Context: an optimization exercise on an open-source flow, tuned for a short achievable clock period and few clock cycles. The choices shown serve that exercise and are no tape-out recipe. Where RTL was checked, it was by simulation tests only, not by an equivalence proof against the original. The series may have gaps, and a smaller design here may also do less where the tests do not look. No functional check of the RTL was part of runs 2 and 4.

==> flow/design.v <==
module multiply(
    input clk, rstn,
    input [31:0] a, b,
    output [31:0] c
);
    assign c = a *b;
endmodule
module ALU (
  input [5:0]  ALU_Control,
  input [31:0] operand_A,
  input [31:0] operand_B,
  output reg [31:0] ALU_result
);
always @(*) begin
  case (ALU_Control)
    (6'b000000)  : ALU_result <= operand_A + operand_B;
    (6'b000001)  : ALU_result <= operand_A - operand_B;
    (6'b001000)   : ALU_result <= operand_A | operand_B;
    (6'b000101)  : ALU_result <= operand_A ^ operand_B;
    (6'b001001)  : ALU_result <= operand_A & operand_B;
    (6'b000010)  : ALU_result <= operand_A << operand_B[4:0];
    (6'b000110)  : ALU_result <= operand_A >> operand_B[4:0];
    (6'b000111)  : ALU_result <= $signed(operand_A) >>> operand_B[4:0];
    (6'b011111)  : ALU_result <= operand_A;
    (6'b111111) : ALU_result <= operand_A;
    (6'b000011)  : ALU_result <= ({31'b0,$signed(operand_A)<$signed(operand_B)});
    (6'b000100) : ALU_result <= ({31'b0,$unsigned(operand_A)<$unsigned(operand_B)});
    (6'b101010)  : ALU_result <= operand_A + operand_B;
    default: ALU_result <= 32'b0; 
  endcase
end	  
endmodule
module mini_decoder (
    input [31:0] instruction,
    input [31:0] PC,
    output reg[31:0]PC_predict
);
 wire [6:0]opcode;
 wire[12:0] sb_imm_orig;
 wire[31:0] sb_imm_32;
 wire jump_flag;
 wire branch_flag;
 reg[31:0] imm;
 reg branch_loop;
wire[20:0] uj_imm;
wire[31:0] uj_imm_32;
assign opcode=instruction[6:0]; 
assign uj_imm = {instruction[31], instruction[19:12], instruction[20], instruction[30:21], 1'b0};
assign uj_imm_32 = { {11{uj_imm[20]}}, uj_imm};
assign sb_imm_orig = {instruction[31], instruction[7], instruction[30:25], instruction[11:8], 1'b0};
assign sb_imm_32 = { {19{sb_imm_orig[12]}}, sb_imm_orig}; 
assign jump_flag =(opcode==7'b1101111);
assign branch_flag = (opcode==7'b1100011);
always @(*) begin
    if (jump_flag) begin
      imm=uj_imm_32;
    end
    else if (branch_flag)begin
      imm=sb_imm_32;
    end
    else begin
      imm=32'b0;
    end
    if (sb_imm_32[31]==1'b1) begin
      branch_loop=1'b1;  
    end
    else begin
      branch_loop=1'b0;   
    end
    if (branch_flag && branch_loop || jump_flag) begin
        PC_predict=PC+imm;
    end
    else begin
        PC_predict=PC+4;
    end
end
endmodule
module branch_unit (
    input [5:0]ALU_Control,
    input [31:0] operand_A,
    input [31:0] operand_B,
    output reg branch_result
);
always @(*) begin
     case (ALU_Control)
        (6'b001110) : branch_result <=  ($unsigned(operand_A)<$unsigned(operand_B));
        (6'b001101)  : branch_result <= ($signed(operand_A)>=$signed(operand_B));
        (6'b001111) : branch_result <= ($unsigned(operand_A)>=$unsigned(operand_B));
        (6'b001010)  : branch_result <= (operand_A == operand_B);
        (6'b001011)  : branch_result <= (operand_A != operand_B);
        (6'b001100)  : branch_result <= ($signed(operand_A)<$signed(operand_B));
    default: branch_result<= 1'b0;
 endcase  
end
endmodule
module decoder (
  input [31:0] instruction,
  output [4:0] read_sel1,                    
  output [4:0] read_sel2,                    
  output [4:0] rd,                           
  output reg[31:0] imm32                       
);
wire [6:0] opcode;
wire [2:0] funct3;
wire[6:0]  s_imm_msb;
wire[4:0]  s_imm_lsb;
wire[19:0] u_imm;
wire[11:0] i_imm_orig;
wire[20:0] uj_imm;
wire[11:0] s_imm_orig;
wire[12:0] sb_imm_orig;
wire[4:0] shamt;
wire[31:0] sb_imm_32;
wire[31:0] u_imm_32;
wire[31:0] i_imm_32;
wire[31:0] s_imm_32;
wire[31:0] uj_imm_32;  
wire[31:0] shamt_32;
assign opcode = instruction[6:0];
assign funct3 = instruction[14:12];
assign read_sel2  = instruction[24:20];
assign read_sel1  = instruction[19:15];
assign rd = instruction[11:7]; 
assign s_imm_msb = instruction[31:25];
assign s_imm_lsb = instruction[11:7];
assign s_imm_orig = {s_imm_msb, s_imm_lsb};
assign s_imm_32 = { {20{s_imm_orig[11]}},s_imm_orig};  
assign i_imm_orig = instruction[31:20];
assign i_imm_32 = { {20{i_imm_orig[11]}}, i_imm_orig};  
assign u_imm = instruction[31:12];
assign u_imm_32 = {u_imm, 12'b000000000000}; 
assign sb_imm_orig = {instruction[31], instruction[7], instruction[30:25], instruction[11:8], 1'b0};
assign sb_imm_32 = { {19{sb_imm_orig[12]}}, sb_imm_orig}; 
assign shamt = instruction[24:20];
assign shamt_32 = {27'b000000000000000000000000000, shamt};
always @(*) begin
    case (opcode)
        7'b0010011: begin
            if (funct3 == 3'b001 || funct3 == 3'b101) begin
                imm32 = shamt_32;  
            end else begin
                imm32 = i_imm_32;  
            end
        end
        7'b0000011: imm32 = i_imm_32;  
        7'b0100011: imm32 = s_imm_32;  
        7'b1100011: imm32 = sb_imm_32;  
        7'b1100111: imm32 = i_imm_32;  
        7'b0010111: imm32 = u_imm_32;  
        7'b0110111: imm32 = u_imm_32;  
        default: imm32 = 0;  
    endcase
end
endmodule
module decode_stage(
    input clk,
    input rstn,
    input stall_all,    
    input [5:0]ALU_Control,
    input branch_op,
    input [31:0]PC,
    input [31:0]instruction,
    input wrEN_WB,
    input [4:0]Rd_WB,  
    input [31:0]RWrdata_WB,   
    input [4:0] Rd_Exec,
    input mem_wEn_Exec,
    input [4:0] Rd_Mem,
    input mem_wEn_Mem,
    input [31:0] Data_mem_Mem,
    input [31:0] ALU_output_Mem,
    input [6:0]opcode_Mem,   
    input [6:0]opcode_Exec,
    input [6:0]opcode_WB,
    output [31:0]Rdata1,
    output [31:0]Rdata2,
    output [31:0] imm32,     
    output [4:0] Rd_Dec,       
    output reg[1:0] forward_select_A_Dec,  
    output reg[1:0] forward_select_B_Dec,
    output reg npc_control,
    output reg [31:0]jump_target_PC,     
    output reg wait_signal_c  
);
reg [31:0]operand_A,operand_B;
wire[4:0] Rsrc1,Rsrc2;
reg [4:0] Rdst_in;
reg [31:0] RWrdata;
reg wrEn;
reg wait_signal;
reg [1:0] forward_select_A,forward_select_A_c;
reg [1:0] forward_select_B,forward_select_B_c;
reg jump_flag,branch_jump_flag;
reg [1:0]predict_result;
decoder decoder_unit (
      .instruction(instruction),  
      .read_sel1(Rsrc1),      
      .read_sel2(Rsrc2),       
      .rd(Rd_Dec), 
      .imm32(imm32)            
   );
RegFile RF(
        .AddrA(Rsrc1), 
        .DataOutA(Rdata1), 
	      .AddrB(Rsrc2), 
        .DataOutB(Rdata2), 
	      .AddrW(Rdst_in), 
        .DataInW(RWrdata), 
        .WenW(wrEn),   
        .CLK(clk)
        );  
branch_unit branch_unit(
  .ALU_Control(ALU_Control),
  .operand_A(operand_A),
  .operand_B(operand_B),
  .branch_result(branch_result)
);
always @(*) begin
  Rdst_in=Rd_WB;
  RWrdata=RWrdata_WB;
  wrEn=wrEN_WB;
end 
always @(posedge clk or negedge rstn) begin
  if (!rstn) begin
    wait_signal<=1'b0;
    forward_select_A<=2'b00;
    forward_select_B<=2'b00;
  end
  else if (!stall_all) begin
    wait_signal<=wait_signal_c;
    forward_select_A<=forward_select_A_c;
    forward_select_B<=forward_select_B_c;
  end
end
always @(*) begin
    forward_select_A_c=2'b00;
    forward_select_B_c=2'b00;
    wait_signal_c=1'b0;
    operand_A=32'b0;
    operand_B=32'b0;
    jump_target_PC=32'b0;
    jump_flag=1'b0; 
    branch_jump_flag=1'b0;
    npc_control=1'b0;
    forward_select_A_Dec=2'b0;
    forward_select_B_Dec=2'b0;
    predict_result=2'b0;
  if (branch_op==1'b1 || ALU_Control==6'b111111)  begin  
    if (wait_signal==1'b0) begin 
      if (Rd_Exec!= 5'b0 && Rd_Exec==Rsrc1 && mem_wEn_Exec==1'b1 && opcode_Exec!=7'b1100011 ) begin  
          wait_signal_c=1'b1;
          forward_select_A_c=2'b10;  
      end
      else if (Rd_Mem!=5'b0 && Rd_Mem==Rsrc1 && mem_wEn_Mem==1'b1 && opcode_Mem!=7'b1100011) begin  
            wait_signal_c=1'b1;
            forward_select_A_c=2'b01;    
      end
      else if (Rd_WB!=5'b0 && Rd_WB==Rsrc1 && wrEN_WB==1'b0 && opcode_WB!=7'b1100011 && opcode_WB!=7'b0100011) begin
            wait_signal_c=1'b1;
            forward_select_A_c=2'b11;
      end
      else begin
        operand_A=Rdata1;
      end
      if (Rd_Exec!= 5'b0 && Rd_Exec==Rsrc2 && mem_wEn_Exec==1'b1 && opcode_Exec!=7'b1100011 ) begin
          wait_signal_c=1'b1;
          forward_select_B_c=2'b10;  
      end
      else if (Rd_Mem!=5'b0 && Rd_Mem==Rsrc2 && mem_wEn_Mem==1'b1 && opcode_Mem!=7'b1100011 ) begin
            wait_signal_c=1'b1;
            forward_select_B_c=2'b01;
      end
      else if (Rd_WB!=5'b0 && Rd_WB==Rsrc2 && wrEN_WB==1'b0 && opcode_WB!=7'b1100011 && opcode_WB!=7'b0100011) begin
            wait_signal_c=1'b1;
            forward_select_B_c=2'b11;
      end
      else begin
        operand_B=Rdata2;
      end
    end
    else if (wait_signal==1'b1)begin  
      wait_signal_c=1'b0;
      if (forward_select_A==2'b11) begin
          operand_A=Rdata1;
      end
      else if(forward_select_A==2'b01) begin   
          operand_A=RWrdata_WB;   
      end
      else if (forward_select_A==2'b10) begin  
        if(opcode_Mem==7'b0000011)
          operand_A=Data_mem_Mem;    
        else
          operand_A=ALU_output_Mem;    
      end
      else begin
        operand_A=Rdata1;     
      end
      if (forward_select_B==2'b11) begin
          operand_B=Rdata2;
      end
      else if(forward_select_B==2'b01) begin   
          operand_B=RWrdata_WB;   
      end
      else if (forward_select_B==2'b10) begin  
        if(opcode_Mem==7'b0000011)
          operand_B=Data_mem_Mem;    
        else
          operand_B=ALU_output_Mem;    
      end
      else begin
        operand_B=Rdata2;      
      end
    end
    if (wait_signal_c==1'b0) begin 
      if (imm32[31]==1'b1) begin   
        if (branch_result==1'b1) begin   
          predict_result=2'b11; 
        end
        else if (branch_result==1'b0) begin  
          predict_result=2'b01;
        end
      end
      else if (imm32[31]==1'b0) begin   
        if (branch_result==1'b1) begin   
          predict_result=2'b10;
        end
        else if (branch_result==1'b0) begin  
            predict_result=2'b11; 
        end
      end
      else begin
        predict_result=2'b0;
      end
      if (ALU_Control == 6'b111111) begin   
        jump_target_PC=operand_A+imm32;
        branch_jump_flag=1'b0;
        jump_flag=1'b1;
      end
      else if (branch_op==1'b1) begin     
        if (predict_result==2'b01) begin
          jump_target_PC=PC+4;
          branch_jump_flag=1'b1;
        end
        else if (predict_result==2'b10) begin
          jump_target_PC=PC + imm32;
          branch_jump_flag=1'b1;
        end
        else begin
          jump_target_PC=32'b0;  
          branch_jump_flag=1'b0;
        end
        jump_flag=1'b0;
      end
      else begin
        jump_target_PC=32'b0;
        jump_flag=1'b0;
        branch_jump_flag=1'b0;
      end
      if (jump_flag||branch_jump_flag) begin    
          npc_control=1'b1;
      end
      else begin
          npc_control=1'b0; 
      end
    end
  end
  else begin 
    if (Rd_Exec!= 5'b0 && Rd_Exec==Rsrc1 && mem_wEn_Exec==1'b1 && opcode_Exec!=7'b1100011)  begin 
            forward_select_A_Dec=2'b10;  
    end
    else if (Rd_Mem!=5'b0 && Rd_Mem==Rsrc1 && mem_wEn_Mem==1'b1 && opcode_Mem!=7'b1100011 ) begin  
            forward_select_A_Dec=2'b01;   
    end
    else 
      forward_select_A_Dec=2'b00;   
    if (Rd_Exec!= 5'b0 && Rd_Exec==Rsrc2 && mem_wEn_Exec==1'b1 && opcode_Exec!=7'b1100011) begin
            forward_select_B_Dec=2'b10;    
    end
    else if (Rd_Mem!=5'b0 && Rd_Mem==Rsrc2 && mem_wEn_Mem==1'b1 && opcode_Mem!=7'b1100011) begin  
          forward_select_B_Dec=2'b01;    
    end
    else 
      forward_select_B_Dec=2'b00;     
  end
end
endmodule
module execution(
  input [1:0] op_A_sel,
  input op_B_sel,
  input [5:0]ALU_Control,
  input [31:0] Rdata1,  
  input [31:0] Rdata2_in,  
  input [31:0] imm32,
  input [31:0] PC, 
  input [1:0] forward_select_A,
  input [1:0] forward_select_B,
  input [31:0]instruction_Exec,
  input [31:0]RWrdata_WB,
  input [31:0]Data_mem_Mem,
  input [31:0] ALU_output_Mem,
  input [6:0]opcode_Mem,
  output reg[31:0]Rdata2_out,
  output [6:0] opcode_Exec,
  output [31:0] ALU_result
);
reg [31:0] operand_A;  
reg [31:0] operand_B;   
  wire [31:0] mul_result;
  wire [31:0] ALU_result_temp;
assign opcode_Exec = instruction_Exec[6:0];
ALU ALU_inst (
  .ALU_Control(ALU_Control),  
  .operand_A(operand_A),      
  .operand_B(operand_B),      
  .ALU_result(ALU_result_temp)     
);
multiply mul_inst (
  .a(operand_A),
  .b(operand_B),
  .c(mul_result)
);
assign ALU_result = (ALU_Control == 6'b110011)? mul_result : ALU_result_temp;
always @(*) begin
  if(forward_select_A==2'b01 && op_A_sel==2'b00) begin
    operand_A=RWrdata_WB;   
  end
  else if (forward_select_A==2'b10 && op_A_sel==2'b00) begin
    if(opcode_Mem==7'b0000011)
      operand_A=Data_mem_Mem;    
    else
      operand_A=ALU_output_Mem;    
  end
  else begin
    case (op_A_sel)
      2'b00: operand_A=Rdata1;
      2'b01: operand_A=PC;   
      2'b10:  operand_A=PC + 32'd4;  
      2'b11: operand_A=32'b0; 
      default: operand_A=32'b0; 
    endcase
  end
  if (op_B_sel==1'b1) begin
      operand_B=imm32;
  end 
  else begin
    if(forward_select_B==2'b01) begin
      operand_B=RWrdata_WB;  
    end
    else if (forward_select_B==2'b10) begin
      if (opcode_Mem==7'b0000011)
        operand_B=Data_mem_Mem;
      else 
        operand_B=ALU_output_Mem;
    end
    else begin
        operand_B=Rdata2_in;
    end
  end
  if(ALU_Control==6'b101010) begin
     if(forward_select_B==2'b01) begin
      Rdata2_out=RWrdata_WB;  
    end
    else if (forward_select_B==2'b10) begin
      if (opcode_Mem==7'b0000011)
        Rdata2_out=Data_mem_Mem;
      else 
        Rdata2_out=ALU_output_Mem;
    end
    else begin
        Rdata2_out=Rdata2_in;
    end
  end
  else begin
    Rdata2_out=32'b0;
  end
end
endmodule
module ifetch(
    input npc_control,
    input IF_stall,
    input [31:0] branch_pc,   
    input rst,
    input clk,
    input [31:0] imem_rdata,
    output [31:0] instruction,
    output [31:0]PC,
    output halt
);
    reg [31:0] PC_in;
    wire [31:0]PC_out;
    wire [31:0]InstWord;
    wire [6:0]opcode;
   assign InstWord = imem_rdata;
    mini_decoder mini_decoder(
        .instruction(InstWord),
        .PC(PC_in),
        .PC_predict(PC_out)
    );
   assign PC=PC_in;   
    always @ (negedge clk)begin
        if (!rst) begin
            PC_in <= 32'b0;
        end
        else if (npc_control) begin
            PC_in <= (IF_stall)?PC:branch_pc;  
        end
        else begin
            PC_in <= (IF_stall)?PC:PC_out;
        end
    end
    assign instruction=InstWord;
    assign opcode = InstWord[6:0];
    assign halt = !((opcode == 7'b0110011)||(opcode == 7'b0010011)||(opcode == 7'b0100011)||(opcode == 7'b0000011)
   ||(opcode == 7'b1100011)||(opcode == 7'b1100111) ||(opcode == 7'b1101111)||(opcode == 7'b0010111)||(opcode == 7'b0110111));
endmodule
module mem_access(
    input clk,
    input mem_wEn,          
    input load_extend_sign,  
    input branch_op,       
    input [1:0]MemSize,
    input [31:0] instruction_Mem,
    input [31:0] imm32,
    input [31:0] Rdata2,
    input [31:0]ALU_result,  
    input [31:0] dmem_rdata,
    output [31:0] dmem_addr,
    output [31:0] dmem_wdata,
    output [1:0] dmem_size,
    output dmem_we,
    output [31:0]DataWord,
    output [6:0] opcode_Mem
);
assign opcode_Mem = instruction_Mem[6:0];
assign dmem_addr = ALU_result;
assign dmem_wdata = Rdata2;
assign dmem_size = MemSize;
assign dmem_we = !mem_wEn;
DataMem DMEM(
    .Addr(ALU_result), 
    .Size(MemSize), 
    .load_extend_sign(load_extend_sign),
    .RData(dmem_rdata), 
    .DataOut(DataWord)
    );
endmodule
module DataMem(Addr, Size, load_extend_sign, RData, DataOut);
   input [31:0] Addr;
   input [1:0] 	Size; 
   input load_extend_sign;  
   input [31:0] RData;   
   output reg[31:0] DataOut;
   wire [7:0] ByteB;
   wire [15:0] HalfB;
   assign ByteB = RData[8*Addr[1:0] +: 8];
   assign HalfB = Addr[1] ? RData[31:16] : RData[15:0];
always @ (*) begin
    if (Size == 2'b00 && load_extend_sign == 1'b1) begin
        DataOut = {{24{ByteB[7]}}, ByteB};
    end else if (Size == 2'b00 && load_extend_sign == 1'b0) begin
        DataOut = {24'b0, ByteB};
    end else if (Size == 2'b01 && load_extend_sign == 1'b1) begin
        DataOut = {{16{HalfB[15]}}, HalfB};
    end else if (Size == 2'b01 && load_extend_sign == 1'b0) begin
        DataOut = {16'b0, HalfB};
    end else begin
        DataOut = RData;
    end
end
endmodule  
module RegFile(AddrA, DataOutA,
	       AddrB, DataOutB,
	       AddrW, DataInW, WenW, CLK);
   input [4:0] AddrA, AddrB, AddrW;
   output [31:0] DataOutA, DataOutB;
   reg [31:0] DataOutA, DataOutB;   
   input [31:0]  DataInW;
   input 	 WenW, CLK;
   reg [31:0] 	 Mem[0:31];
   always @ * begin
      DataOutA = (AddrA == 0) ? 32'h00000000 : Mem[AddrA];
      DataOutB = (AddrB == 0) ? 32'h00000000 : Mem[AddrB]; 
   end
   always @ (negedge CLK) begin
     if (!WenW) begin
       Mem[AddrW] <= DataInW;
     end
      Mem[0] <= 0;  
   end
endmodule  
module write_back(
    input wb_sel,
    input [31:0] ALU_result,
    input [31:0]DataWord,
    input [31:0]instruction_WB,
    output [31:0]RWrdata,
    output [6:0] opcode_WB
);
assign RWrdata = (wb_sel)? DataWord:ALU_result;  
assign opcode_WB = instruction_WB[6:0];
endmodule
module control  (
  input [31:0] instruction,
  output reg wEn,    
  output reg [1:0] op_A_sel,                  
  output reg op_B_sel,                       
  output reg [5:0] ALU_Control,               
  output reg branch_op,                        
  output reg mem_wEn,
  output reg [1:0]MemSize,
  output reg load_extend_sign,
  output reg wb_sel
);
wire [6:0] opcode;
wire [6:0] funct7;
wire [2:0] funct3;
assign opcode = instruction[6:0];
assign funct7 = instruction[31:25];
assign funct3 = instruction[14:12];
always @(*) begin 
  wEn <= 1;
  op_A_sel <= 2'b00;
  op_B_sel <= 0;
  ALU_Control <= 6'b000000;
  branch_op <= 0;
  mem_wEn <= 1;
  MemSize <= 2'b00;
  load_extend_sign <= 1'b0;
  wb_sel <= 0;
  case (opcode) 
    7'b0110011: begin  
    branch_op <= 0;
    mem_wEn <= 1;
    op_A_sel <= 2'b00;  
    op_B_sel <= 0;  
    wb_sel <= 0;  
    wEn <= 0;
        case (funct3)
              3'b000 : begin
                  if (funct7 == 7'b0000000) begin 
                          ALU_Control <= 6'b000000;
                  end else if (funct7==7'b0100000) begin
                          ALU_Control <= 6'b000001;      
                  end else if (funct7==7'b0000001) begin
                          ALU_Control <= 6'b110011;
                  end
              end
              3'b001: ALU_Control<=6'b000010;  
              3'b010: ALU_Control<=6'b000011; 
              3'b011: ALU_Control<=6'b000100; 
              3'b100: ALU_Control<=6'b000101; 
              3'b101: begin
                  if(funct7==7'b0000000)begin
                      ALU_Control<=6'b000110;  
                  end
                  else if (funct7==7'b0100000) begin
                      ALU_Control<=6'b000111;  
                  end
              end
              3'b110:ALU_Control<=6'b001000; 
              3'b111:ALU_Control<=6'b001001; 
              default: ALU_Control<=6'b000000;
        endcase
    end 		  
  7'b0010011: begin  
    branch_op <= 0;
    mem_wEn <= 1;
    op_A_sel <= 2'b00; 
    op_B_sel <= 1;  
    wb_sel <= 0;
    wEn <= 0;
        case (funct3)
          3'b000: ALU_Control <= 6'b000000;
          3'b001:ALU_Control <=6'b000010;
          3'b010: ALU_Control<=6'b000011;
          3'b011: ALU_Control<=6'b000100;
          3'b100: ALU_Control<=6'b000101;
          3'b101: begin
              if (funct7 == 7'b0000000) begin 
              ALU_Control <= 6'b000110;  
              end else if(funct7==7'b0100000) begin 
              ALU_Control <= 6'b000111;  
              end
          end
          3'b110: ALU_Control <= 6'b001000;
          3'b111: ALU_Control <= 6'b001001;
          default: ALU_Control<=6'b000000;
        endcase
  end
      7'b0000011: begin  
    branch_op <= 0;
    mem_wEn <= 1;  
    op_A_sel <= 2'b00;
    op_B_sel <= 1;
    wb_sel <= 1;
    wEn <= 0;   
    ALU_Control <= 6'b000000;
    case (funct3)
      3'b000 :begin MemSize<=2'b00; load_extend_sign<= 1'b1; end 
      3'b001 : begin MemSize<=2'b01; load_extend_sign<= 1'b1; end  
      3'b010 : begin MemSize<= 2'b10; load_extend_sign<=1'b1; end 
      3'b100:begin MemSize<=2'b00;load_extend_sign<= 1'b0; end 
      3'b101:begin MemSize<=2'b01;load_extend_sign<= 1'b0; end 
      default: begin MemSize<=2'b00;load_extend_sign<= 1'b0; end
    endcase
  end 
      7'b0100011: begin  
    branch_op <= 0;
    mem_wEn <= 0;  
    op_A_sel <= 2'b00;  
    op_B_sel <= 1;   
    wb_sel <= 0;
    wEn <= 1;
    ALU_Control <= 6'b101010;
    case (funct3)
      3'b000: MemSize<=2'b00;  
      3'b001: MemSize<=2'b01;  
      3'b010: MemSize<=2'b10;  
      default: MemSize<=2'b11;
    endcase
  end
      7'b1100011 : begin  
      branch_op <= 1;    
      mem_wEn <= 1;
      op_A_sel <= 2'b00;   
      op_B_sel <= 0;   
      wb_sel <= 0;
      wEn <= 1;
      case (funct3)
          3'b000 : ALU_Control<=6'b001010;
          3'b001: ALU_Control<=6'b001011;
          3'b100: ALU_Control<=6'b001100;
          3'b101 : ALU_Control<=6'b001101;
          3'b110 : ALU_Control<=6'b001110;
          3'b111: ALU_Control<=6'b001111;
      endcase
  end
  7'b1100111: begin  
    branch_op <= 0;
    mem_wEn <= 1;
    op_A_sel <= 2'b10;  
    op_B_sel <= 0;   
    wb_sel <= 0;
    wEn <= 0;
    ALU_Control <= 6'b111111;  
  end
  7'b1101111: begin  
    branch_op <= 0;
    mem_wEn <= 1;
    op_A_sel <= 2'b10;   
    op_B_sel <= 0;  
    wb_sel <= 0;
    wEn <= 0;
    ALU_Control <= 6'b011111;  
  end
  7'b0010111: begin  
    mem_wEn <= 1;
    op_A_sel <= 2'b01;  
    op_B_sel <= 1;  
    wb_sel <= 0;
    wEn <= 0;
    ALU_Control <=6'b000000;   
  end
  7'b0110111 : begin  
    branch_op <= 0;
    mem_wEn <= 1;
    op_A_sel <= 2'b11;  
    op_B_sel <= 1;      
    wb_sel <= 0;
    wEn <= 0;
    ALU_Control <= 6'b000000;  
  end
  endcase 
end	 
endmodule
module pipeline_top (
    input clk, rstn,
    output reg halt_out,
    output [31:0] imem_addr,
    input [31:0] imem_rdata,
    output [31:0] dmem_addr,
    output [31:0] dmem_wdata,
    output [1:0] dmem_size,
    output dmem_we,
    input [31:0] dmem_rdata
);
wire stall_all, stall_IF, stall_Dec, stall_Exec;   
wire flush_all, flush_IF, flush_Dec;  
wire wait_signal_Dec;   
wire IF_stall;  
wire [31:0] PC_IF,PC_Dec_out;
reg [31:0] PC_Dec_in,PC_Exec_in;
wire [31:0] Instruction_IF; 
reg [31:0] Instruction_Dec,Instruction_Exec,Instruction_Mem,Instruction_WB;
wire [31:0]Imm_Dec;
reg [31:0] Imm_Mem,Imm_Exec;   
wire [31:0]A_Dec,B_Dec;
reg [31:0] A_Exec;   
reg [31:0] B_Exec;   
wire [31:0]Rdata1_Dec;
reg [31:0] Rdata1_Exec;
wire [31:0]Rdata2_Dec,Rdata2_Exec_out;
reg [31:0] Rdata2_Exec_in,Rdata2_Mem;
wire [4:0]Rd_Dec;
reg [4:0] Rd_Exec,Rd_Mem,Rd_WB;  
wire [31:0]ALU_output_Exec;
reg [31:0] ALU_output_Mem, ALU_output_WB;
wire [31:0]Data_mem_Mem;
reg  [31:0]  Data_mem_WB;
wire [31:0] RWrdata_WB;
wire wrEn_Dec;
reg wrEn_Exec,wrEn_Mem,wrEN_WB;
wire [1:0]op_A_sel_Dec;
reg [1:0]op_A_sel_Exec;
wire op_B_sel_Dec;
reg op_B_sel_Exec;
wire [5:0]ALU_Control_Dec;
reg [5:0]ALU_Control_Exec;
wire branch_op_Dec;
reg branch_op_Exec,branch_op_Mem;
wire mem_wEn_Dec;
reg mem_wEn_Exec,mem_wEn_Mem;
wire [1:0] MemSize_Dec;
reg [1:0]MemSize_Exec,MemSize_Mem;
wire load_extend_sign_Dec;
reg load_extend_sign_Exec,load_extend_sign_Mem;
wire wb_sel_Dec;
reg wb_sel_Exec,wb_sel_Mem,wb_sel_WB;
wire [6:0] opcode_Exec,opcode_Mem,opcode_WB;
wire npc_control_Dec;   
wire [1:0]forward_select_A_Dec,forward_select_B_Dec;
reg [1:0] forward_select_A_Exec,forward_select_B_Exec;
wire halt_IF;
reg halt_Dec,halt_Exec,halt_Mem,halt_WB;
wire stall_hazard_if, stall_hazard_dec, stall_hazard_ex;
assign stall_IF=stall_Dec||halt_IF||stall_hazard_if;
assign stall_Dec=wait_signal_Dec||stall_hazard_dec;   
assign imem_addr = PC_IF;
assign stall_Exec = stall_hazard_ex;
assign IF_stall=stall_IF||stall_all;
ifetch IF (
    .clk(clk),
    .rst(rstn),    
    .IF_stall(IF_stall),
    .imem_rdata(imem_rdata),
    .branch_pc(PC_Dec_out),    
    .npc_control(npc_control_Dec), 
    .instruction(Instruction_IF), 
    .PC (PC_IF),
    .halt(halt_IF)
    );
control Control(
    .instruction(Instruction_Dec),
    .wEn(wrEn_Dec),
    .op_A_sel(op_A_sel_Dec),
    .op_B_sel(op_B_sel_Dec),
    .ALU_Control(ALU_Control_Dec),
    .branch_op(branch_op_Dec),
    .mem_wEn(mem_wEn_Dec),
    .MemSize(MemSize_Dec),
    .load_extend_sign(load_extend_sign_Dec),
    .wb_sel(wb_sel_Dec)
);
decode_stage Dec (
    .clk(clk),
    .rstn(rstn),
    .stall_all(stall_all),
    .ALU_Control(ALU_Control_Dec),
    .branch_op(branch_op_Dec),
    .PC(PC_Dec_in),
    .instruction(Instruction_Dec),
    .wrEN_WB(wrEN_WB),
    .Rd_WB(Rd_WB),    
    .RWrdata_WB(RWrdata_WB),
    .Rd_Exec(Rd_Exec),
    .mem_wEn_Exec(mem_wEn_Exec),
    .Rd_Mem(Rd_Mem),
    .mem_wEn_Mem(mem_wEn_Mem),
    .Data_mem_Mem(Data_mem_Mem),
    .ALU_output_Mem(ALU_output_Mem),
    .opcode_Mem(opcode_Mem),
    .opcode_Exec(opcode_Exec),
    .opcode_WB(opcode_WB),
    .Rdata1(Rdata1_Dec),
    .Rdata2(Rdata2_Dec),
    .imm32(Imm_Dec),
    .Rd_Dec(Rd_Dec),
    .forward_select_A_Dec(forward_select_A_Dec),
    .forward_select_B_Dec(forward_select_B_Dec),
    .npc_control(npc_control_Dec),
    .jump_target_PC(PC_Dec_out),
    .wait_signal_c(wait_signal_Dec)
);
execution Exec (
    .op_A_sel(op_A_sel_Exec),
    .op_B_sel(op_B_sel_Exec),
    .ALU_Control(ALU_Control_Exec),
    .Rdata1(Rdata1_Exec),
    .Rdata2_in(Rdata2_Exec_in),
    .imm32(Imm_Exec),
    .PC(PC_Exec_in),
    .forward_select_A(forward_select_A_Exec),
    .forward_select_B(forward_select_B_Exec),
    .instruction_Exec(Instruction_Exec),
    .RWrdata_WB(RWrdata_WB),
    .Data_mem_Mem(Data_mem_Mem),
    .ALU_output_Mem(ALU_output_Mem),
    .opcode_Mem(opcode_Mem),
    .Rdata2_out(Rdata2_Exec_out),
    .ALU_result(ALU_output_Exec),
    .opcode_Exec(opcode_Exec)
    );
mem_access Mem(
    .clk(clk),
    .mem_wEn(mem_wEn_Mem),
    .load_extend_sign(load_extend_sign_Mem),
    .branch_op(branch_op_Mem),
    .MemSize(MemSize_Mem),
    .instruction_Mem(Instruction_Mem),
    .imm32(Imm_Mem),
    .Rdata2(Rdata2_Mem),
    .ALU_result(ALU_output_Mem),
    .dmem_rdata(dmem_rdata),
    .dmem_addr(dmem_addr),
    .dmem_wdata(dmem_wdata),
    .dmem_size(dmem_size),
    .dmem_we(dmem_we),
    .DataWord(Data_mem_Mem),
    .opcode_Mem(opcode_Mem)
);
assign stall_all = 1'b0;
assign stall_hazard_dec = 1'b0;
assign stall_hazard_if = 1'b0;
assign stall_hazard_ex = 1'b0;
write_back WB(
    .wb_sel(wb_sel_WB),
    .ALU_result(ALU_output_WB),
    .DataWord(Data_mem_WB),
    .instruction_WB(Instruction_WB),
    .RWrdata(RWrdata_WB),
    .opcode_WB(opcode_WB)
);
always @(posedge clk or negedge rstn) begin 
    if (!rstn) begin
        halt_Dec<=1'b0;
        halt_Exec<=1'b0;
        halt_Mem<=1'b0;
        halt_WB<=1'b0;
        halt_out<=1'b0;
        wrEn_Exec<=1'b1;
        wrEn_Mem<=1'b1;
        wrEN_WB<=1'b1;
        ALU_Control_Exec<=6'b0;
        branch_op_Exec<=1'b0;
        branch_op_Mem<=1'b0;
        mem_wEn_Exec<=1'b1;
        mem_wEn_Mem<=1'b1;
        MemSize_Exec<=2'b0;
        MemSize_Mem<=2'b0;
        load_extend_sign_Exec<=1'b0;
        load_extend_sign_Mem<=1'b0;
        wb_sel_Exec<=1'b0;
        wb_sel_Mem<=1'b0;
        wb_sel_WB<=1'b0;
        PC_Dec_in <= 32'b0;
        Instruction_Dec <= 32'b0;
        Instruction_Exec<=32'b0;
        Instruction_Mem<=32'b0;
        Instruction_WB<=32'b0;
        PC_Exec_in <= 32'b0;
        A_Exec <= 32'b0;
        Rdata1_Exec<=32'b0;
        Rdata2_Exec_in<=32'b0;
        B_Exec <= 32'b0;
        Imm_Exec <= 32'b0;
        Rd_Exec <= 32'b0;
        op_A_sel_Exec<=2'b0;
        op_B_sel_Exec<=1'b0;
        forward_select_A_Exec<=2'b0;
        forward_select_B_Exec<=2'b0;
        ALU_output_Mem <= 32'b0;
        Rdata2_Mem<=32'b0;
        Rd_Mem<=32'b0;   
        Data_mem_WB <= 32'b0;
        ALU_output_WB <= 32'b0;
        Rd_WB<=32'b0;   
    end
    else begin
        halt_Dec<=halt_IF;
        halt_Exec<=halt_Dec;
        halt_Mem<=halt_Exec;
        halt_WB<=halt_Mem;
        halt_out<=halt_WB;
        wrEn_Exec<=(stall_all | stall_Dec)? wrEn_Exec : wrEn_Dec;
        ALU_Control_Exec<=(stall_all | stall_Dec)? ALU_Control_Exec : ALU_Control_Dec;
        branch_op_Exec<=(stall_all | stall_Dec)? branch_op_Exec : branch_op_Dec;
        mem_wEn_Exec<=(stall_all | stall_Dec)? mem_wEn_Exec : mem_wEn_Dec;
        MemSize_Exec<=(stall_all | stall_Dec)? MemSize_Exec : MemSize_Dec;
        load_extend_sign_Exec<=(stall_all | stall_Dec)? load_extend_sign_Exec : load_extend_sign_Dec;
        wb_sel_Exec<=(stall_all | stall_Dec)? wb_sel_Exec : wb_sel_Dec;
        op_A_sel_Exec<=(stall_all | stall_Dec)?op_A_sel_Exec:op_A_sel_Dec;
        op_B_sel_Exec<=(stall_all | stall_Dec)?op_B_sel_Exec:op_B_sel_Dec;
        PC_Exec_in<=(stall_all | stall_Dec)?PC_Exec_in:PC_Dec_in;
        forward_select_A_Exec<=(stall_all | stall_Dec)?forward_select_A_Exec:forward_select_A_Dec;
        forward_select_B_Exec<=(stall_all | stall_Dec)? forward_select_B_Exec:forward_select_B_Dec;
        wrEn_Mem<=(stall_all | stall_Exec)? wrEn_Mem : wrEn_Exec;  
        branch_op_Mem<=(stall_all | stall_Exec)? branch_op_Mem : branch_op_Exec;
        mem_wEn_Mem<=(stall_all | stall_Exec)? mem_wEn_Mem : mem_wEn_Exec;
        MemSize_Mem<=(stall_all | stall_Exec)? MemSize_Mem : MemSize_Exec;
        load_extend_sign_Mem<=(stall_all | stall_Exec)? load_extend_sign_Mem : load_extend_sign_Exec;
        wb_sel_Mem<=(stall_all | stall_Exec)? wb_sel_Mem : wb_sel_Exec;
        wb_sel_WB<=(stall_all)? wb_sel_WB : wb_sel_Mem;
        wrEn_Mem<=(stall_all)? wrEn_Mem : wrEn_Exec;  
        PC_Dec_in <= (stall_all | stall_IF)? PC_Dec_in : PC_IF;
        Instruction_Dec <= (stall_all | stall_IF)? Instruction_Dec : Instruction_IF;
        PC_Exec_in <= (stall_all | stall_Dec)? PC_Exec_in : PC_Dec_in;
        A_Exec <= (stall_all | stall_Dec)? A_Exec : A_Dec;
        B_Exec <= (stall_all | stall_Dec)? B_Exec : B_Dec;
        Rdata1_Exec<= (stall_all | stall_Dec)? Rdata1_Exec : Rdata1_Dec;
        Rdata2_Exec_in<= (stall_all | stall_Dec)? Rdata2_Exec_in : Rdata2_Dec;
        Imm_Exec <= (stall_all | stall_Dec)? Imm_Exec : Imm_Dec;
        Rd_Exec <= (stall_all | stall_Dec)? Rd_Exec : Rd_Dec;
        Instruction_Exec<=(stall_all | stall_Dec)?Instruction_Exec:Instruction_Dec;
        if (!stall_all && stall_Dec) begin
            wrEn_Exec<=1'b1;
            mem_wEn_Exec<=1'b1;
            Rd_Exec<=5'b0;
            Instruction_Exec<=32'b0;
            forward_select_A_Exec<=2'b00;
            forward_select_B_Exec<=2'b00;
        end
        ALU_output_Mem <= (stall_all | stall_Exec)? ALU_output_Mem : ALU_output_Exec;
        Rdata2_Mem<= (stall_all | stall_Exec)? Rdata2_Mem : Rdata2_Exec_out;
        Rd_Mem<= (stall_all | stall_Exec)? Rd_Mem : Rd_Exec;   
        Instruction_Mem<=(stall_all | stall_Exec)? Instruction_Mem:Instruction_Exec;
        Data_mem_WB <= (stall_all)? Data_mem_WB : Data_mem_Mem;
        ALU_output_WB <= (stall_all)? ALU_output_WB : ALU_output_Mem;
        Rd_WB<= (stall_all)? Rd_WB : Rd_Mem;  
        wrEN_WB<= (stall_all)? wrEN_WB : wrEn_Mem;
        Instruction_WB<=(stall_all)? Instruction_WB:Instruction_Mem;
    end
end
endmodule
==> flow/run.sh <==
#!/bin/bash
# synth_recipe.tcl (not shown) runs the flow's synth.tcl, then flattens the netlist and writes it again
# the make line also repeats each setting of config.mk as NAME=value (left out here)
make -C /OpenROAD-flow-scripts/flow DESIGN_CONFIG=/design/flow/config.mk WORK_HOME=/design/flow/orfs CLKGATE_MAP_FILE= SYNTH_SCRIPT=/design/flow/synth_recipe.tcl finish
==> flow/config.mk <==
export PLATFORM = sky130hd
export DESIGN_NAME = pipeline_top
export DESIGN_NICKNAME = pipeline_top
export VERILOG_FILES = /design/flow/design.v
export SDC_FILE = /design/flow/constraint.sdc
export NUM_CORES = 4
export LEC_CHECK = 0
export CAP_MARGIN = 20
export CORE_MARGIN = 2
export CORE_UTILIZATION = 40
export SLEW_MARGIN = 20
==> flow/constraint.sdc <==
create_clock -name core_clock -period 30.0 [get_ports {clk}]
set_input_delay 6.0000 -clock core_clock [delete_from_list [all_inputs] [get_ports {clk}]]
set_output_delay 6.0000 -clock core_clock [all_outputs]
set_load 0.01 [all_outputs]
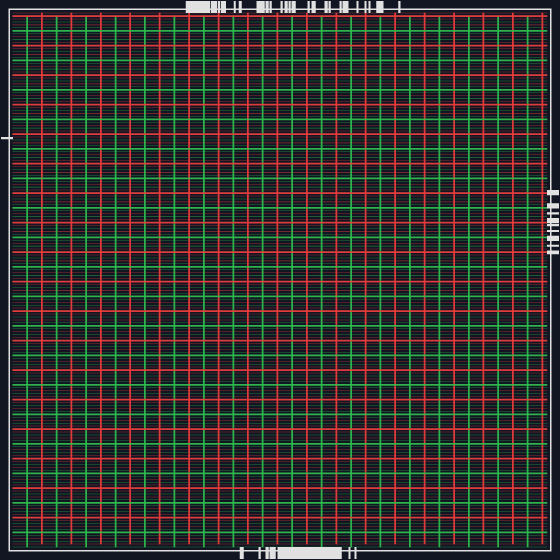
(run_1/pdn.png)
Pins as bars on the die edge.
Key: VDD = red; VSS = green
36 straps on met4. The core has 181 rows. 166 signal pins sit on the boundary. 182 met1 rails follow the rows.
floorplan die width: 498 um

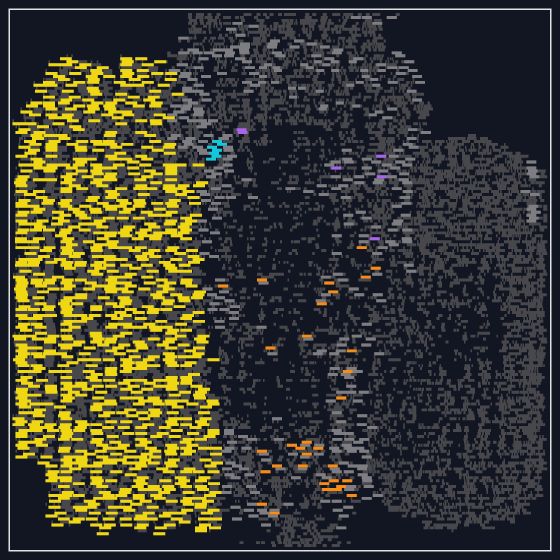
(run_1/registers.png)
Other sequential cells in the stronger gray, the rest of the logic in the fainter gray.
Key: ALU_output_WB = orange [sequential cells 32, where bottom middle]; Instruction_Mem = cyan [sequential cells 7]; Dec.RF.Mem = yellow [sequential cells 992]; ALU_Control_Exec = purple [sequential cells 6]
final core utilization: 0.466
sequential cell area: 0.0403 mm^2
register share of the cell area: 0.356

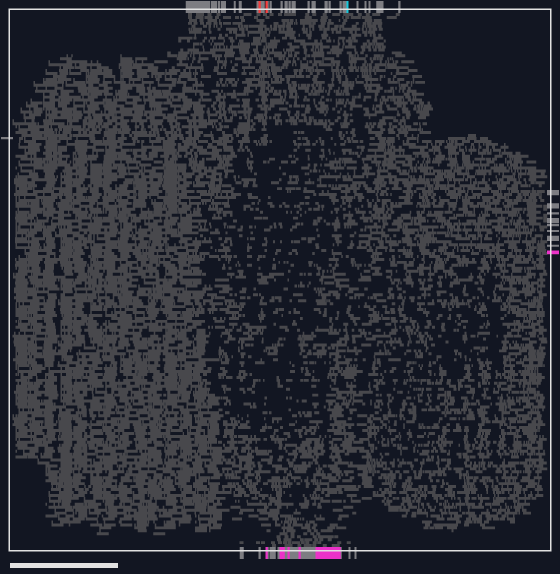
(run_1/pins.png)
Scale bar: 100 um. Pins as bars across the die edge, other pins in gray.
Key: dmem_addr = magenta [pins 32, direction output, edge 30 bottom, 2 right]; dmem_size = red [pins 2, direction output, edge top]; clk = cyan [pins 1, direction input, edge top]
All pins by edge: 75 bottom, 72 top, 18 right, 1 left.
height of the chip: 498 um
port buffer count: 165

==> impl_summary.txt, run 1 <==
----------------------------------------------------
[Status]
  Result of the run ... complete, no violations

[Route]
  Number of vias in the routed layout ... 79300
  # DRC ... 0
  Vias per cell ... 6.15
  Initial detailed-routing violation count ... 8609
  Detailed Routing Iterations Pass 1 ... 6
  Post-Route WL ... 424 mm
  Post-route ant nets ... 0

[Yosys]
  Area leader, netlist ... sky130_fd_sc_hd__edfxtp_1
  Proportion of register bits with asynchronous set or reset after synthesis ... 0.277
  Post-synthesis sequential area ratio ... 0.412
  Share of the synthesized area in compound gates (AO/OA/AOI/OAI) ... 0.117
  Main combinational cell family by area after synthesis ... multiplexers
  EDFF count, synth ... approximately 990
  Simple-Gate Fraction of Synth Area ... 0.106
  Most common cell in the netlist ... sky130_fd_sc_hd__edfxtp_1
  Area share of the largest cell type after synthesis ... 0.305
  Avg Cell Area, Syn ... 11.5 um^2
  Fraction of synthesized area in multiplexers ... 0.165
  Yosys warning count ... 12
  Post-synthesis instance area ... ~0.1 mm^2
  Top post-synthesis cells by count ... sky130_fd_sc_hd__edfxtp_1 (992), sky130_fd_sc_hd__nand2_1 (977), sky130_fd_sc_hd__nor2_1 (750), sky130_fd_sc_hd__mux4_2 (583), sky130_fd_sc_hd__inv_1 (539)
  Synth Area in Adders ... 0.130
  Synth area leaders ... sky130_fd_sc_hd__edfxtp_1 (31%), sky130_fd_sc_hd__mux4_2 (13%), sky130_fd_sc_hd__dfrtp_1 (9.9%)
  Number of distinct library cells after synthesis ... 128
  Post-synthesis instance total ... 8513
  Leading register cell type out of synthesis ... sky130_fd_sc_hd__edfxtp_1

[Clock tree]
  Deepest level of the CTS H-tree ... 4
  Total clock buffers created by CTS ... 164
  Post-cts gate resize count ... 0
  Sink count of the clock tree ... about 1400
  Number of buffers on the longest clock path ... 3
  Post-cts hold buffer count ... 0
  CTS tree ... yes
  Clk Latency, worst-skew pair ... 0.84 ns
  Root Buffer ... sky130_fd_sc_hd__clkbuf_16

[Final layout]
  Fraction of final layout cells with drive strength greater than 1 ... 0.146
  Layout Cells excl Fill ... 12900
  Layout-stage area growth over the synthesis result ... 16.0%
  Fill count ... 22300
  Leading cell type in the layout, fill and taps excluded ... sky130_fd_sc_hd__inv_1
  Final-stage net count ... 10400

[Critical path]
  Worst path max stage delay ... about 0.8 ns
  Number of cells traversed by the worst register-to-register path ... 30
  Launch point of the worst reg-to-reg path ... Instruction_Dec[16]$_DFFE_PN0N_
  Register-to-register setup slack ... between 5 and 6 ns
  Nature of the critical path endpoint ... flip-flop
  Critical path launch point type ... primary input
  Arrival time worst endpoint ... approximately 14 ns
  Critical Path Fanout Max ... 12
  CP required ... 15.66 ns

[Hold path]
  Beginning of the worst hold path ... wrEn_Exec$_DFF_PN1_
  Hold Crit Class ... flip-flop to flip-flop

[Global routing]
  Total gr overflow ... 0
  First-pass GRT wire length ... 594 mm
  GRT Util Overall ... 0.337
  Antenna violations before repair ... 23
  Number of global-route vias before repair ... approximately 80000

[Die]
  Initial standard-cell utilization of the core ... 0.402
  I/O pin count ... 166

[Timing]
  Relative slew slack ... 0.150
  Setup tns final ... 0 ns
  Final hold vios ... 0
  Unrepaired setup endpoints after global routing ... false
  Setup skew after layout ... 0.0961 ns
  Final setup fails ... 0
  Max Slew Vio Count ... 0

[Run]
  MaxCap Viol Count ... 0

[Placement]
  Detailed Place HPWL ... 299 mm
  RD Place Congestion ... 1.01

----------------------------------------------------
Testbench counts for the RTL of run 1, summed over its fixed seeds: cycles 43,507.
-- run 1: state kept, by name, summed over array words and instances, names as in the netlist, 5 cells and up --
signal / flops
Dec.RF.Mem: 992
ALU_output_Mem: 32
ALU_output_WB: 32
Data_mem_WB: 32
IF.PC_in: 32
Imm_Exec: 32
Instruction_Dec: 32
PC_Dec_in: 32
PC_Exec_in: 32
Rdata1_Exec: 32
Rdata2_Exec_in: 32
Rdata2_Mem: 32
Instruction_Exec: 7
Instruction_Mem: 7
ALU_Control_Exec: 6
Instruction_WB: 6
Rd_Exec: 5
Rd_Mem: 5
Rd_WB: 5
-- run 1: routing by layer --
metal | vias up | wire, um | GRT usage
met5 | - | 100 | 0
met4 | 16 | 32400 | 0.231
met3 | 1018 | 32200 | 0.0679
met2 | 4285 | 206000 | 0.559
met1 | 40600 | 154000 | 0.393
li1 | 33400 | - | -
-- run 1: stage by stage --
step	setup slack, ns	hold WS (ns)	utilization	cell area [um^2]
3_3_place_gp	1.54	0.332	0.426	103000
2_1_floorplan	3.51	0.331	-	97600
3_5_place_dp	1.54	0.336	0.426	103000
5_1_grt	1.76	0.328	0.466	113000
6_report	2.08	0.336	0.466	113000
4_1_cts	2.30	0.332	0.466	113000
-- run 1: layout make-up --
cell class,instances,area (um^2),area share
well taps,3202,4010,0.0354
clock inverters,1136,5300,0.0468
flip-flops and latches,1416,40300,0.356
multi-input cells,5967,53400,0.472
clock buffers,186,4370,0.0386
inverters,564,2130,0.0188
repair buffers,419,3670,0.0324
diodes,10,25.0,0.000221
-- run 1: critical path: cells and delay by family --
family	cells	cell delay, ns
adders and majority gates	2	0.38
AOI/OAI and AO/OA	17	3.83
and+or+nand+nor	8	1.92
buffers and inverters	2	0.68
muxes	2	0.78
--- run 2: outline of the changes from run 1 ---
flow/design.v: 1043 -> 1422 lines; modules unchanged: 0
  mul_tree: new, 946 lines
  mul_final: new, 200 lines
  pipeline_top: edited, 268 -> 276 lines
  removed: multiply, ALU, mini_decoder, branch_unit, decoder, decode_stage, execution, ifetch, mem_access, DataMem, RegFile, write_back, control
==> module mul_final as of run 2 <==
module mul_final (
  input [127:0] rows,
  output [31:0] p
);
  wire t1, t2, t3, t4, t5, t6, t7, t8, t9, t10, t11, t12, t13, t14, t15, t16, t17, t18, t19, t20, t21, t22, t23, t24, t25, t26, t27, t28, t29, t30, t31, t32, t33, t34, t35, t36, t37, t38, t39, t40, t41, t42, t43, t44, t45, t46, t47, t48, t49, t50, t51, t52, t53, t54, t55, t56, t57, t58, t59, t60, t61, t62, t63, t64, t65, t66, t67, t68, t69, t70, t71, t72, t73, t74, t75, t76, t77, t78, t79, t80, t81, t82, t83, t84, t85, t86, t87, t88, t89, t90, t91, t92, t93, t94, t95, t96, t97, t98, t99, t100, t101, t102, t103, t104, t105, t106, t107, t108, t109, t110, t111, t112, t113, t114, t115, t116, t117, t118, t119, t120, t121, t122, t123, t124, t125, t126, t127, t128;
  assign t1 = rows[0] ^ rows[32];
  assign t2 = rows[0] & rows[32];
  assign t3 = rows[1] ^ rows[33] ^ rows[65];
  assign t4 = (rows[1] & rows[33]) | (rows[1] & rows[65]) | (rows[33] & rows[65]);
  assign t5 = rows[2] ^ rows[34] ^ rows[66];
  assign t6 = (rows[2] & rows[34]) | (rows[2] & rows[66]) | (rows[34] & rows[66]);
  assign t7 = rows[3] ^ rows[35] ^ rows[67];
  assign t8 = (rows[3] & rows[35]) | (rows[3] & rows[67]) | (rows[35] & rows[67]);
  assign t9 = rows[4] ^ rows[36] ^ rows[68];
  assign t10 = (rows[4] & rows[36]) | (rows[4] & rows[68]) | (rows[36] & rows[68]);
  assign t11 = rows[5] ^ rows[37] ^ rows[69];
  assign t12 = (rows[5] & rows[37]) | (rows[5] & rows[69]) | (rows[37] & rows[69]);
  assign t13 = rows[6] ^ rows[38] ^ rows[70];
  assign t14 = (rows[6] & rows[38]) | (rows[6] & rows[70]) | (rows[38] & rows[70]);
  assign t15 = rows[7] ^ rows[39] ^ rows[71];
  assign t16 = (rows[7] & rows[39]) | (rows[7] & rows[71]) | (rows[39] & rows[71]);
  assign t17 = rows[8] ^ rows[40] ^ rows[72];
  assign t18 = (rows[8] & rows[40]) | (rows[8] & rows[72]) | (rows[40] & rows[72]);
  assign t19 = rows[9] ^ rows[41] ^ rows[73];
  assign t20 = (rows[9] & rows[41]) | (rows[9] & rows[73]) | (rows[41] & rows[73]);
  assign t21 = rows[10] ^ rows[42] ^ rows[74];
  assign t22 = (rows[10] & rows[42]) | (rows[10] & rows[74]) | (rows[42] & rows[74]);
  assign t23 = rows[11] ^ rows[43] ^ rows[75];
  assign t24 = (rows[11] & rows[43]) | (rows[11] & rows[75]) | (rows[43] & rows[75]);
  assign t25 = rows[12] ^ rows[44] ^ rows[76];
  assign t26 = (rows[12] & rows[44]) | (rows[12] & rows[76]) | (rows[44] & rows[76]);
  assign t27 = rows[13] ^ rows[45] ^ rows[77];
  assign t28 = (rows[13] & rows[45]) | (rows[13] & rows[77]) | (rows[45] & rows[77]);
  assign t29 = rows[14] ^ rows[46] ^ rows[78];
  assign t30 = (rows[14] & rows[46]) | (rows[14] & rows[78]) | (rows[46] & rows[78]);
  assign t31 = rows[15] ^ rows[47] ^ rows[79];
  assign t32 = (rows[15] & rows[47]) | (rows[15] & rows[79]) | (rows[47] & rows[79]);
  assign t33 = rows[16] ^ rows[48] ^ rows[80];
  assign t34 = (rows[16] & rows[48]) | (rows[16] & rows[80]) | (rows[48] & rows[80]);
  assign t35 = rows[17] ^ rows[49] ^ rows[81];
  assign t36 = (rows[17] & rows[49]) | (rows[17] & rows[81]) | (rows[49] & rows[81]);
  assign t37 = rows[18] ^ rows[50] ^ rows[82];
  assign t38 = (rows[18] & rows[50]) | (rows[18] & rows[82]) | (rows[50] & rows[82]);
  assign t39 = rows[19] ^ rows[51] ^ rows[83];
  assign t40 = (rows[19] & rows[51]) | (rows[19] & rows[83]) | (rows[51] & rows[83]);
  assign t41 = rows[20] ^ rows[52] ^ rows[84];
  assign t42 = (rows[20] & rows[52]) | (rows[20] & rows[84]) | (rows[52] & rows[84]);
  assign t43 = rows[21] ^ rows[53] ^ rows[85];
  assign t44 = (rows[21] & rows[53]) | (rows[21] & rows[85]) | (rows[53] & rows[85]);
  assign t45 = rows[22] ^ rows[54] ^ rows[86];
  assign t46 = (rows[22] & rows[54]) | (rows[22] & rows[86]) | (rows[54] & rows[86]);
  assign t47 = rows[23] ^ rows[55] ^ rows[87];
  assign t48 = (rows[23] & rows[55]) | (rows[23] & rows[87]) | (rows[55] & rows[87]);
  assign t49 = rows[24] ^ rows[56] ^ rows[88];
  assign t50 = (rows[24] & rows[56]) | (rows[24] & rows[88]) | (rows[56] & rows[88]);
  assign t51 = rows[25] ^ rows[57] ^ rows[89];
  assign t52 = (rows[25] & rows[57]) | (rows[25] & rows[89]) | (rows[57] & rows[89]);
  assign t53 = rows[26] ^ rows[58] ^ rows[90];
  assign t54 = (rows[26] & rows[58]) | (rows[26] & rows[90]) | (rows[58] & rows[90]);
  assign t55 = rows[27] ^ rows[59] ^ rows[91];
  assign t56 = (rows[27] & rows[59]) | (rows[27] & rows[91]) | (rows[59] & rows[91]);
  assign t57 = rows[28] ^ rows[60] ^ rows[92];
  assign t58 = (rows[28] & rows[60]) | (rows[28] & rows[92]) | (rows[60] & rows[92]);
  assign t59 = rows[29] ^ rows[61] ^ rows[93];
  assign t60 = (rows[29] & rows[61]) | (rows[29] & rows[93]) | (rows[61] & rows[93]);
  assign t61 = rows[30] ^ rows[62] ^ rows[94];
  assign t62 = (rows[30] & rows[62]) | (rows[30] & rows[94]) | (rows[62] & rows[94]);
  assign t63 = rows[31] ^ rows[63] ^ rows[95];
  assign t64 = (rows[31] & rows[63]) | (rows[31] & rows[95]) | (rows[63] & rows[95]);
  assign t65 = t1 ^ rows[64];
  assign t66 = t1 & rows[64];
  assign t67 = t3 ^ rows[97] ^ t2;
  assign t68 = (t3 & rows[97]) | (t3 & t2) | (rows[97] & t2);
  assign t69 = t5 ^ rows[98] ^ t4;
  assign t70 = (t5 & rows[98]) | (t5 & t4) | (rows[98] & t4);
  assign t71 = t7 ^ rows[99] ^ t6;
  assign t72 = (t7 & rows[99]) | (t7 & t6) | (rows[99] & t6);
  assign t73 = t9 ^ rows[100] ^ t8;
  assign t74 = (t9 & rows[100]) | (t9 & t8) | (rows[100] & t8);
  assign t75 = t11 ^ rows[101] ^ t10;
  assign t76 = (t11 & rows[101]) | (t11 & t10) | (rows[101] & t10);
  assign t77 = t13 ^ rows[102] ^ t12;
  assign t78 = (t13 & rows[102]) | (t13 & t12) | (rows[102] & t12);
  assign t79 = t15 ^ rows[103] ^ t14;
  assign t80 = (t15 & rows[103]) | (t15 & t14) | (rows[103] & t14);
  assign t81 = t17 ^ rows[104] ^ t16;
  assign t82 = (t17 & rows[104]) | (t17 & t16) | (rows[104] & t16);
  assign t83 = t19 ^ rows[105] ^ t18;
  assign t84 = (t19 & rows[105]) | (t19 & t18) | (rows[105] & t18);
  assign t85 = t21 ^ rows[106] ^ t20;
  assign t86 = (t21 & rows[106]) | (t21 & t20) | (rows[106] & t20);
  assign t87 = t23 ^ rows[107] ^ t22;
  assign t88 = (t23 & rows[107]) | (t23 & t22) | (rows[107] & t22);
  assign t89 = t25 ^ rows[108] ^ t24;
  assign t90 = (t25 & rows[108]) | (t25 & t24) | (rows[108] & t24);
  assign t91 = t27 ^ rows[109] ^ t26;
  assign t92 = (t27 & rows[109]) | (t27 & t26) | (rows[109] & t26);
  assign t93 = t29 ^ rows[110] ^ t28;
  assign t94 = (t29 & rows[110]) | (t29 & t28) | (rows[110] & t28);
  assign t95 = t31 ^ rows[111] ^ t30;
  assign t96 = (t31 & rows[111]) | (t31 & t30) | (rows[111] & t30);
  assign t97 = t33 ^ rows[112] ^ t32;
  assign t98 = (t33 & rows[112]) | (t33 & t32) | (rows[112] & t32);
  assign t99 = t35 ^ rows[113] ^ t34;
  assign t100 = (t35 & rows[113]) | (t35 & t34) | (rows[113] & t34);
  assign t101 = t37 ^ rows[114] ^ t36;
  assign t102 = (t37 & rows[114]) | (t37 & t36) | (rows[114] & t36);
  assign t103 = t39 ^ rows[115] ^ t38;
  assign t104 = (t39 & rows[115]) | (t39 & t38) | (rows[115] & t38);
  assign t105 = t41 ^ rows[116] ^ t40;
  assign t106 = (t41 & rows[116]) | (t41 & t40) | (rows[116] & t40);
  assign t107 = t43 ^ rows[117] ^ t42;
  assign t108 = (t43 & rows[117]) | (t43 & t42) | (rows[117] & t42);
  assign t109 = t45 ^ rows[118] ^ t44;
  assign t110 = (t45 & rows[118]) | (t45 & t44) | (rows[118] & t44);
  assign t111 = t47 ^ rows[119] ^ t46;
  assign t112 = (t47 & rows[119]) | (t47 & t46) | (rows[119] & t46);
  assign t113 = t49 ^ rows[120] ^ t48;
  assign t114 = (t49 & rows[120]) | (t49 & t48) | (rows[120] & t48);
  assign t115 = t51 ^ rows[121] ^ t50;
  assign t116 = (t51 & rows[121]) | (t51 & t50) | (rows[121] & t50);
  assign t117 = t53 ^ rows[122] ^ t52;
  assign t118 = (t53 & rows[122]) | (t53 & t52) | (rows[122] & t52);
  assign t119 = t55 ^ rows[123] ^ t54;
  assign t120 = (t55 & rows[123]) | (t55 & t54) | (rows[123] & t54);
  assign t121 = t57 ^ rows[124] ^ t56;
  assign t122 = (t57 & rows[124]) | (t57 & t56) | (rows[124] & t56);
  assign t123 = t59 ^ rows[125] ^ t58;
  assign t124 = (t59 & rows[125]) | (t59 & t58) | (rows[125] & t58);
  assign t125 = t61 ^ rows[126] ^ t60;
  assign t126 = (t61 & rows[126]) | (t61 & t60) | (rows[126] & t60);
  assign t127 = t63 ^ rows[127] ^ t62;
  assign t128 = (t63 & rows[127]) | (t63 & t62) | (rows[127] & t62);
  wire [31:0] x, y;
  assign x[0] = t65;
  assign y[0] = rows[96];
  assign x[1] = t67;
  assign y[1] = t66;
  assign x[2] = t69;
  assign y[2] = t68;
  assign x[3] = t71;
  assign y[3] = t70;
  assign x[4] = t73;
  assign y[4] = t72;
  assign x[5] = t75;
  assign y[5] = t74;
  assign x[6] = t77;
  assign y[6] = t76;
  assign x[7] = t79;
  assign y[7] = t78;
  assign x[8] = t81;
  assign y[8] = t80;
  assign x[9] = t83;
  assign y[9] = t82;
  assign x[10] = t85;
  assign y[10] = t84;
  assign x[11] = t87;
  assign y[11] = t86;
  assign x[12] = t89;
  assign y[12] = t88;
  assign x[13] = t91;
  assign y[13] = t90;
  assign x[14] = t93;
  assign y[14] = t92;
  assign x[15] = t95;
  assign y[15] = t94;
  assign x[16] = t97;
  assign y[16] = t96;
  assign x[17] = t99;
  assign y[17] = t98;
  assign x[18] = t101;
  assign y[18] = t100;
  assign x[19] = t103;
  assign y[19] = t102;
  assign x[20] = t105;
  assign y[20] = t104;
  assign x[21] = t107;
  assign y[21] = t106;
  assign x[22] = t109;
  assign y[22] = t108;
  assign x[23] = t111;
  assign y[23] = t110;
  assign x[24] = t113;
  assign y[24] = t112;
  assign x[25] = t115;
  assign y[25] = t114;
  assign x[26] = t117;
  assign y[26] = t116;
  assign x[27] = t119;
  assign y[27] = t118;
  assign x[28] = t121;
  assign y[28] = t120;
  assign x[29] = t123;
  assign y[29] = t122;
  assign x[30] = t125;
  assign y[30] = t124;
  assign x[31] = t127;
  assign y[31] = t126;
  assign p = x + y;
endmodule
==> flow/flow/run.sh (new file) <==
#!/bin/bash
# The standard layout, with fast buffers (instead of the default pick, a delay
# cell) on the input and output ports. make's output goes to make.log here.
set -euo pipefail
bash standard.sh finish "BUFFER_PORTS_ARGS=-buffer_cell sky130_fd_sc_hd__buf_4" > make.log 2>&1
==> flow/standard.sh (new file) <==
#!/bin/bash
# synth_recipe.tcl (not shown) runs the flow's synth.tcl, then flattens the netlist and writes it again
# the make line also repeats each setting of config.mk as NAME=value (left out here)
make -C /OpenROAD-flow-scripts/flow DESIGN_CONFIG=/design/flow/config.mk WORK_HOME=/design/flow/orfs CLKGATE_MAP_FILE= SYNTH_SCRIPT=/design/flow/synth_recipe.tcl "${@:-finish}"
removed: flow/run.sh
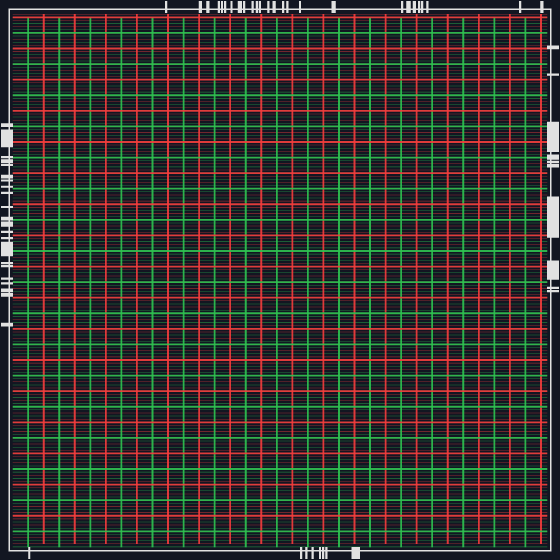
(run_2/pdn.png)
Pins as bars on the die edge.
Key: VDD = red; VSS = green
The core has 171 rows. 34 straps on met5. 172 met1 rails follow the rows.
Core Area: 0.217 mm^2
floorplan die width: 472 um
height of the chip: 472 um

==> run 2 against run 1 <==
  * Still clean
  * Non-clock buffer count increased by 34
  * Register-to-register slack better by 16 ns
  * Clock-buffer cell count up 31
  * Design area fell by 13%
  * Via count fell by 3.3%
  * First-iteration DRC count up 84%
  * Global-route usage grew 4.0 points
  * Largest cell class unchanged
  * Highest routed layer unchanged
==> impl_summary.txt, run 2 <==
----------------------------------------------------
[Timing]
  Setup skew after layout ... 0.0781 ns (was 0.0961 ns)
  Unrepaired setup endpoints after global routing ... false (unchanged)
  Hold Slack ... 0.435 ns (was 0.336 ns)
  Final hold vios ... 0 (unchanged)
  Setup tns final ... 0 ns (unchanged)

[Critical path]
  CP required ... 30.75 ns (was 15.66 ns)
  Nature of the critical path endpoint ... flip-flop (unchanged)

[Final layout]
  Flip-flop count of the largest register after layout ... 992 (unchanged)
  Fraction of final layout cells with drive strength greater than 1 ... 0.117 (was 0.146)
  Largest Register ... rf (was Dec.RF.Mem)

[Route]
  Number of vias in the routed layout ... 76800 (was 79300)
  Routed length on met2 ... 166 mm (was 206 mm)
  Vias per cell ... 6.97 (was 6.15)
  Initial detailed-routing violation count ... 15900 (was 8609)
  Top layer used by detailed routing ... met5 (unchanged)
  # DRC ... 0 (unchanged)
  Detailed-routing wirelength on met1 ... 156 mm (was 154 mm)
  Detailed Routing Iterations Pass 1 ... 12 (was 6)

[Clock tree]
  CTS tree ... yes (unchanged)
  Post-cts gate resize count ... 0 (unchanged)
  Deepest level of the CTS H-tree ... 4 (unchanged)
  Number of buffers on the longest clock path ... 3 (unchanged)
  Root Buffer ... sky130_fd_sc_hd__clkbuf_16 (unchanged)
  Total clock buffers created by CTS ... 167 (was 164)
  Clk Latency, worst-skew pair ... 0.88 ns (was 0.84 ns)
  Post-cts hold buffer count ... 0 (unchanged)

[Yosys]
  Post-synthesis sequential area ratio ... 0.480 (was 0.412)
  Post-synthesis instance area ... 0.0874 mm^2 (was 0.0976 mm^2)
  Top post-synthesis cells by count ... sky130_fd_sc_hd__edfxtp_1 (1058), sky130_fd_sc_hd__nor2_1 (799), sky130_fd_sc_hd__nand2_1 (567), sky130_fd_sc_hd__inv_1 (498), sky130_fd_sc_hd__fa_1 (444) (was sky130_fd_sc_hd__edfxtp_1 (992), sky130_fd_sc_hd__nand2_1 (977), sky130_fd_sc_hd__nor2_1 (750), sky130_fd_sc_hd__mux4_2 (583), sky130_fd_sc_hd__inv_1 (539))
  Proportion of register bits with asynchronous set or reset after synthesis ... 0.103 (was 0.277)
  Area leader, netlist ... sky130_fd_sc_hd__edfxtp_1 (unchanged)
  Synth area leaders ... sky130_fd_sc_hd__edfxtp_1 (36%), sky130_fd_sc_hd__fa_1 (10%), sky130_fd_sc_hd__dfxtp_1 (7.2%) (was sky130_fd_sc_hd__edfxtp_1 (31%), sky130_fd_sc_hd__mux4_2 (13%), sky130_fd_sc_hd__dfrtp_1 (9.9%))
  Area share of the largest cell type after synthesis ... 0.363 (was 0.305)

[Global routing]
  GR peak layer ... met2 (unchanged)
  Antenna violations before repair ... 21 (was 23)
  Met2 GRT Util ... 0.503 (was 0.559)

[Placement]
  Detailed Place HPWL ... 271 mm (was 299 mm)
  RD Place Congestion ... 1.03 (was 1.01)
  Port buffer count ... 143 (was 165)

[Die]
  Initial standard-cell utilization of the core ... 0.403 (was 0.402)
  I/O pin count ... 166 (unchanged)

[Status]
  Result of the run ... complete, no violations (unchanged)

[Run]
  MaxCap Viol Count ... 0 (unchanged)

----------------------------------------------------
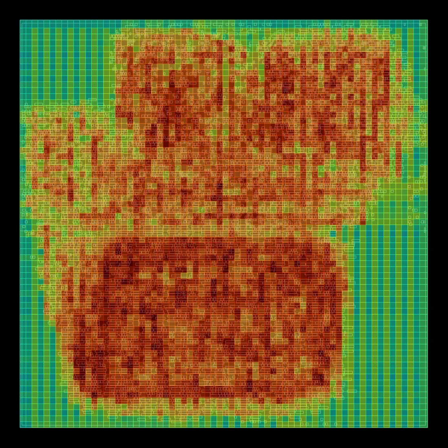
(run_2/final_congestion.png)
GRT Util Overall: 0.376
M1 GR Usage: 0.498
final core utilization: 0.455
grt met3 use: 0.160
detailed-route wire length per cell: 39.1 um

-- run 2: critical path, delay by kind of cell --
kind / cells / cell delay, ns
xor gates and xnor gates: 1 / 0.22
muxes: 1 / 0.22
buffers and inverters: 1 / 0.11
adders and majority gates: 2 / 0.67
and+or+nand+nor: 7 / 1.04
AOI/OAI and AO/OA: 7 / 1.12
-- run 2: cell type report --
cell class,count,area (um^2)
diodes,10,25.0
clock buffers,217,4500
clock inverters,99,1250
fillers,19900,118000
inverters,507,1900
multi-input cells,5344,42100
flip-flops and latches,1530,42100
well taps,2854,3570
repair buffers,453,3410
-- run 2: path summary, 6_finish.rpt --
| kind | from | endpoint | depth (start not counted) |
|---|---|---|---|
| min in group asynchronous | rstn | ia_f[6]$_DFFE_PN0P_ | 1 |
| worst max register to register | fb_w_e$_DFF_PN0_ | da_m[30]$_DFFE_PP_ | 20 |
| worst min-delay path | rd_m[3]$_DFF_PN0_ | rd_w[3]$_DFF_PN0_ | 0 |
| worst max-delay path | imem_rdata[4] | pc_f[8]$_DFFE_PN0P_ | 19 |
| max in group asynchronous | rstn | sel1_d[30]$_DFFE_PN0P_ | 3 |
| worst min register to register | rd_m[3]$_DFF_PN0_ | rd_w[3]$_DFF_PN0_ | 0 |
-- run 2: per-stage QoR --
stage	worst slack, ns	util	std cells	cell area (um^2)
after detailed placement	20.51	0.429	10700	93100
after global placement	20.43	0.429	10700	93100
final	21.36	0.455	11000	98900
after global routing	21.13	0.455	11000	98900
after CTS	21.40	0.455	11000	98800
after floorplan	21.23	-	7924	87500
-- run 2: kinds of logic after synthesis --
kind of cell | after synthesis | share of synthesized area
multiplexers | 233 | 0.0275
AND/OR/NAND/NOR | 1994 | 0.102
other | 1 | 0.0000429
AO/OA/AOI/OAI | 2111 | 0.175
adder cells (fa/ha/maj) | 740 | 0.144
XOR/XNOR | 244 | 0.0244
flip-flops | 1530 | 0.480
buffers and inverters | 1050 | 0.0466
--- run 3 (diff from run 2) ---
--- a/flow/design.v
+++ b/flow/design.v
@@ -1156,73 +1156,55 @@
     input [31:0] dmem_rdata
 );
-reg  [9:0]  pc_f;             
-reg  [9:0]  ia_f;             
+reg  [9:0]  pc_f;
 reg         v_d;
 reg  [31:0] ir_d;
 reg  [9:0]  pc_d;
-reg         pt_d;             
-reg  [31:1] sel1_d, sel2_d;   
-reg         v_e, wr_e, ld_e, st_e, mul_e, halt_e;
+reg         v_e, wr_e, ld_e, st_e, mul_e, br_e, halt_e;
 reg  [4:0]  rd_e;
 reg  [31:0] a_e, b_e, imm_e, res_d_e;
-reg         fa_w_e, fb_w_e;   
+reg         fa_m_e, fa_w_e, fb_m_e, fb_w_e;
 reg         bimm_e;           
-reg         early_e;          
+reg         use_res_d_e;      
 reg         sub_e, sra_e;
-reg         add_e;            
 reg  [2:0]  f3_e;             
-reg  [2:0]  mf3_e;            
+reg  [2:0]  bf3_e;            
 reg         chk_e;            
 reg         pred_e;           
 reg  [9:0]  alt_e;            
-reg         wr_m, ld_m, mul_m;
-reg         we_m;             
+reg         wr_m, ld_m, mul_m, we_m;
 reg  [4:0]  rd_m;
-reg  [31:0] res_m;
-reg  [31:0] da_m;             
-reg  [31:0] sd_m;             
-reg  [1:0]  ds_m;             
+reg  [31:0] res_m, sd_m;
 reg  [2:0]  f3_m;
 reg  [127:0] rows_m;
-reg         wr_w;
+reg         wr_w, ld_w;
 reg  [4:0]  rd_w;
-reg  [31:0] res_w;
+reg  [31:0] res_w, ld_raw_w;
+reg  [2:0]  f3_w;
+reg  [1:0]  al_w;
 reg  [31:0] rf [1:31];
 reg         stopped;          
-integer r, k;
-wire [31:0] wb_w = res_w;
-always @(posedge clk) begin
-    if (wr_w) rf[rd_w] <= wb_w;
-end
-wire [31:0] a_x = fa_w_e ? wb_w : a_e;
-wire [31:0] b_x = fb_w_e ? wb_w : b_e;
-wire [31:0] bo_x = bimm_e ? imm_e : b_x;
-wire [31:0] q_x = sub_e ? ~bo_x : bo_x;     
-wire [31:0] sum_x = a_x + q_x + {31'b0, sub_e};
-wire        lt_x  = $signed(a_x) < $signed(bo_x);
-wire        ltu_x = a_x < bo_x;
-wire [31:0] sll_x = a_x << bo_x[4:0];
-wire [31:0] srl_x = $signed({sra_e & a_x[31], a_x}) >>> bo_x[4:0];
-reg  [31:0] alu_x;
+reg  [31:0] ld_val_w;
 always @(*) begin
-    case (f3_e)
-        3'd0: alu_x = sum_x;
-        3'd1: alu_x = sll_x;
-        3'd2: alu_x = {31'b0, lt_x};
-        3'd3: alu_x = {31'b0, ltu_x};
-        3'd4: alu_x = a_x ^ bo_x;
-        3'd5: alu_x = srl_x;
-        3'd6: alu_x = a_x | bo_x;
-        default: alu_x = a_x & bo_x;
+    case (f3_w[1:0])
+        2'b00: begin
+            case (al_w)
+                2'd0: ld_val_w[7:0] = ld_raw_w[7:0];
+                2'd1: ld_val_w[7:0] = ld_raw_w[15:8];
+                2'd2: ld_val_w[7:0] = ld_raw_w[23:16];
+                default: ld_val_w[7:0] = ld_raw_w[31:24];
+            endcase
+            ld_val_w[31:8] = {24{~f3_w[2] & ld_val_w[7]}};
+        end
+        2'b01: begin
+            ld_val_w[15:0] = al_w[1] ? ld_raw_w[31:16] : ld_raw_w[15:0];
+            ld_val_w[31:16] = {16{~f3_w[2] & ld_val_w[15]}};
+        end
+        default: ld_val_w = ld_raw_w;
     endcase
 end
-wire [31:0] res_x = early_e ? res_d_e : alu_x;
-wire eq_x   = a_x == b_x;
-wire blt_x  = $signed(a_x) < $signed(b_x);
-wire bltu_x = a_x < b_x;
-wire cond_x = mf3_e[2] ? ((mf3_e[1] ? bltu_x : blt_x) ^ mf3_e[0]) : (eq_x ^ mf3_e[0]);
-wire e_mis  = v_e & chk_e & (cond_x != pred_e);
-wire [127:0] rows_x;
-mul_tree MT (.a(a_x), .b(b_x), .rows(rows_x));
+wire [31:0] wb_w = ld_w ? ld_val_w : res_w;
+always @(posedge clk) begin
+    if (wr_w) rf[rd_w] <= wb_w;
+end
 wire [6:0] op_d = ir_d[6:0];
 wire [2:0] f3_d = ir_d[14:12];
@@ -1249,127 +1231,105 @@
 wire [31:0] immS = {{20{ir_d[31]}}, ir_d[31:25], ir_d[11:7]};
 wire [31:0] immU = {ir_d[31:12], 12'b0};
-wire m_late = ld_m | mul_m;                 
-wire e_slow = ~early_e;                     
-wire m1_e = v_e & wr_e & (rd_e == rs1_d);
-wire m2_e = v_e & wr_e & (rd_e == rs2_d);
+wire e_wr_now = v_e & wr_e;
+wire m_late   = ld_m | mul_m;               
+wire m1_e = e_wr_now & (rd_e == rs1_d);
+wire m2_e = e_wr_now & (rd_e == rs2_d);
 wire m1_m = wr_m & (rd_m == rs1_d);
 wire m2_m = wr_m & (rd_m == rs2_d);
 wire m1_w = wr_w & (rd_w == rs1_d);
 wire m2_w = wr_w & (rd_w == rs2_d);
-reg  [31:0] rf1, rf2;
-always @(*) begin
-    rf1 = 32'b0;
-    rf2 = 32'b0;
-    for (r = 1; r < 32; r = r + 1) begin
-        rf1 = rf1 | (rf[r] & {32{sel1_d[r]}});
-        rf2 = rf2 | (rf[r] & {32{sel2_d[r]}});
-    end
-end
-wire [31:0] f1_d = m1_e ? res_d_e : m1_m ? res_m : m1_w ? wb_w : rf1;
-wire [31:0] f2_d = m2_e ? res_d_e : m2_m ? res_m : m2_w ? wb_w : rf2;
-wire ok1_d = ~(m1_e & e_slow) & ~(~m1_e & m1_m & m_late);
-wire ok2_d = ~(m2_e & e_slow) & ~(~m2_e & m2_m & m_late);
-wire [31:0] a_d = (m1_e & e_slow) ? res_x : f1_d;
-wire [31:0] b_d = (m2_e & e_slow) ? res_x : f2_d;
-wire d_wait = (use1_d & m1_e & (ld_e | mul_e)) | (use2_d & m2_e & (ld_e | mul_e)) |
-              (is_jalr_d & ~ok1_d);
-wire eq_d  = f1_d == f2_d;
-wire lt_d  = $signed(f1_d) < $signed(f2_d);
-wire ltu_d = f1_d < f2_d;
+wire [31:0] rf1 = (rs1_d == 5'd0) ? 32'b0 : rf[rs1_d];
+wire [31:0] rf2 = (rs2_d == 5'd0) ? 32'b0 : rf[rs2_d];
+wire [31:0] a_d = (m1_m & ~m_late) ? res_m : m1_w ? wb_w : rf1;
+wire [31:0] b_d = (m2_m & ~m_late) ? res_m : m2_w ? wb_w : rf2;
+wire rdy1_d = ~m1_e & ~(m1_m & m_late);
+wire rdy2_d = ~m2_e & ~(m2_m & m_late);
+wire lu_stall = v_e & wr_e & (ld_e | mul_e) & ((use1_d & m1_e) | (use2_d & m2_e));
+wire eq_d  = a_d == b_d;
+wire lt_d  = $signed(a_d) < $signed(b_d);
+wire ltu_d = a_d < b_d;
 wire cond_d = f3_d[2] ? ((f3_d[1] ? ltu_d : lt_d) ^ f3_d[0]) : (eq_d ^ f3_d[0]);
-wire        s1_d = m1_e & e_slow & ~m2_e;    
-wire        s2_d = m2_e & e_slow & ~m1_e;
-wire [31:0] so_d = s1_d ? f2_d : f1_d;      
-wire [31:0] sx_d = a_x ^ q_x ^ so_d;        
-wire [31:0] sm_d = (a_x & q_x) | (a_x & sx_d) | (q_x & sx_d);
-wire        seq_d = (sx_d[0] == sub_e) & (sx_d[31:1] == sm_d[30:0]);
-wire        sok_d = (s1_d | s2_d) & add_e & ~f3_d[2];
-wire rs_same_d = rs1_d == rs2_d;
-wire br_fast_d = (ok1_d & ok2_d) | sok_d | rs_same_d;
-wire br_cond_d = rs_same_d ? (f3_d[2] ? f3_d[0] : ~f3_d[0]) :
-                 (ok1_d & ok2_d) ? cond_d : (seq_d ^ f3_d[0]);
-wire br_pred_d = ir_d[31];                          
-wire br_take_d = br_fast_d ? br_cond_d : br_pred_d;
 wire [9:0] pc1_d   = pc_d + 10'd1;
 wire [9:0] brtgt_d = pc_d + {ir_d[7], ir_d[30:25], ir_d[11:9]};
 wire [9:0] jtgt_d  = pc_d + {ir_d[19:12], ir_d[20], ir_d[30:22]};
-wire [11:0] jrsum_d = f1_d[11:0] + ir_d[31:20];
+wire [11:0] jrsum_d = a_d[11:0] + ir_d[31:20];
 wire [9:0] jrtgt_d = jrsum_d[11:2];
-wire take_d = is_jal_d | is_jalr_d | (is_br_d & br_take_d);
-wire d_ok    = v_d & ~e_mis & ~stopped;
-wire d_stall = v_d & ~stopped & d_wait;         
-wire d_go    = d_ok & ~d_wait;                  
-wire d_redir = d_go & (is_jalr_d | (take_d ^ pt_d));
-wire d_halt  = d_go & is_halt_d;
-wire d_end   = v_d & ~stopped & ~d_wait & is_halt_d;    
-wire [6:0] op_f  = imem_rdata[6:0];
-wire       jal_f = op_f == 7'b1101111;
-wire       bb_f  = (op_f == 7'b1100011) & imem_rdata[31];
-wire [9:0] jt_f  = pc_f + {imem_rdata[19:12], imem_rdata[20], imem_rdata[30:22]};
-wire [9:0] bt_f  = pc_f + {imem_rdata[7], imem_rdata[30:25], imem_rdata[11:9]};
-wire       pt_f  = jal_f | bb_f;
-wire [31:0] prod_m;
-mul_final MF (.rows(rows_m), .p(prod_m));
-reg  [31:0] ld_val_m;
+wire br_rdy_d  = rdy1_d & rdy2_d;
+wire br_pred_d = ir_d[31];                          
+wire br_take_d = br_rdy_d ? cond_d : br_pred_d;
+wire jr_wait_d = is_jalr_d & ~rdy1_d;
+wire e_mis;
+wire d_ok      = v_d & ~e_mis & ~stopped;
+wire d_stall   = d_ok & (lu_stall | jr_wait_d);
+wire d_go      = d_ok & ~d_stall;              
+wire d_redir   = d_go & ((is_br_d & br_take_d) | is_jal_d | is_jalr_d);
+wire [9:0] d_tgt = is_jalr_d ? jrtgt_d : is_jal_d ? jtgt_d : brtgt_d;
+wire d_halt    = d_go & is_halt_d;
+wire [31:0] a_x = fa_m_e ? res_m : fa_w_e ? wb_w : a_e;
+wire [31:0] b_x = fb_m_e ? res_m : fb_w_e ? wb_w : b_e;
+wire [31:0] bo_x = bimm_e ? imm_e : b_x;
+wire [31:0] sum_x = a_x + (sub_e ? ~bo_x : bo_x) + {31'b0, sub_e};
+wire        lt_x  = $signed(a_x) < $signed(bo_x);
+wire        ltu_x = a_x < bo_x;
+wire [31:0] sll_x = a_x << bo_x[4:0];
+wire [31:0] srl_x = $signed({sra_e & a_x[31], a_x}) >>> bo_x[4:0];
+reg  [31:0] alu_x;
 always @(*) begin
-    case (f3_m[1:0])
-        2'b00: begin
-            case (res_m[1:0])
-                2'd0: ld_val_m[7:0] = dmem_rdata[7:0];
-                2'd1: ld_val_m[7:0] = dmem_rdata[15:8];
-                2'd2: ld_val_m[7:0] = dmem_rdata[23:16];
-                default: ld_val_m[7:0] = dmem_rdata[31:24];
-            endcase
-            ld_val_m[31:8] = {24{~f3_m[2] & ld_val_m[7]}};
-        end
-        2'b01: begin
-            ld_val_m[15:0] = res_m[1] ? dmem_rdata[31:16] : dmem_rdata[15:0];
-            ld_val_m[31:16] = {16{~f3_m[2] & ld_val_m[15]}};
-        end
-        default: ld_val_m = dmem_rdata;
+    case (f3_e)
+        3'd0: alu_x = sum_x;
+        3'd1: alu_x = sll_x;
+        3'd2: alu_x = {31'b0, lt_x};
+        3'd3: alu_x = {31'b0, ltu_x};
+        3'd4: alu_x = a_x ^ bo_x;
+        3'd5: alu_x = srl_x;
+        3'd6: alu_x = a_x | bo_x;
+        default: alu_x = a_x & bo_x;
     endcase
 end
-assign dmem_addr  = da_m;
+wire [31:0] res_x = use_res_d_e ? res_d_e : alu_x;
+wire eq_x  = a_x == b_x;
+wire blt_x = $signed(a_x) < $signed(b_x);
+wire bltu_x = a_x < b_x;
+wire cond_x = bf3_e[2] ? ((bf3_e[1] ? bltu_x : blt_x) ^ bf3_e[0]) : (eq_x ^ bf3_e[0]);
+assign e_mis = v_e & chk_e & (cond_x != pred_e);
+wire [127:0] rows_x;
+mul_tree MT (.a(a_x), .b(b_x), .rows(rows_x));
+wire [31:0] prod_m;
+mul_final MF (.rows(rows_m), .p(prod_m));
+assign dmem_addr  = res_m;
 assign dmem_wdata = sd_m;
-assign dmem_size  = ds_m;
+assign dmem_size  = f3_m[1:0];
 assign dmem_we    = we_m;
-assign imem_addr  = {20'b0, ia_f, 2'b00};
-wire       f_hold = d_stall | stopped | d_end;
-wire [9:0] pc_seq = jal_f ? jt_f : bb_f ? bt_f : pc_f + 10'd1;
-wire [9:0] br_t_nxt = pt_d ? pc_seq : brtgt_d;
-wire [9:0] br_n_nxt = pt_d ? pc1_d : pc_seq;
-wire [9:0] oth_nxt = (v_d & is_jalr_d) ? jrtgt_d : (v_d & is_jal_d & ~pt_d) ? jtgt_d : pc_seq;
-wire [9:0] pc_nxt = e_mis ? alt_e : (v_d & is_br_d) ? (br_take_d ? br_t_nxt : br_n_nxt) : oth_nxt;
+assign imem_addr  = {20'b0, pc_f, 2'b00};
 always @(posedge clk or negedge rstn) begin
     if (!rstn) begin
         pc_f <= 10'd0;
-        ia_f <= 10'd0;
         v_d <= 1'b0;
         ir_d <= 32'b0;
         pc_d <= 10'd0;
-        pt_d <= 1'b0;
-        sel1_d <= 31'b0;
-        sel2_d <= 31'b0;
         v_e <= 1'b0; wr_e <= 1'b0; ld_e <= 1'b0; st_e <= 1'b0; mul_e <= 1'b0;
-        halt_e <= 1'b0; chk_e <= 1'b0;
+        br_e <= 1'b0; halt_e <= 1'b0; chk_e <= 1'b0; pred_e <= 1'b0;
         rd_e <= 5'd0;
-        fa_w_e <= 1'b0; fb_w_e <= 1'b0;
+        fa_m_e <= 1'b0; fa_w_e <= 1'b0; fb_m_e <= 1'b0; fb_w_e <= 1'b0;
         wr_m <= 1'b0; ld_m <= 1'b0; mul_m <= 1'b0; we_m <= 1'b0; rd_m <= 5'd0;
-        wr_w <= 1'b0; rd_w <= 5'd0;
+        wr_w <= 1'b0; ld_w <= 1'b0; rd_w <= 5'd0;
         stopped <= 1'b0;
         halt_out <= 1'b0;
     end else begin
-        if (e_mis | ~f_hold) pc_f <= pc_nxt;
-        if (e_mis | ~d_stall) ia_f <= pc_nxt;
-        if (~f_hold) begin
+        if (e_mis) begin
+            pc_f <= alt_e;
+            v_d <= 1'b0;
+        end else if (stopped | d_halt) begin
+            v_d <= 1'b0;
+        end else if (d_stall) begin
+        end else if (d_redir) begin
+            pc_f <= d_tgt;
+            v_d <= 1'b0;
+        end else begin
+            pc_f <= pc_f + 10'd1;
             ir_d <= imem_rdata;
             pc_d <= pc_f;
-            pt_d <= pt_f;
-            for (r = 1; r < 32; r = r + 1) begin
-                sel1_d[r] <= imem_rdata[19:15] == r;
-                sel2_d[r] <= imem_rdata[24:20] == r;
-            end
+            v_d <= 1'b1;
         end
-        v_d <= e_mis ? 1'b0 : f_hold ? (v_d & ~stopped & ~d_end) : ~d_redir;
         if (d_halt) stopped <= 1'b1;
         v_e    <= d_go;
@@ -1378,8 +1338,12 @@
         st_e   <= d_go & is_st_d;
         mul_e  <= d_go & is_mul_d;
+        br_e   <= d_go & is_br_d;
         halt_e <= d_go & is_halt_d;
-        chk_e  <= d_go & is_br_d & ~br_fast_d;
+        chk_e  <= d_go & is_br_d & ~br_rdy_d;
+        pred_e <= br_pred_d;
         rd_e   <= rd_d;
+        fa_m_e <= d_go & use1_d & m1_e;
         fa_w_e <= d_go & use1_d & ~m1_e & m1_m & m_late;
+        fb_m_e <= d_go & use2_d & m2_e;
         fb_w_e <= d_go & use2_d & ~m2_e & m2_m & m_late;
         wr_m  <= v_e & wr_e;
@@ -1389,4 +1353,5 @@
         rd_m  <= rd_e;
         wr_w <= wr_m;
+        ld_w <= ld_m;
         rd_w <= rd_m;
         halt_out <= halt_out | (v_e & halt_e) |
@@ -1400,23 +1365,20 @@
     res_d_e <= is_lui_d ? immU :
                is_auipc_d ? {ir_d[31:12], pc_d, 2'b00} :
-               {19'b0, pc_d + 11'd1, 2'b00};
-    early_e <= is_lui_d | is_auipc_d | is_jal_d | is_jalr_d;
-    bimm_e <= ~is_op_d;
+               {20'b0, pc1_d, 2'b00};
+    use_res_d_e <= is_lui_d | is_auipc_d | is_jal_d | is_jalr_d;
+    bimm_e <= ~(is_op_d | is_br_d);
     sub_e <= is_op_d & ir_d[30] & (f3_d == 3'd0);
-    add_e <= (is_op_d | is_opi_d) & (f3_d == 3'd0) & ~is_mul_d;
     sra_e <= ir_d[30];
     f3_e <= (is_ld_d | is_st_d) ? 3'd0 : f3_d;
-    mf3_e <= f3_d;
-    pred_e <= br_pred_d;
+    bf3_e <= f3_d;
     alt_e <= br_pred_d ? pc1_d : brtgt_d;
     res_m <= res_x;
-    if (v_e & (ld_e | st_e)) da_m <= res_x;
-    if (v_e & st_e) begin
-        sd_m <= b_x;
-        ds_m <= mf3_e[1:0];
-    end
-    f3_m <= mf3_e;
+    sd_m <= b_x;
+    f3_m <= bf3_e;
     rows_m <= rows_x;
-    res_w <= ld_m ? ld_val_m : mul_m ? prod_m : res_m;
+    res_w <= mul_m ? prod_m : res_m;
+    ld_raw_w <= dmem_rdata;
+    f3_w <= f3_m;
+    al_w <= res_m[1:0];
 end
 endmodule
==> flow/run.sh (new file) <==
#!/bin/bash
# synth_recipe.tcl (not shown) runs the flow's synth.tcl, then flattens the netlist and writes it again
# the make line also repeats each setting of config.mk as NAME=value (left out here)
make -C /OpenROAD-flow-scripts/flow DESIGN_CONFIG=/design/flow/config.mk WORK_HOME=/design/flow/orfs CLKGATE_MAP_FILE= SYNTH_SCRIPT=/design/flow/synth_recipe.tcl finish
removed: flow/flow/run.sh
removed: flow/standard.sh
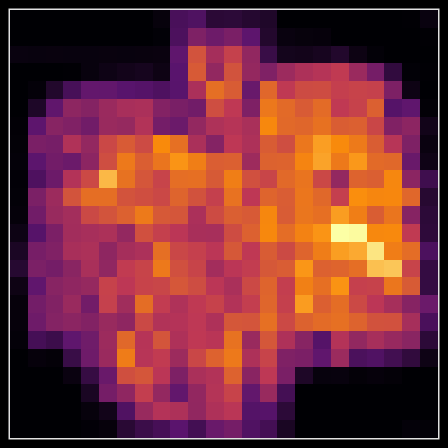
(run_3/wire_density.png)
The die is cut into 24 by 24 equal tiles; black is low, pale yellow is high, scaled to the fullest tile. Values are wire area over tile area, all layers added.
37% of the tiles are over half the peak. The mean over all tiles is 0.26. The emptiest ninth of the die: top left.
GRT Util Overall: 0.298
number of vias in the routed layout: 64600
detailed-route wire length per cell: 32.6 um

==> run 3 against run 2 <==
  * Design area fell by 0.35%
  * Non-clock buffer count fell by 74
  * Worst setup slack got worse by 0.62 ns
  * Sequential share of layout area fell by 2.3 points
  * Clock-buffer cell count fell by 16
  * Critical path type is now flip-flop to flip-flop
  * Highest routed layer unchanged
==> impl_summary.txt, run 3 <==
----------------------------------------------------
[Yosys]
  Top post-synthesis cells by count ... sky130_fd_sc_hd__edfxtp_1 (992), sky130_fd_sc_hd__nor2_1 (791), sky130_fd_sc_hd__inv_1 (517), sky130_fd_sc_hd__mux4_2 (429), sky130_fd_sc_hd__nand2_1 (428) (was sky130_fd_sc_hd__edfxtp_1 (1058), sky130_fd_sc_hd__nor2_1 (799), sky130_fd_sc_hd__nand2_1 (567), sky130_fd_sc_hd__inv_1 (498), sky130_fd_sc_hd__fa_1 (444))
  Post-synthesis sequential area ratio ... 0.452 (was 0.480)
  EDFF count, synth ... 992 (was 1058)
  Synth area leaders ... sky130_fd_sc_hd__edfxtp_1 (34%), sky130_fd_sc_hd__mux4_2 (11%), sky130_fd_sc_hd__fa_1 (9.4%) (was sky130_fd_sc_hd__edfxtp_1 (36%), sky130_fd_sc_hd__fa_1 (10%), sky130_fd_sc_hd__dfxtp_1 (7.2%))
  Avg Cell Area, Syn ... 12.1 um^2 (was 11.1 um^2)
  Area share of the largest cell type after synthesis ... 0.339 (was 0.363)
  Post-synthesis instance area ... 0.0878 mm^2 (was 0.0874 mm^2)
  Area leader, netlist ... sky130_fd_sc_hd__edfxtp_1 (unchanged)
  Most common cell in the netlist ... sky130_fd_sc_hd__edfxtp_1 (unchanged)
  Yosys warning count ... 1 (unchanged)
  Number of distinct library cells after synthesis ... 99 (was 96)
  Total of flip-flops plus latches after synthesis ... 1463 (was 1530)
  Proportion of register bits with asynchronous set or reset after synthesis ... 0.0602 (was 0.103)
  Post-synthesis instance total ... 7273 (was 7903)
  Leading register cell type out of synthesis ... sky130_fd_sc_hd__edfxtp_1 (unchanged)

[Critical path]
  Critical Setup Path Class ... flip-flop to flip-flop (was primary input to flip-flop)
  Critical path's slowest cell ... sky130_fd_sc_hd__buf_4 (was sky130_fd_sc_hd__fa_1)
  Buf+Inv Stages, Crit Path ... 5 (was 1)
  Critical path launch point type ... flip-flop (was primary input)
  Arrival time worst endpoint ... 9.95 ns (was 9.39 ns)
  Launch point of the worst reg-to-reg path ... ir_d[15]$_DFFE_PN0P_ (was fb_w_e$_DFF_PN0_)
  CP required ... 30.69 ns (was 30.75 ns)
  Critical Path Fanout Max ... 39 (was 5)
  Nature of the critical path endpoint ... flip-flop (unchanged)
  Register-to-register setup slack ... 20.74 ns (was 21.39 ns)
  Worst path max stage delay ... 0.77 ns (was 0.45 ns)
  Timing startpoint of the critical path ... ir_d[15]$_DFFE_PN0P_ (was imem_rdata[4])
  Critical path's top delay family ... buffers and inverters (was compound AO/OA/AOI/OAI gates)
  Cell seen most often among critical-path stages ... sky130_fd_sc_hd__buf_4 (was sky130_fd_sc_hd__a21oi_1)
  Number of cells traversed by the worst register-to-register path ... 24 (was 20)
  RR Endpoint ... pc_d[4]$_DFFE_PN0P_ (was da_m[30]$_DFFE_PP_)
  Series of cell instances along the critical path ... buf_4, buf_4, buf_4, buf_4, mux4_2, a21oi_1, a31oi_1, nor2_1, nor3_1, a21oi_1, o21ai_0, ha_1, and4_1, nand4bb_1, or4_1, a211o_1, nor4bb_1, a211o_1, mux2_4, nor3_4, nor3_2, nor2_4, buf_4, mux2_1 (was buf_4, nor2b_1, nand4_1, nand2b_1, ha_1, fa_1, a21oi_1, nor2_1, nor2_1, o21bai_1, a21oi_1, o21bai_1, a21oi_1, xnor2_1, mux2_2, nand2_1, o211ai_1, nand4b_1, o31ai_1)

[Timing]
  Max Slew Vio Count ... 0 (unchanged)
  Final hold vios ... 0 (unchanged)
  Fmax ... 108 MHz (was 116 MHz)
  Relative slew slack ... 0.208 (was 0.111)
  Setup tns final ... 0 ns (unchanged)
  Unrepaired setup endpoints after global routing ... false (unchanged)
  Hold Slack ... 0.351 ns (was 0.435 ns)
  Part of the cycle the worst path needs ... 0.309 (was 0.288)
  Slew at the pin with the worst max-slew slack ... 1.19 ns (was 1.32 ns)
  Post-layout min period ... 9.26 ns (was 8.64 ns)
  Final critical-path setup slack ... 20.74 ns (was 21.36 ns)
  Setup skew after layout ... 0.0591 ns (was 0.0781 ns)
  Final setup fails ... 0 (unchanged)

[Die]
  I/O pin count ... 166 (unchanged)
  Initial standard-cell utilization of the core ... 0.403 (about the same)
  Height of the chip ... 472 um (about the same)
  Total Die Area ... 0.223 mm^2 (was 0.222 mm^2)
  Core Area ... 0.218 mm^2 (was 0.217 mm^2)
  Floorplan die width ... 472 um (about the same)
  Count of standard-cell rows ... 171 (unchanged)

[Placement]
  Instance count after placement with tap cells included ... 10000 (was 10700)
  Place WS ... 20.69 ns (was 20.51 ns)
  Detailed Place HPWL ... 224 mm (was 271 mm)
  RD Place Congestion ... 1.03 (about the same)
  Port buffer count ... 143 (unchanged)

[Final layout]
  Most frequent cells in the layout ... sky130_fd_sc_hd__edfxtp_1 (992), sky130_fd_sc_hd__nor2_1 (747), sky130_fd_sc_hd__inv_1 (516) (was sky130_fd_sc_hd__edfxtp_1 (1058), sky130_fd_sc_hd__nor2_1 (765), sky130_fd_sc_hd__nand2_1 (566))
  Leading registers by flop count ... rf x992, rows_m x122 (unchanged)
  Fill count ... 19500 (was 19900)
  Largest Register ... rf (unchanged)
  Layout-stage area growth over the synthesis result ... 12.3% (was 13.1%)
  Layout Cells excl Fill ... 10300 (was 11000)
  Leading cell type in the layout, fill and taps excluded ... sky130_fd_sc_hd__edfxtp_1 (unchanged)
  Final-stage net count ... 8098 (was 8808)
  Fraction of final layout cells with drive strength greater than 1 ... 0.161 (was 0.117)
  Sequential cell area ... 0.0397 mm^2 (was 0.0421 mm^2)
  Flip-flop count of the largest register after layout ... 992 (unchanged)
  Multi-input gate area in the final layout ... 0.0446 mm^2 (was 0.0421 mm^2)

[Global routing]
  First-pass GRT wire length ... 476 mm (was 583 mm)
  Antenna violations before repair ... 12 (was 21)
  Total gr overflow ... 0 (unchanged)
  Pin count of the biggest net entering global routing ... 99 (was 133)
  Number of global-route vias before repair ... 64500 (was 73100)
  Grt met3 use ... 0.0655 (was 0.160)

[Clock tree]
  Deepest level of the CTS H-tree ... 4 (unchanged)
  Post-cts hold buffer count ... 0 (unchanged)
  Root Buffer ... sky130_fd_sc_hd__clkbuf_16 (unchanged)
  Number of buffers on the longest clock path ... 3 (unchanged)
  CTS tree ... yes (unchanged)
  Clk Latency, worst-skew pair ... 0.86 ns (was 0.88 ns)
  Number of buffers inserted to repair setup after CTS ... 0 (unchanged)
  Clock transition at the register clock pins on the worst setup and hold paths after CTS ... 0.06 ns (about the same)
  Post-cts gate resize count ... 0 (unchanged)
  Sink count of the clock tree ... 1463 (was 1530)
  Total clock buffers created by CTS ... 163 (was 167)

[Route]
  Post-Route WL ... 337 mm (was 431 mm)
  Vias per cell ... 6.26 (was 6.97)
  Initial detailed-routing violation count ... 8102 (was 15900)
  # DRC ... 0 (unchanged)
  Post-route ant nets ... 0 (unchanged)
  Detailed Routing Iterations Pass 1 ... 6 (was 12)

[Run]
  MaxCap Viol Count ... 0 (unchanged)

[Status]
  Result of the run ... complete, no violations (unchanged)

[Hold path]
  Instance count along the most critical hold path ... 0 (unchanged)
  Endpoint with the worst hold slack ... f3_w[1]$_DFF_P_ (was rd_w[3]$_DFF_PN0_)
  Beginning of the worst hold path ... f3_m[1]$_DFF_P_ (was rd_m[3]$_DFF_PN0_)
  Hold Crit Class ... flip-flop to flip-flop (unchanged)

----------------------------------------------------
Testbench counts for the RTL of run 3, summed over its fixed seeds: cycles 45,736.
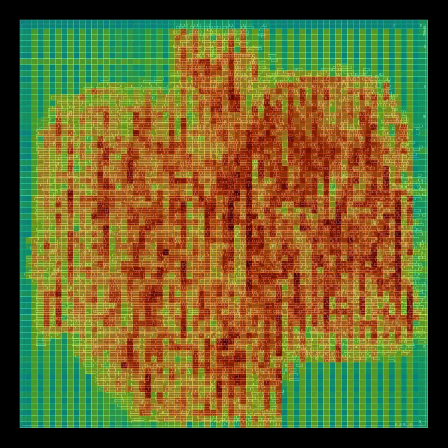
(run_3/final_congestion.png)
met2 GRT Util: 0.466
M1 GR Usage: 0.376
GR peak layer: met2
final core utilization: 0.453

[run 3: cell count changes after synthesis, moves of 129 or more]
cell and change:
sky130_fd_sc_hd__mux4_2 +429, sky130_fd_sc_hd__a22oi_1 -352, sky130_fd_sc_hd__nand2_1 -139, sky130_fd_sc_hd__nand4_1 -129
sky130_fd_sc_hd__a221oi_1 -205, sky130_fd_sc_hd__a22o_1 -237
[run 3: kinds of logic after synthesis]
kind of cell,after synthesis,share of synthesized area
buffers and inverters,1042,0.0480
AND/OR/NAND/NOR,1629,0.0803
XOR/XNOR,200,0.0203
multiplexers,890,0.165
flip-flops,1463,0.452
other,1,0.0000427
AO/OA/AOI/OAI,1348,0.0994
adder cells (fa/ha/maj),700,0.135
[run 3: routing by layer]
metal	up-vias	wire, um	share of wire
li1	26600	-	-
met1	33000	125000	0.37
met2	4029	154000	0.46
met3	996	33400	0.099
met4	10	24700	0.073
met5	-	69	0.00020
[run 3: worst max path at each step]
stage,cells past startpoint,to
final,24,pc_d[4]$_DFFE_PN0P_
after global routing,24,pc_d[4]$_DFFE_PN0P_
after CTS,24,pc_d[4]$_DFFE_PN0P_
after detailed placement,24,pc_d[4]$_DFFE_PN0P_
after global placement,24,ir_d[28]$_DFFE_PN0P_
after floorplan,20,rows_m[31]$_DFF_P_
[run 3: cell type report]
cell class,count,share of cell area
sequential,1463,0.403
inverter,536,0.0204
clock buffer,201,0.0441
tap,2854,0.0362
antenna,7,0.000178
multi-input combinational,4789,0.453
clock inverter,95,0.0107
timing repair buffer,379,0.0329
[run 3: per-stage QoR]
step | utilization | area [um^2]
2_1_floorplan | - | 87900
3_3_place_gp | 0.428 | 93100
3_5_place_dp | 0.428 | 93100
4_1_cts | 0.453 | 98500
5_1_grt | 0.453 | 98500
6_report | 0.453 | 98500
--- run 4: outline of the changes from run 3 ---
flow/design.v: 1384 -> 1562 lines; modules unchanged: 0
  mul_tree: edited, 946 -> 900 lines
  mul_final: edited, 200 -> 326 lines
  pipeline_top: edited, 238 -> 315 lines
  fpred: new, 21 lines
==> module fpred as of run 4 <==
module fpred (
    input  [9:0]  pc,
    input  [31:0] ins,
    input         lk_v,
    input  [4:0]  lk_rd,
    input  [11:0] lk_val,
    output [9:0]  nxt,
    output        taken
);
wire [6:0]  op  = ins[6:0];
wire        jal = op == 7'b1101111;
wire        bb  = (op == 7'b1100011) & ins[31];
wire        jr  = (op == 7'b1100111) & lk_v & (ins[19:15] == lk_rd);
wire [9:0]  jt  = pc + {ins[19:12], ins[20], ins[30:22]};
wire [9:0]  bt  = pc + {ins[7], ins[30:25], ins[11:9]};
wire [11:0] js  = lk_val + ins[31:20];
wire [9:0]  p1  = pc + 10'd1;
assign nxt = ({10{jal}} & jt) | ({10{bb}} & bt) | ({10{jr}} & js[11:2]) |
             ({10{~(jal | bb | jr)}} & p1);
assign taken = jal | bb | jr;
endmodule
==> flow/flow/run.sh (new file) <==
#!/bin/bash
# The standard layout, with fast buffers (instead of the default pick, a delay
# cell) on the input and output ports. make's output goes to make.log here.
set -euo pipefail
bash standard.sh finish "BUFFER_PORTS_ARGS=-buffer_cell sky130_fd_sc_hd__buf_4" > make.log 2>&1
==> flow/standard.sh (new file) <==
#!/bin/bash
# synth_recipe.tcl (not shown) runs the flow's synth.tcl, then flattens the netlist and writes it again
# the make line also repeats each setting of config.mk as NAME=value (left out here)
make -C /OpenROAD-flow-scripts/flow DESIGN_CONFIG=/design/flow/config.mk WORK_HOME=/design/flow/orfs CLKGATE_MAP_FILE= SYNTH_SCRIPT=/design/flow/synth_recipe.tcl "${@:-finish}"
--- a/flow/config.mk
+++ b/flow/config.mk
@@ -8,4 +8,6 @@
 export CAP_MARGIN = 20
 export CORE_MARGIN = 2
-export CORE_UTILIZATION = 40
+export CORE_UTILIZATION = 60
+export GPL_TIMING_DRIVEN = 1
 export SLEW_MARGIN = 20
+export SYNTH_HIERARCHICAL = 1
removed: flow/run.sh
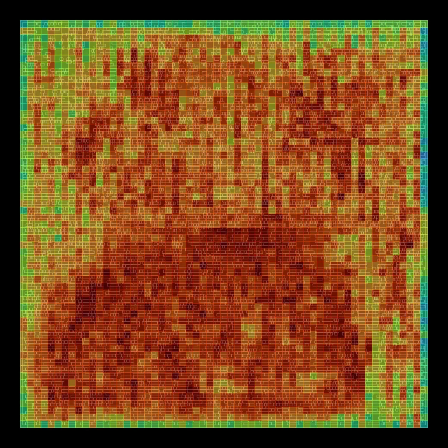
(run_4/final_congestion.png)
GRT Util Overall: 0.498
met2 GRT Util: 0.688
detailed-route wire length per cell: 37.5 um
grt met3 use: 0.237

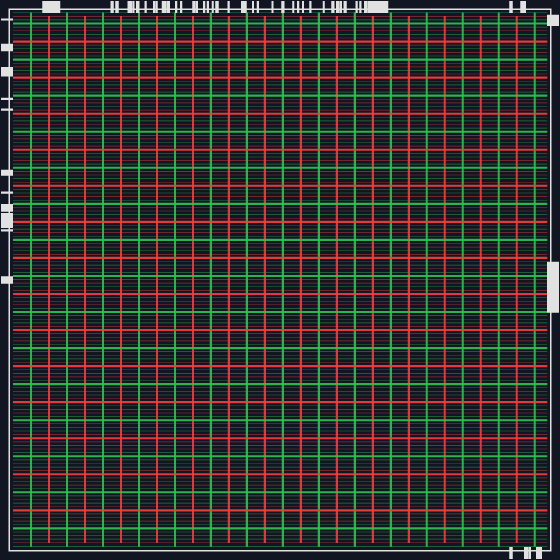
(run_4/pdn.png)
Pins as bars on the die edge.
Key: VSS = green; VDD = red
149 met1 rails follow the rows. 166 signal pins sit on the boundary. 29 straps on met4. 29 straps on met5. The core has 148 rows.
floorplan die width: 407 um

==> run 4 against run 3 <==
  * Via count grew 28%
  * Register-to-register slack better by 1.6 ns
  * Hold slack improved by 0.10 ns
  * Utilization is 21 points higher
  * Clock-buffer cell count up 16
  * Still clean
==> impl_summary.txt, run 4 <==
----------------------------------------------------
[Timing]
  Setup tns final ... 0 ns (unchanged)
  Final hold vios ... 0 (unchanged)
  Max Slew Vio Count ... 0 (unchanged)
  Relative slew slack ... 0.112 (was 0.208)
  Setup skew after layout ... 0.0591 ns (about the same)
  Final setup fails ... 0 (unchanged)
  Post-layout min period ... 7.65 ns (was 9.26 ns)
  Part of the cycle the worst path needs ... 0.255 (was 0.309)
  Final critical-path setup slack ... 22.35 ns (was 20.74 ns)
  Fmax ... 131 MHz (was 108 MHz)
  Slew at the pin with the worst max-slew slack ... 1.33 ns (was 1.19 ns)
  Unrepaired setup endpoints after global routing ... false (unchanged)

[Critical path]
  Critical Path End ... pc_f[5]$_DFFE_PN0P_ (was pc_d[4]$_DFFE_PN0P_)
  Number of logic stages on the critical path including buffering ... 22 (was 24)
  Critical path's slowest cell ... sky130_fd_sc_hd__o32ai_1 (was sky130_fd_sc_hd__buf_4)
  Critical Path Fanout Max ... 19 (was 39)
  Buf+Inv Stages, Crit Path ... 3 (was 5)
  Launch point of the worst reg-to-reg path ... sel1_d[3]$_DFFE_PN0N_ (was ir_d[15]$_DFFE_PN0P_)
  Nature of the critical path endpoint ... flip-flop (unchanged)
  Worst path max stage delay ... 1.08 ns (was 0.77 ns)
  Register-to-register setup slack ... 22.35 ns (was 20.74 ns)
  CP required ... 30.72 ns (was 30.69 ns)
  Critical path's top delay family ... compound AO/OA/AOI/OAI gates (was buffers and inverters)
  Number of cells traversed by the worst register-to-register path ... 22 (was 24)
  Critical path launch point type ... flip-flop (unchanged)
  Timing startpoint of the critical path ... sel1_d[3]$_DFFE_PN0N_ (was ir_d[15]$_DFFE_PN0P_)
  Arrival time worst endpoint ... 8.37 ns (was 9.95 ns)
  Critical Setup Path Class ... flip-flop to flip-flop (unchanged)
  Series of cell instances along the critical path ... buf_4, a22o_1, a221oi_1, nand4_1, o32ai_1, o211ai_1, o21ai_0, inv_1, a21oi_1, fa_1, xnor2_1, nor4_1, nand4_1, nor4_1, nand2b_1, mux2i_2, mux2i_4, a2111oi_2, nor3_1, buf_4, mux2i_1, a21oi_1 (was buf_4, buf_4, buf_4, buf_4, mux4_2, a21oi_1, a31oi_1, nor2_1, nor3_1, a21oi_1, o21ai_0, ha_1, and4_1, nand4bb_1, or4_1, a211o_1, nor4bb_1, a211o_1, mux2_4, nor3_4, nor3_2, nor2_4, buf_4, mux2_1)
  RR Endpoint ... pc_f[5]$_DFFE_PN0P_ (was pc_d[4]$_DFFE_PN0P_)

[Final layout]
  Leading cell type in the layout, fill and taps excluded ... sky130_fd_sc_hd__edfxtp_1 (unchanged)
  Flip-flop count of the largest register after layout ... 992 (unchanged)
  Final-stage net count ... 9709 (was 8098)
  Leading registers by flop count ... rf x992, rows_m x192 (was rf x992, rows_m x122)
  Most frequent cells in the layout ... sky130_fd_sc_hd__edfxtp_1 (1056), sky130_fd_sc_hd__inv_1 (859), sky130_fd_sc_hd__nand2_1 (653) (was sky130_fd_sc_hd__edfxtp_1 (992), sky130_fd_sc_hd__nor2_1 (747), sky130_fd_sc_hd__inv_1 (516))
  Largest Register ... rf (unchanged)
  Layout-stage area growth over the synthesis result ... 9.79% (was 12.3%)
  Fraction of final layout cells with drive strength greater than 1 ... 0.119 (was 0.161)

[Global routing]
  Pin count of the biggest net entering global routing ... 133 (was 99)
  Antenna violations before repair ... 27 (was 12)
  First-pass GRT wire length ... 585 mm (was 476 mm)
  Number of global-route vias before repair ... 79100 (was 64500)
  Total gr overflow ... 0 (unchanged)

[Die]
  Initial standard-cell utilization of the core ... 0.602 (was 0.403)
  I/O pin count ... 166 (unchanged)
  Total Die Area ... 0.166 mm^2 (was 0.223 mm^2)
  Core Area ... 0.162 mm^2 (was 0.218 mm^2)
  Count of standard-cell rows ... 148 (was 171)

[Route]
  Detailed Routing Iterations Pass 1 ... 14 (was 6)
  # DRC ... 0 (unchanged)
  Initial detailed-routing violation count ... 17200 (was 8102)
  Vias per cell ... 7.37 (was 6.26)
  Post-route ant nets ... 0 (unchanged)
  Number of vias in the routed layout ... 82800 (was 64600)
  Post-Route WL ... 422 mm (was 337 mm)

[Clock tree]
  Number of buffers on the longest clock path ... 3 (unchanged)
  Number of buffers inserted to repair setup after CTS ... 0 (unchanged)
  Total clock buffers created by CTS ... 178 (was 163)
  Deepest level of the CTS H-tree ... 4 (unchanged)
  Post-cts hold buffer count ... 0 (unchanged)
  Sink count of the clock tree ... 1688 (was 1463)
  CTS tree ... yes (unchanged)
  Clk Latency, worst-skew pair ... 0.90 ns (was 0.86 ns)
  Clock transition at the register clock pins on the worst setup and hold paths after CTS ... 0.06 ns (about the same)
  Root Buffer ... sky130_fd_sc_hd__clkbuf_16 (unchanged)
  Post-cts gate resize count ... 0 (unchanged)

[Placement]
  RD Place Congestion ... 1.04 (was 1.03)
  Detailed Place HPWL ... 267 mm (was 224 mm)
  Place WS ... 21.54 ns (was 20.69 ns)
  Port buffer count ... 143 (unchanged)

[Yosys]
  Leading register cell type out of synthesis ... sky130_fd_sc_hd__edfxtp_1 (unchanged)
  Main combinational cell family by area after synthesis ... compound AO/OA/AOI/OAI gates (was multiplexers)
  Area share of the largest cell type after synthesis ... 0.325 (was 0.339)
  Post-synthesis instance area ... 0.0976 mm^2 (was 0.0878 mm^2)
  Fraction of synthesized area in multiplexers ... 0.0315 (was 0.165)
  Most common cell in the netlist ... sky130_fd_sc_hd__edfxtp_1 (unchanged)
  Share of the synthesized area in compound gates (AO/OA/AOI/OAI) ... 0.176 (was 0.0994)
  Proportion of register bits with asynchronous set or reset after synthesis ... 0.107 (was 0.0602)
  Simple-Gate Fraction of Synth Area ... 0.0968 (was 0.0803)
  Post-synthesis sequential area ratio ... 0.464 (was 0.452)
  EDFF count, synth ... 1056 (was 992)
  Number of distinct library cells after synthesis ... 113 (was 99)
  Post-synthesis instance total ... 8990 (was 7273)
  Avg Cell Area, Syn ... 10.9 um^2 (was 12.1 um^2)
  Synthesized-area fraction occupied by xor and xnor cells ... 0.0306 (was 0.0203)
  Synth area leaders ... sky130_fd_sc_hd__edfxtp_1 (32%), sky130_fd_sc_hd__fa_1 (9.4%), sky130_fd_sc_hd__dfxtp_1 (9.2%) (was sky130_fd_sc_hd__edfxtp_1 (34%), sky130_fd_sc_hd__mux4_2 (11%), sky130_fd_sc_hd__fa_1 (9.4%))
  Total of flip-flops plus latches after synthesis ... 1688 (was 1463)
  Synth Area in Adders ... 0.132 (was 0.135)
  Area leader, netlist ... sky130_fd_sc_hd__edfxtp_1 (unchanged)
  Top post-synthesis cells by count ... sky130_fd_sc_hd__edfxtp_1 (1056), sky130_fd_sc_hd__inv_1 (860), sky130_fd_sc_hd__nand2_1 (654), sky130_fd_sc_hd__clkbuf_1 (482), sky130_fd_sc_hd__fa_1 (457) (was sky130_fd_sc_hd__edfxtp_1 (992), sky130_fd_sc_hd__nor2_1 (791), sky130_fd_sc_hd__inv_1 (517), sky130_fd_sc_hd__mux4_2 (429), sky130_fd_sc_hd__nand2_1 (428))
  Yosys warning count ... 7 (was 1)

[Run]
  MaxCap Viol Count ... 0 (unchanged)

[Status]
  Result of the run ... complete, no violations (unchanged)

[Hold path]
  Hold Crit Class ... flip-flop to flip-flop (unchanged)
  Endpoint with the worst hold slack ... rd_m[1]$_DFF_PN0_ (was f3_w[1]$_DFF_P_)
  Beginning of the worst hold path ... rd_e[1]$_DFF_PN0_ (was f3_m[1]$_DFF_P_)
  Instance count along the most critical hold path ... 0 (unchanged)

----------------------------------------------------
run 4: cell count changes in the layout (fill, tap and decap cells not counted), sizes merged, moves of 127 or more:
cell	before	now
a22o	40	317
mux4	429	1
buf	237	433
a22oi	21	356
a221oi	75	324
nor2	792	295
nand4	27	166
inv	534	873
nand2	428	658
clkdlybuf4s50	142	0
and2	45	388
o21ai	314	441
run 4: through the flow:
| step | std cells | hold WS (ns) | cell area, um^2 | util |
|---|---|---|---|---|
| after floorplan | 9025 | 0.345 | 97700 | - |
| after global placement | 10900 | 0.434 | 101000 | 0.621 |
| after detailed placement | 10900 | 0.420 | 101000 | 0.621 |
| after CTS | 11200 | 0.450 | 107000 | 0.660 |
| after global routing | 11200 | 0.458 | 107000 | 0.660 |
| final | 11200 | 0.454 | 107000 | 0.661 |
run 4: kinds of logic after synthesis:
kind of cell	Yosys count
simple gates	1900
other cells	2
flops	1688
xor+xnor	332
mux	291
buf+inv	1615
fa+ha+maj	754
compound gates	2408
run 4: area by class of cell:
type	count	area [um^2]
antenna	16	40.0
clock buffer	217	4890
clock inverter	117	1330
fill	12600	55000
inverter	865	3250
multi-input combinational	5722	46300
sequential	1688	45400
tap	2175	2720
timing repair buffer	434	3270
run 4: per-layer routing:
layer	GRT usage	up-vias	wire length (um)
met4	0.304	32	36200
met5	0.0241	-	734
li1	-	32100	-
met3	0.237	2362	75900
met1	0.629	39800	141000
met2	0.688	8424	167000
run 4: Yosys stat by module (local to each module, per instance):
module,copies in the design,area [um^2]
pipeline_top,1,78600
mul_tree,1,12200
mul_final,1,5180
fpred,1,1580
==> run_4/registers.png <==
Other sequential cells in the stronger gray, the rest of the logic in the fainter gray.
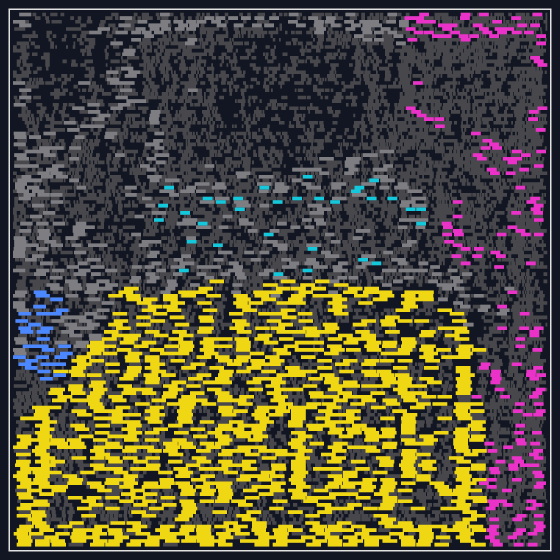

--- run 5 (diff from run 4) ---
--- a/flow/design.v
+++ b/flow/design.v
@@ -1241,4 +1241,7 @@
 reg  [4:0]  lc_rd;
 reg  [11:0] lc_val;
+reg         kc_v;
+reg  [4:0]  kc_rd;
+reg  [31:0] kc_val;
 reg         v_d;
 reg  [31:0] ir_d;
@@ -1377,5 +1380,5 @@
 wire br_cond_d = rs_same_d ? (f3_d[2] ? f3_d[0] : ~f3_d[0]) :
                  (ok1_d & ok2_d) ? cond_d : (seq_d ^ f3_d[0]);
-wire br_pred_d = ir_d[31];                          
+wire br_pred_d = pt_d;                              
 wire br_take_d = br_fast_d ? br_cond_d : br_pred_d;
 wire [9:0] pc1_d   = pc_d + 10'd1;
@@ -1399,5 +1402,13 @@
 wire [9:0]  pc_seq;            
 wire        pt_f;              
+wire        d_addi  = v_d & ~stopped & is_opi_d & (f3_d == 3'd0) & (rd_d != 5'd0);
+wire        d_kset  = d_addi & ((rs1_d == 5'd0) | (kc_v & (rs1_d == kc_rd)));
+wire        d_kkill = v_d & ~stopped & wr_d & (rd_d == kc_rd);
+wire        kk_v    = d_kset | (kc_v & ~d_kkill);
+wire [4:0]  kk_rd   = d_kset ? rd_d : kc_rd;
+wire [31:0] kk_val  = d_kset ? (((rs1_d == 5'd0) ? 32'd0 : kc_val) + immI) : kc_val;
+wire        kk_zero = kk_val == 32'd0;
 fpred FP (.pc(pc_f), .ins(imem_rdata), .lk_v(lk_v), .lk_rd(lk_rd), .lk_val(lk_val),
+          .kk_v(kk_v), .kk_rd(kk_rd), .kk_zero(kk_zero), .kk_neg(kk_val[31]),
           .nxt(pc_seq), .taken(pt_f));
 wire [31:0] prod_m;
@@ -1437,8 +1448,10 @@
     if (!rstn) begin
         pc_f <= 10'd0;
-        ia_f <= 10'd0;
         lc_v <= 1'b0;
         lc_rd <= 5'd0;
         lc_val <= 12'd0;
+        kc_v <= 1'b0;
+        kc_rd <= 5'd0;
+        kc_val <= 32'd0;
         v_d <= 1'b0;
         ir_d <= 32'b0;
@@ -1453,11 +1466,9 @@
         rd_e <= 5'd0;
         fa_w_e <= 1'b0; fb_w_e <= 1'b0;
-        wr_m <= 1'b0; ld_m <= 1'b0; mul_m <= 1'b0; we_m <= 1'b0; rd_m <= 5'd0;
+        wr_m <= 1'b0; ld_m <= 1'b0; mul_m <= 1'b0; rd_m <= 5'd0;
         wr_w <= 1'b0; rd_w <= 5'd0;
         stopped <= 1'b0;
-        halt_out <= 1'b0;
     end else begin
         if (e_mis | ~f_hold) pc_f <= pc_nxt;
-        if (e_mis | ~d_stall) ia_f <= pc_nxt;
         if (~f_hold) begin
             ir_d <= imem_rdata;
@@ -1489,4 +1500,7 @@
             lc_rd <= lk_rd;
             lc_val <= lk_val;
+            kc_v <= kk_v;
+            kc_rd <= kk_rd;
+            kc_val <= kk_val;
         end
         v_e    <= d_go;
@@ -1503,8 +1517,17 @@
         ld_m  <= v_e & ld_e;
         mul_m <= v_e & mul_e;
-        we_m  <= v_e & st_e;
         rd_m  <= rd_e;
         wr_w <= wr_m;
         rd_w <= rd_m;
+    end
+end
+always @(posedge clk) begin
+    if (!rstn) begin
+        ia_f <= 10'd0;
+        we_m <= 1'b0;
+        halt_out <= 1'b0;
+    end else begin
+        if (e_mis | ~d_stall) ia_f <= pc_nxt;
+        we_m <= v_e & st_e;
         halt_out <= halt_out | (v_e & halt_e) |
                     (d_halt & ~(v_e & st_e));
@@ -1546,4 +1569,8 @@
     input  [4:0]  lk_rd,
     input  [11:0] lk_val,
+    input         kk_v,
+    input  [4:0]  kk_rd,
+    input         kk_zero,
+    input         kk_neg,
     output [9:0]  nxt,
     output        taken
@@ -1551,5 +1578,8 @@
 wire [6:0]  op  = ins[6:0];
 wire        jal = op == 7'b1101111;
-wire        bb  = (op == 7'b1100011) & ins[31];
+wire        br  = op == 7'b1100011;
+wire        kn  = kk_v & (ins[19:15] == kk_rd) & (ins[24:20] == 5'd0) & ~ins[13];
+wire        kt  = (ins[14] ? kk_neg : kk_zero) ^ ins[12];
+wire        bb  = br & (kn ? kt : ins[31]);
 wire        jr  = (op == 7'b1100111) & lk_v & (ins[19:15] == lk_rd);
 wire [9:0]  jt  = pc + {ins[19:12], ins[20], ins[30:22]};
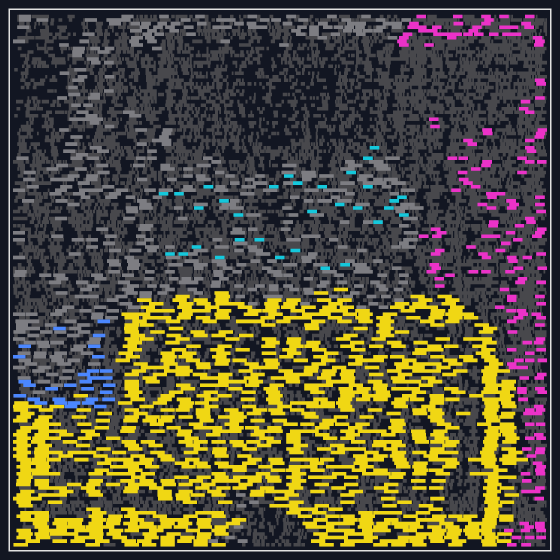
(run_5/registers.png)
Other sequential cells in the stronger gray, the rest of the logic in the fainter gray.
Key: rf = yellow [sequential cells 992]; rows_m = magenta [sequential cells 192, where a column on the right]; a_e = cyan [sequential cells 32]; sel1_d = blue [sequential cells 31]
Another 480 sequential cells are not colored.
register share of the cell area: 0.419
final core utilization: 0.661
sequential cell area: 0.0463 mm^2

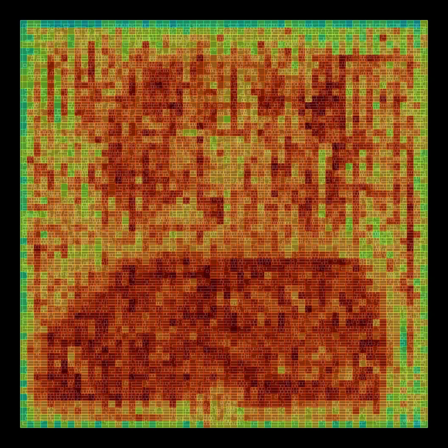
(run_5/final_congestion.png)
detailed-route wire length per cell: 36.5 um
GRT Util Overall: 0.492
met2 GRT Util: 0.678

==> run 5 against run 4 <==
  * Still clean on timing, DRC and antenna
  * Maximum frequency shrank 5.8%
  * Synthesized cell count grew 6.0%
  * Critical path type unchanged
  * Via count grew 4.5%
  * Register-to-register slack lost 0.47 ns
  * Flip-flop and latch count grew 39
  * Largest cell class unchanged
==> impl_summary.txt, run 5 <==
----------------------------------------------------
[Die]
  Height of the chip ... 414 um (was 407 um)
  Core Area ... 0.167 mm^2 (was 0.162 mm^2)
  Floorplan die width ... 414 um (was 407 um)
  Initial standard-cell utilization of the core ... 0.604 (was 0.602)

[Global routing]
  Number of global-route vias before repair ... 82500 (was 79100)
  Pin count of the biggest net entering global routing ... 107 (was 133)
  Antenna violations before repair ... 36 (was 27)
  First-pass GRT wire length ... 600 mm (was 585 mm)
  Total gr overflow ... 0 (unchanged)

[Timing]
  Setup skew after layout ... 0.0714 ns (was 0.0591 ns)
  Final hold vios ... 0 (unchanged)
  Setup tns final ... 0 ns (unchanged)
  Post-layout min period ... 8.12 ns (was 7.65 ns)
  Final setup fails ... 0 (unchanged)
  Relative slew slack ... 0.119 (was 0.112)
  Part of the cycle the worst path needs ... 0.271 (was 0.255)
  Fmax ... 123 MHz (was 131 MHz)

[Run]
  MaxCap Viol Count ... 0 (unchanged)

[Clock tree]
  Post-cts gate resize count ... 0 (unchanged)
  Post-cts hold buffer count ... 0 (unchanged)
  Total clock buffers created by CTS ... 181 (was 178)
  Sink count of the clock tree ... 1727 (was 1688)
  Clk Latency, worst-skew pair ... 0.89 ns (was 0.90 ns)
  Deepest level of the CTS H-tree ... 4 (unchanged)
  Root Buffer ... sky130_fd_sc_hd__clkbuf_16 (unchanged)
  Clock transition at the register clock pins on the worst setup and hold paths after CTS ... 0.06 ns (about the same)
  Number of buffers on the longest clock path ... 3 (unchanged)

[Yosys]
  Top post-synthesis cells by count ... sky130_fd_sc_hd__edfxtp_1 (1056), sky130_fd_sc_hd__inv_1 (888), sky130_fd_sc_hd__nand2_1 (842), sky130_fd_sc_hd__o21ai_0 (511), sky130_fd_sc_hd__clkbuf_1 (490) (was sky130_fd_sc_hd__edfxtp_1 (1056), sky130_fd_sc_hd__inv_1 (860), sky130_fd_sc_hd__nand2_1 (654), sky130_fd_sc_hd__clkbuf_1 (482), sky130_fd_sc_hd__fa_1 (457))
  Avg Cell Area, Syn ... 10.6 um^2 (was 10.9 um^2)
  Post-synthesis sequential area ratio ... 0.457 (was 0.464)
  Main combinational cell family by area after synthesis ... compound AO/OA/AOI/OAI gates (unchanged)
  Proportion of register bits with asynchronous set or reset after synthesis ... 0.120 (was 0.107)
  Post-synthesis instance total ... 9526 (was 8990)
  Synth Area in Adders ... 0.132 (about the same)
  EDFF count, synth ... 1056 (unchanged)
  Number of distinct library cells after synthesis ... 111 (was 113)
  Leading register cell type out of synthesis ... sky130_fd_sc_hd__edfxtp_1 (unchanged)
  Most common cell in the netlist ... sky130_fd_sc_hd__edfxtp_1 (unchanged)
  Synth area leaders ... sky130_fd_sc_hd__edfxtp_1 (31%), sky130_fd_sc_hd__dfxtp_1 (9.2%), sky130_fd_sc_hd__fa_1 (9.1%) (was sky130_fd_sc_hd__edfxtp_1 (32%), sky130_fd_sc_hd__fa_1 (9.4%), sky130_fd_sc_hd__dfxtp_1 (9.2%))
  Total of flip-flops plus latches after synthesis ... 1727 (was 1688)
  Area share of the largest cell type after synthesis ... 0.314 (was 0.325)
  Simple-Gate Fraction of Synth Area ... 0.109 (was 0.0968)
  Area leader, netlist ... sky130_fd_sc_hd__edfxtp_1 (unchanged)

[Final layout]
  Leading registers by flop count ... rf x992, rows_m x192 (unchanged)
  Most frequent cells in the layout ... sky130_fd_sc_hd__edfxtp_1 (1056), sky130_fd_sc_hd__inv_1 (885), sky130_fd_sc_hd__nand2_1 (839) (was sky130_fd_sc_hd__edfxtp_1 (1056), sky130_fd_sc_hd__inv_1 (859), sky130_fd_sc_hd__nand2_1 (653))
  Leading cell type in the layout, fill and taps excluded ... sky130_fd_sc_hd__edfxtp_1 (unchanged)
  Layout-stage area growth over the synthesis result ... 9.33% (was 9.79%)
  Flip-flop count of the largest register after layout ... 992 (unchanged)

[Route]
  Detailed Routing Iterations Pass 1 ... 22 (was 14)
  Number of vias in the routed layout ... 86500 (was 82800)
  Post-Route WL ... 431 mm (was 422 mm)
  Detailed-routing wirelength on met1 ... 144 mm (was 141 mm)
  # DRC ... 0 (unchanged)
  Post-route ant nets ... 0 (unchanged)
  Routed length on met2 ... 171 mm (was 167 mm)
  Detailed-routed wire length on met3 ... 72.5 mm (was 75.9 mm)
  Vias per cell ... 7.32 (was 7.37)

[Critical path]
  Buf+Inv Stages, Crit Path ... 1 (was 3)
  Nature of the critical path endpoint ... flip-flop (unchanged)
  Critical path's top delay family ... compound AO/OA/AOI/OAI gates (unchanged)
  Critical Path Fanout Max ... 19 (unchanged)
  Cell seen most often among critical-path stages ... sky130_fd_sc_hd__nand4_1
  Critical path launch point type ... flip-flop (unchanged)
  Worst path max stage delay ... 1.01 ns (was 1.08 ns)
  Critical Setup Path Class ... flip-flop to flip-flop (unchanged)

[Placement]
  Placed standard-cell area ... 0.104 mm^2 (was 0.101 mm^2)
  RD Place Congestion ... 1.03 (was 1.04)
  Port buffer count ... 143 (unchanged)

[Status]
  Result of the run ... complete, no violations (unchanged)

[Hold path]
  Hold Crit Class ... flip-flop to flip-flop (unchanged)

----------------------------------------------------
Testbench counts for the RTL of run 5, summed over its fixed seeds: cycles 40,375.
[run 5: worst paths after layout]
check,from,end,slack [ns],cells past startpoint
min in group asynchronous,rstn,lc_val[7]$_DFFE_PN0P_,5.13,1
max in group asynchronous,rstn,sel2_d[13]$_DFFE_PN0N_,22.54,3
worst min register to register,ir_d[12]$_DFFE_PN0N_,mf3_e[0]$_DFF_P_,0.40,0
worst min-delay path,ir_d[12]$_DFFE_PN0N_,mf3_e[0]$_DFF_P_,0.40,0
worst max-delay path,sel2_d[6]$_DFFE_PN0N_,pc_f[8]$_DFFE_PN0P_,21.88,21
worst max register to register,sel2_d[6]$_DFFE_PN0N_,pc_f[8]$_DFFE_PN0P_,21.88,21
[run 5: area by class of cell]
cell class | instances | area [um^2]
fill | 13100 | 56800
antenna | 24 | 60.1
sequential | 1727 | 46300
tap | 2204 | 2760
clock inverter | 105 | 1090
timing repair buffer | 442 | 3330
inverter | 891 | 3340
clock buffer | 234 | 4940
multi-input combinational | 6185 | 48700
[run 5: Yosys stat by module (local to each module, per instance)]
module / flip-flops and latches / area [um^2] / times used
fpred: 0 / 1680 / 1
mul_final: 0 / 5180 / 1
mul_tree: 0 / 12200 / 1
pipeline_top: 1727 / 82000 / 1
[run 5: layer usage]
| metal | GRT usage | vias up |
|---|---|---|
| li1 | - | 33900 |
| met1 | 0.613 | 41400 |
| met2 | 0.678 | 8422 |
| met3 | 0.218 | 2625 |
| met4 | 0.347 | 32 |
| met5 | 0.0133 | - |
[run 5: through the flow]
step                hold WS (ns)   util  std cells  setup slack [ns]
detailed placement         0.386  0.624      11400             21.41
finish                     0.400  0.661      11800             21.88
global route               0.421  0.660      11800             21.68
CTS                        0.402  0.660      11800             22.30
global placement           0.379  0.624      11400             21.34
floorplan                  0.345      -       9561             22.11

==> what the ideal ports hide <==
The flow's constraints put no driver on any port. The routed layouts listed below were extracted and timed again, unchanged, in two steps.
Step 1 sets driving cells, clkbuf_16 on the clock port and buf_2 on the other inputs (assumed; they add their load-dependent delay and slew).
Step 2, shift: input delay + t, output delay - t, t = (earliest + latest rising clock arrival at the registers) / 2. This alone moves slack from input paths to output paths.
a / b / c = ideal / step 1 / step 2; a / b = the first two.
run	shift t [ns]	setup WS [ns]	worst hold slack (ns)	clock arrival spread, ns	worst slew at a driven data input, ns
run 2	0.934	21.362 / 21.392 / 20.500	0.435 / 0.435 / 0.435	0.082 / 0.082	0.07
run 3	0.931	20.739 / 20.739 / 20.739	0.351 / 0.351 / 0.351	0.059 / 0.059	0.10
run 4	0.956	22.350 / 22.350 / 21.529	0.454 / 0.454 / 0.454	0.069 / 0.069	0.21
run 5	0.948	21.878 / 21.878 / 21.401	0.400 / 0.400 / 0.400	0.076 / 0.076	0.20
After both steps every run listed still meets setup and hold. For run 2, which loses most, drivers alone change the setup slack by +0.030 ns; drivers and shift together by -0.862 ns.
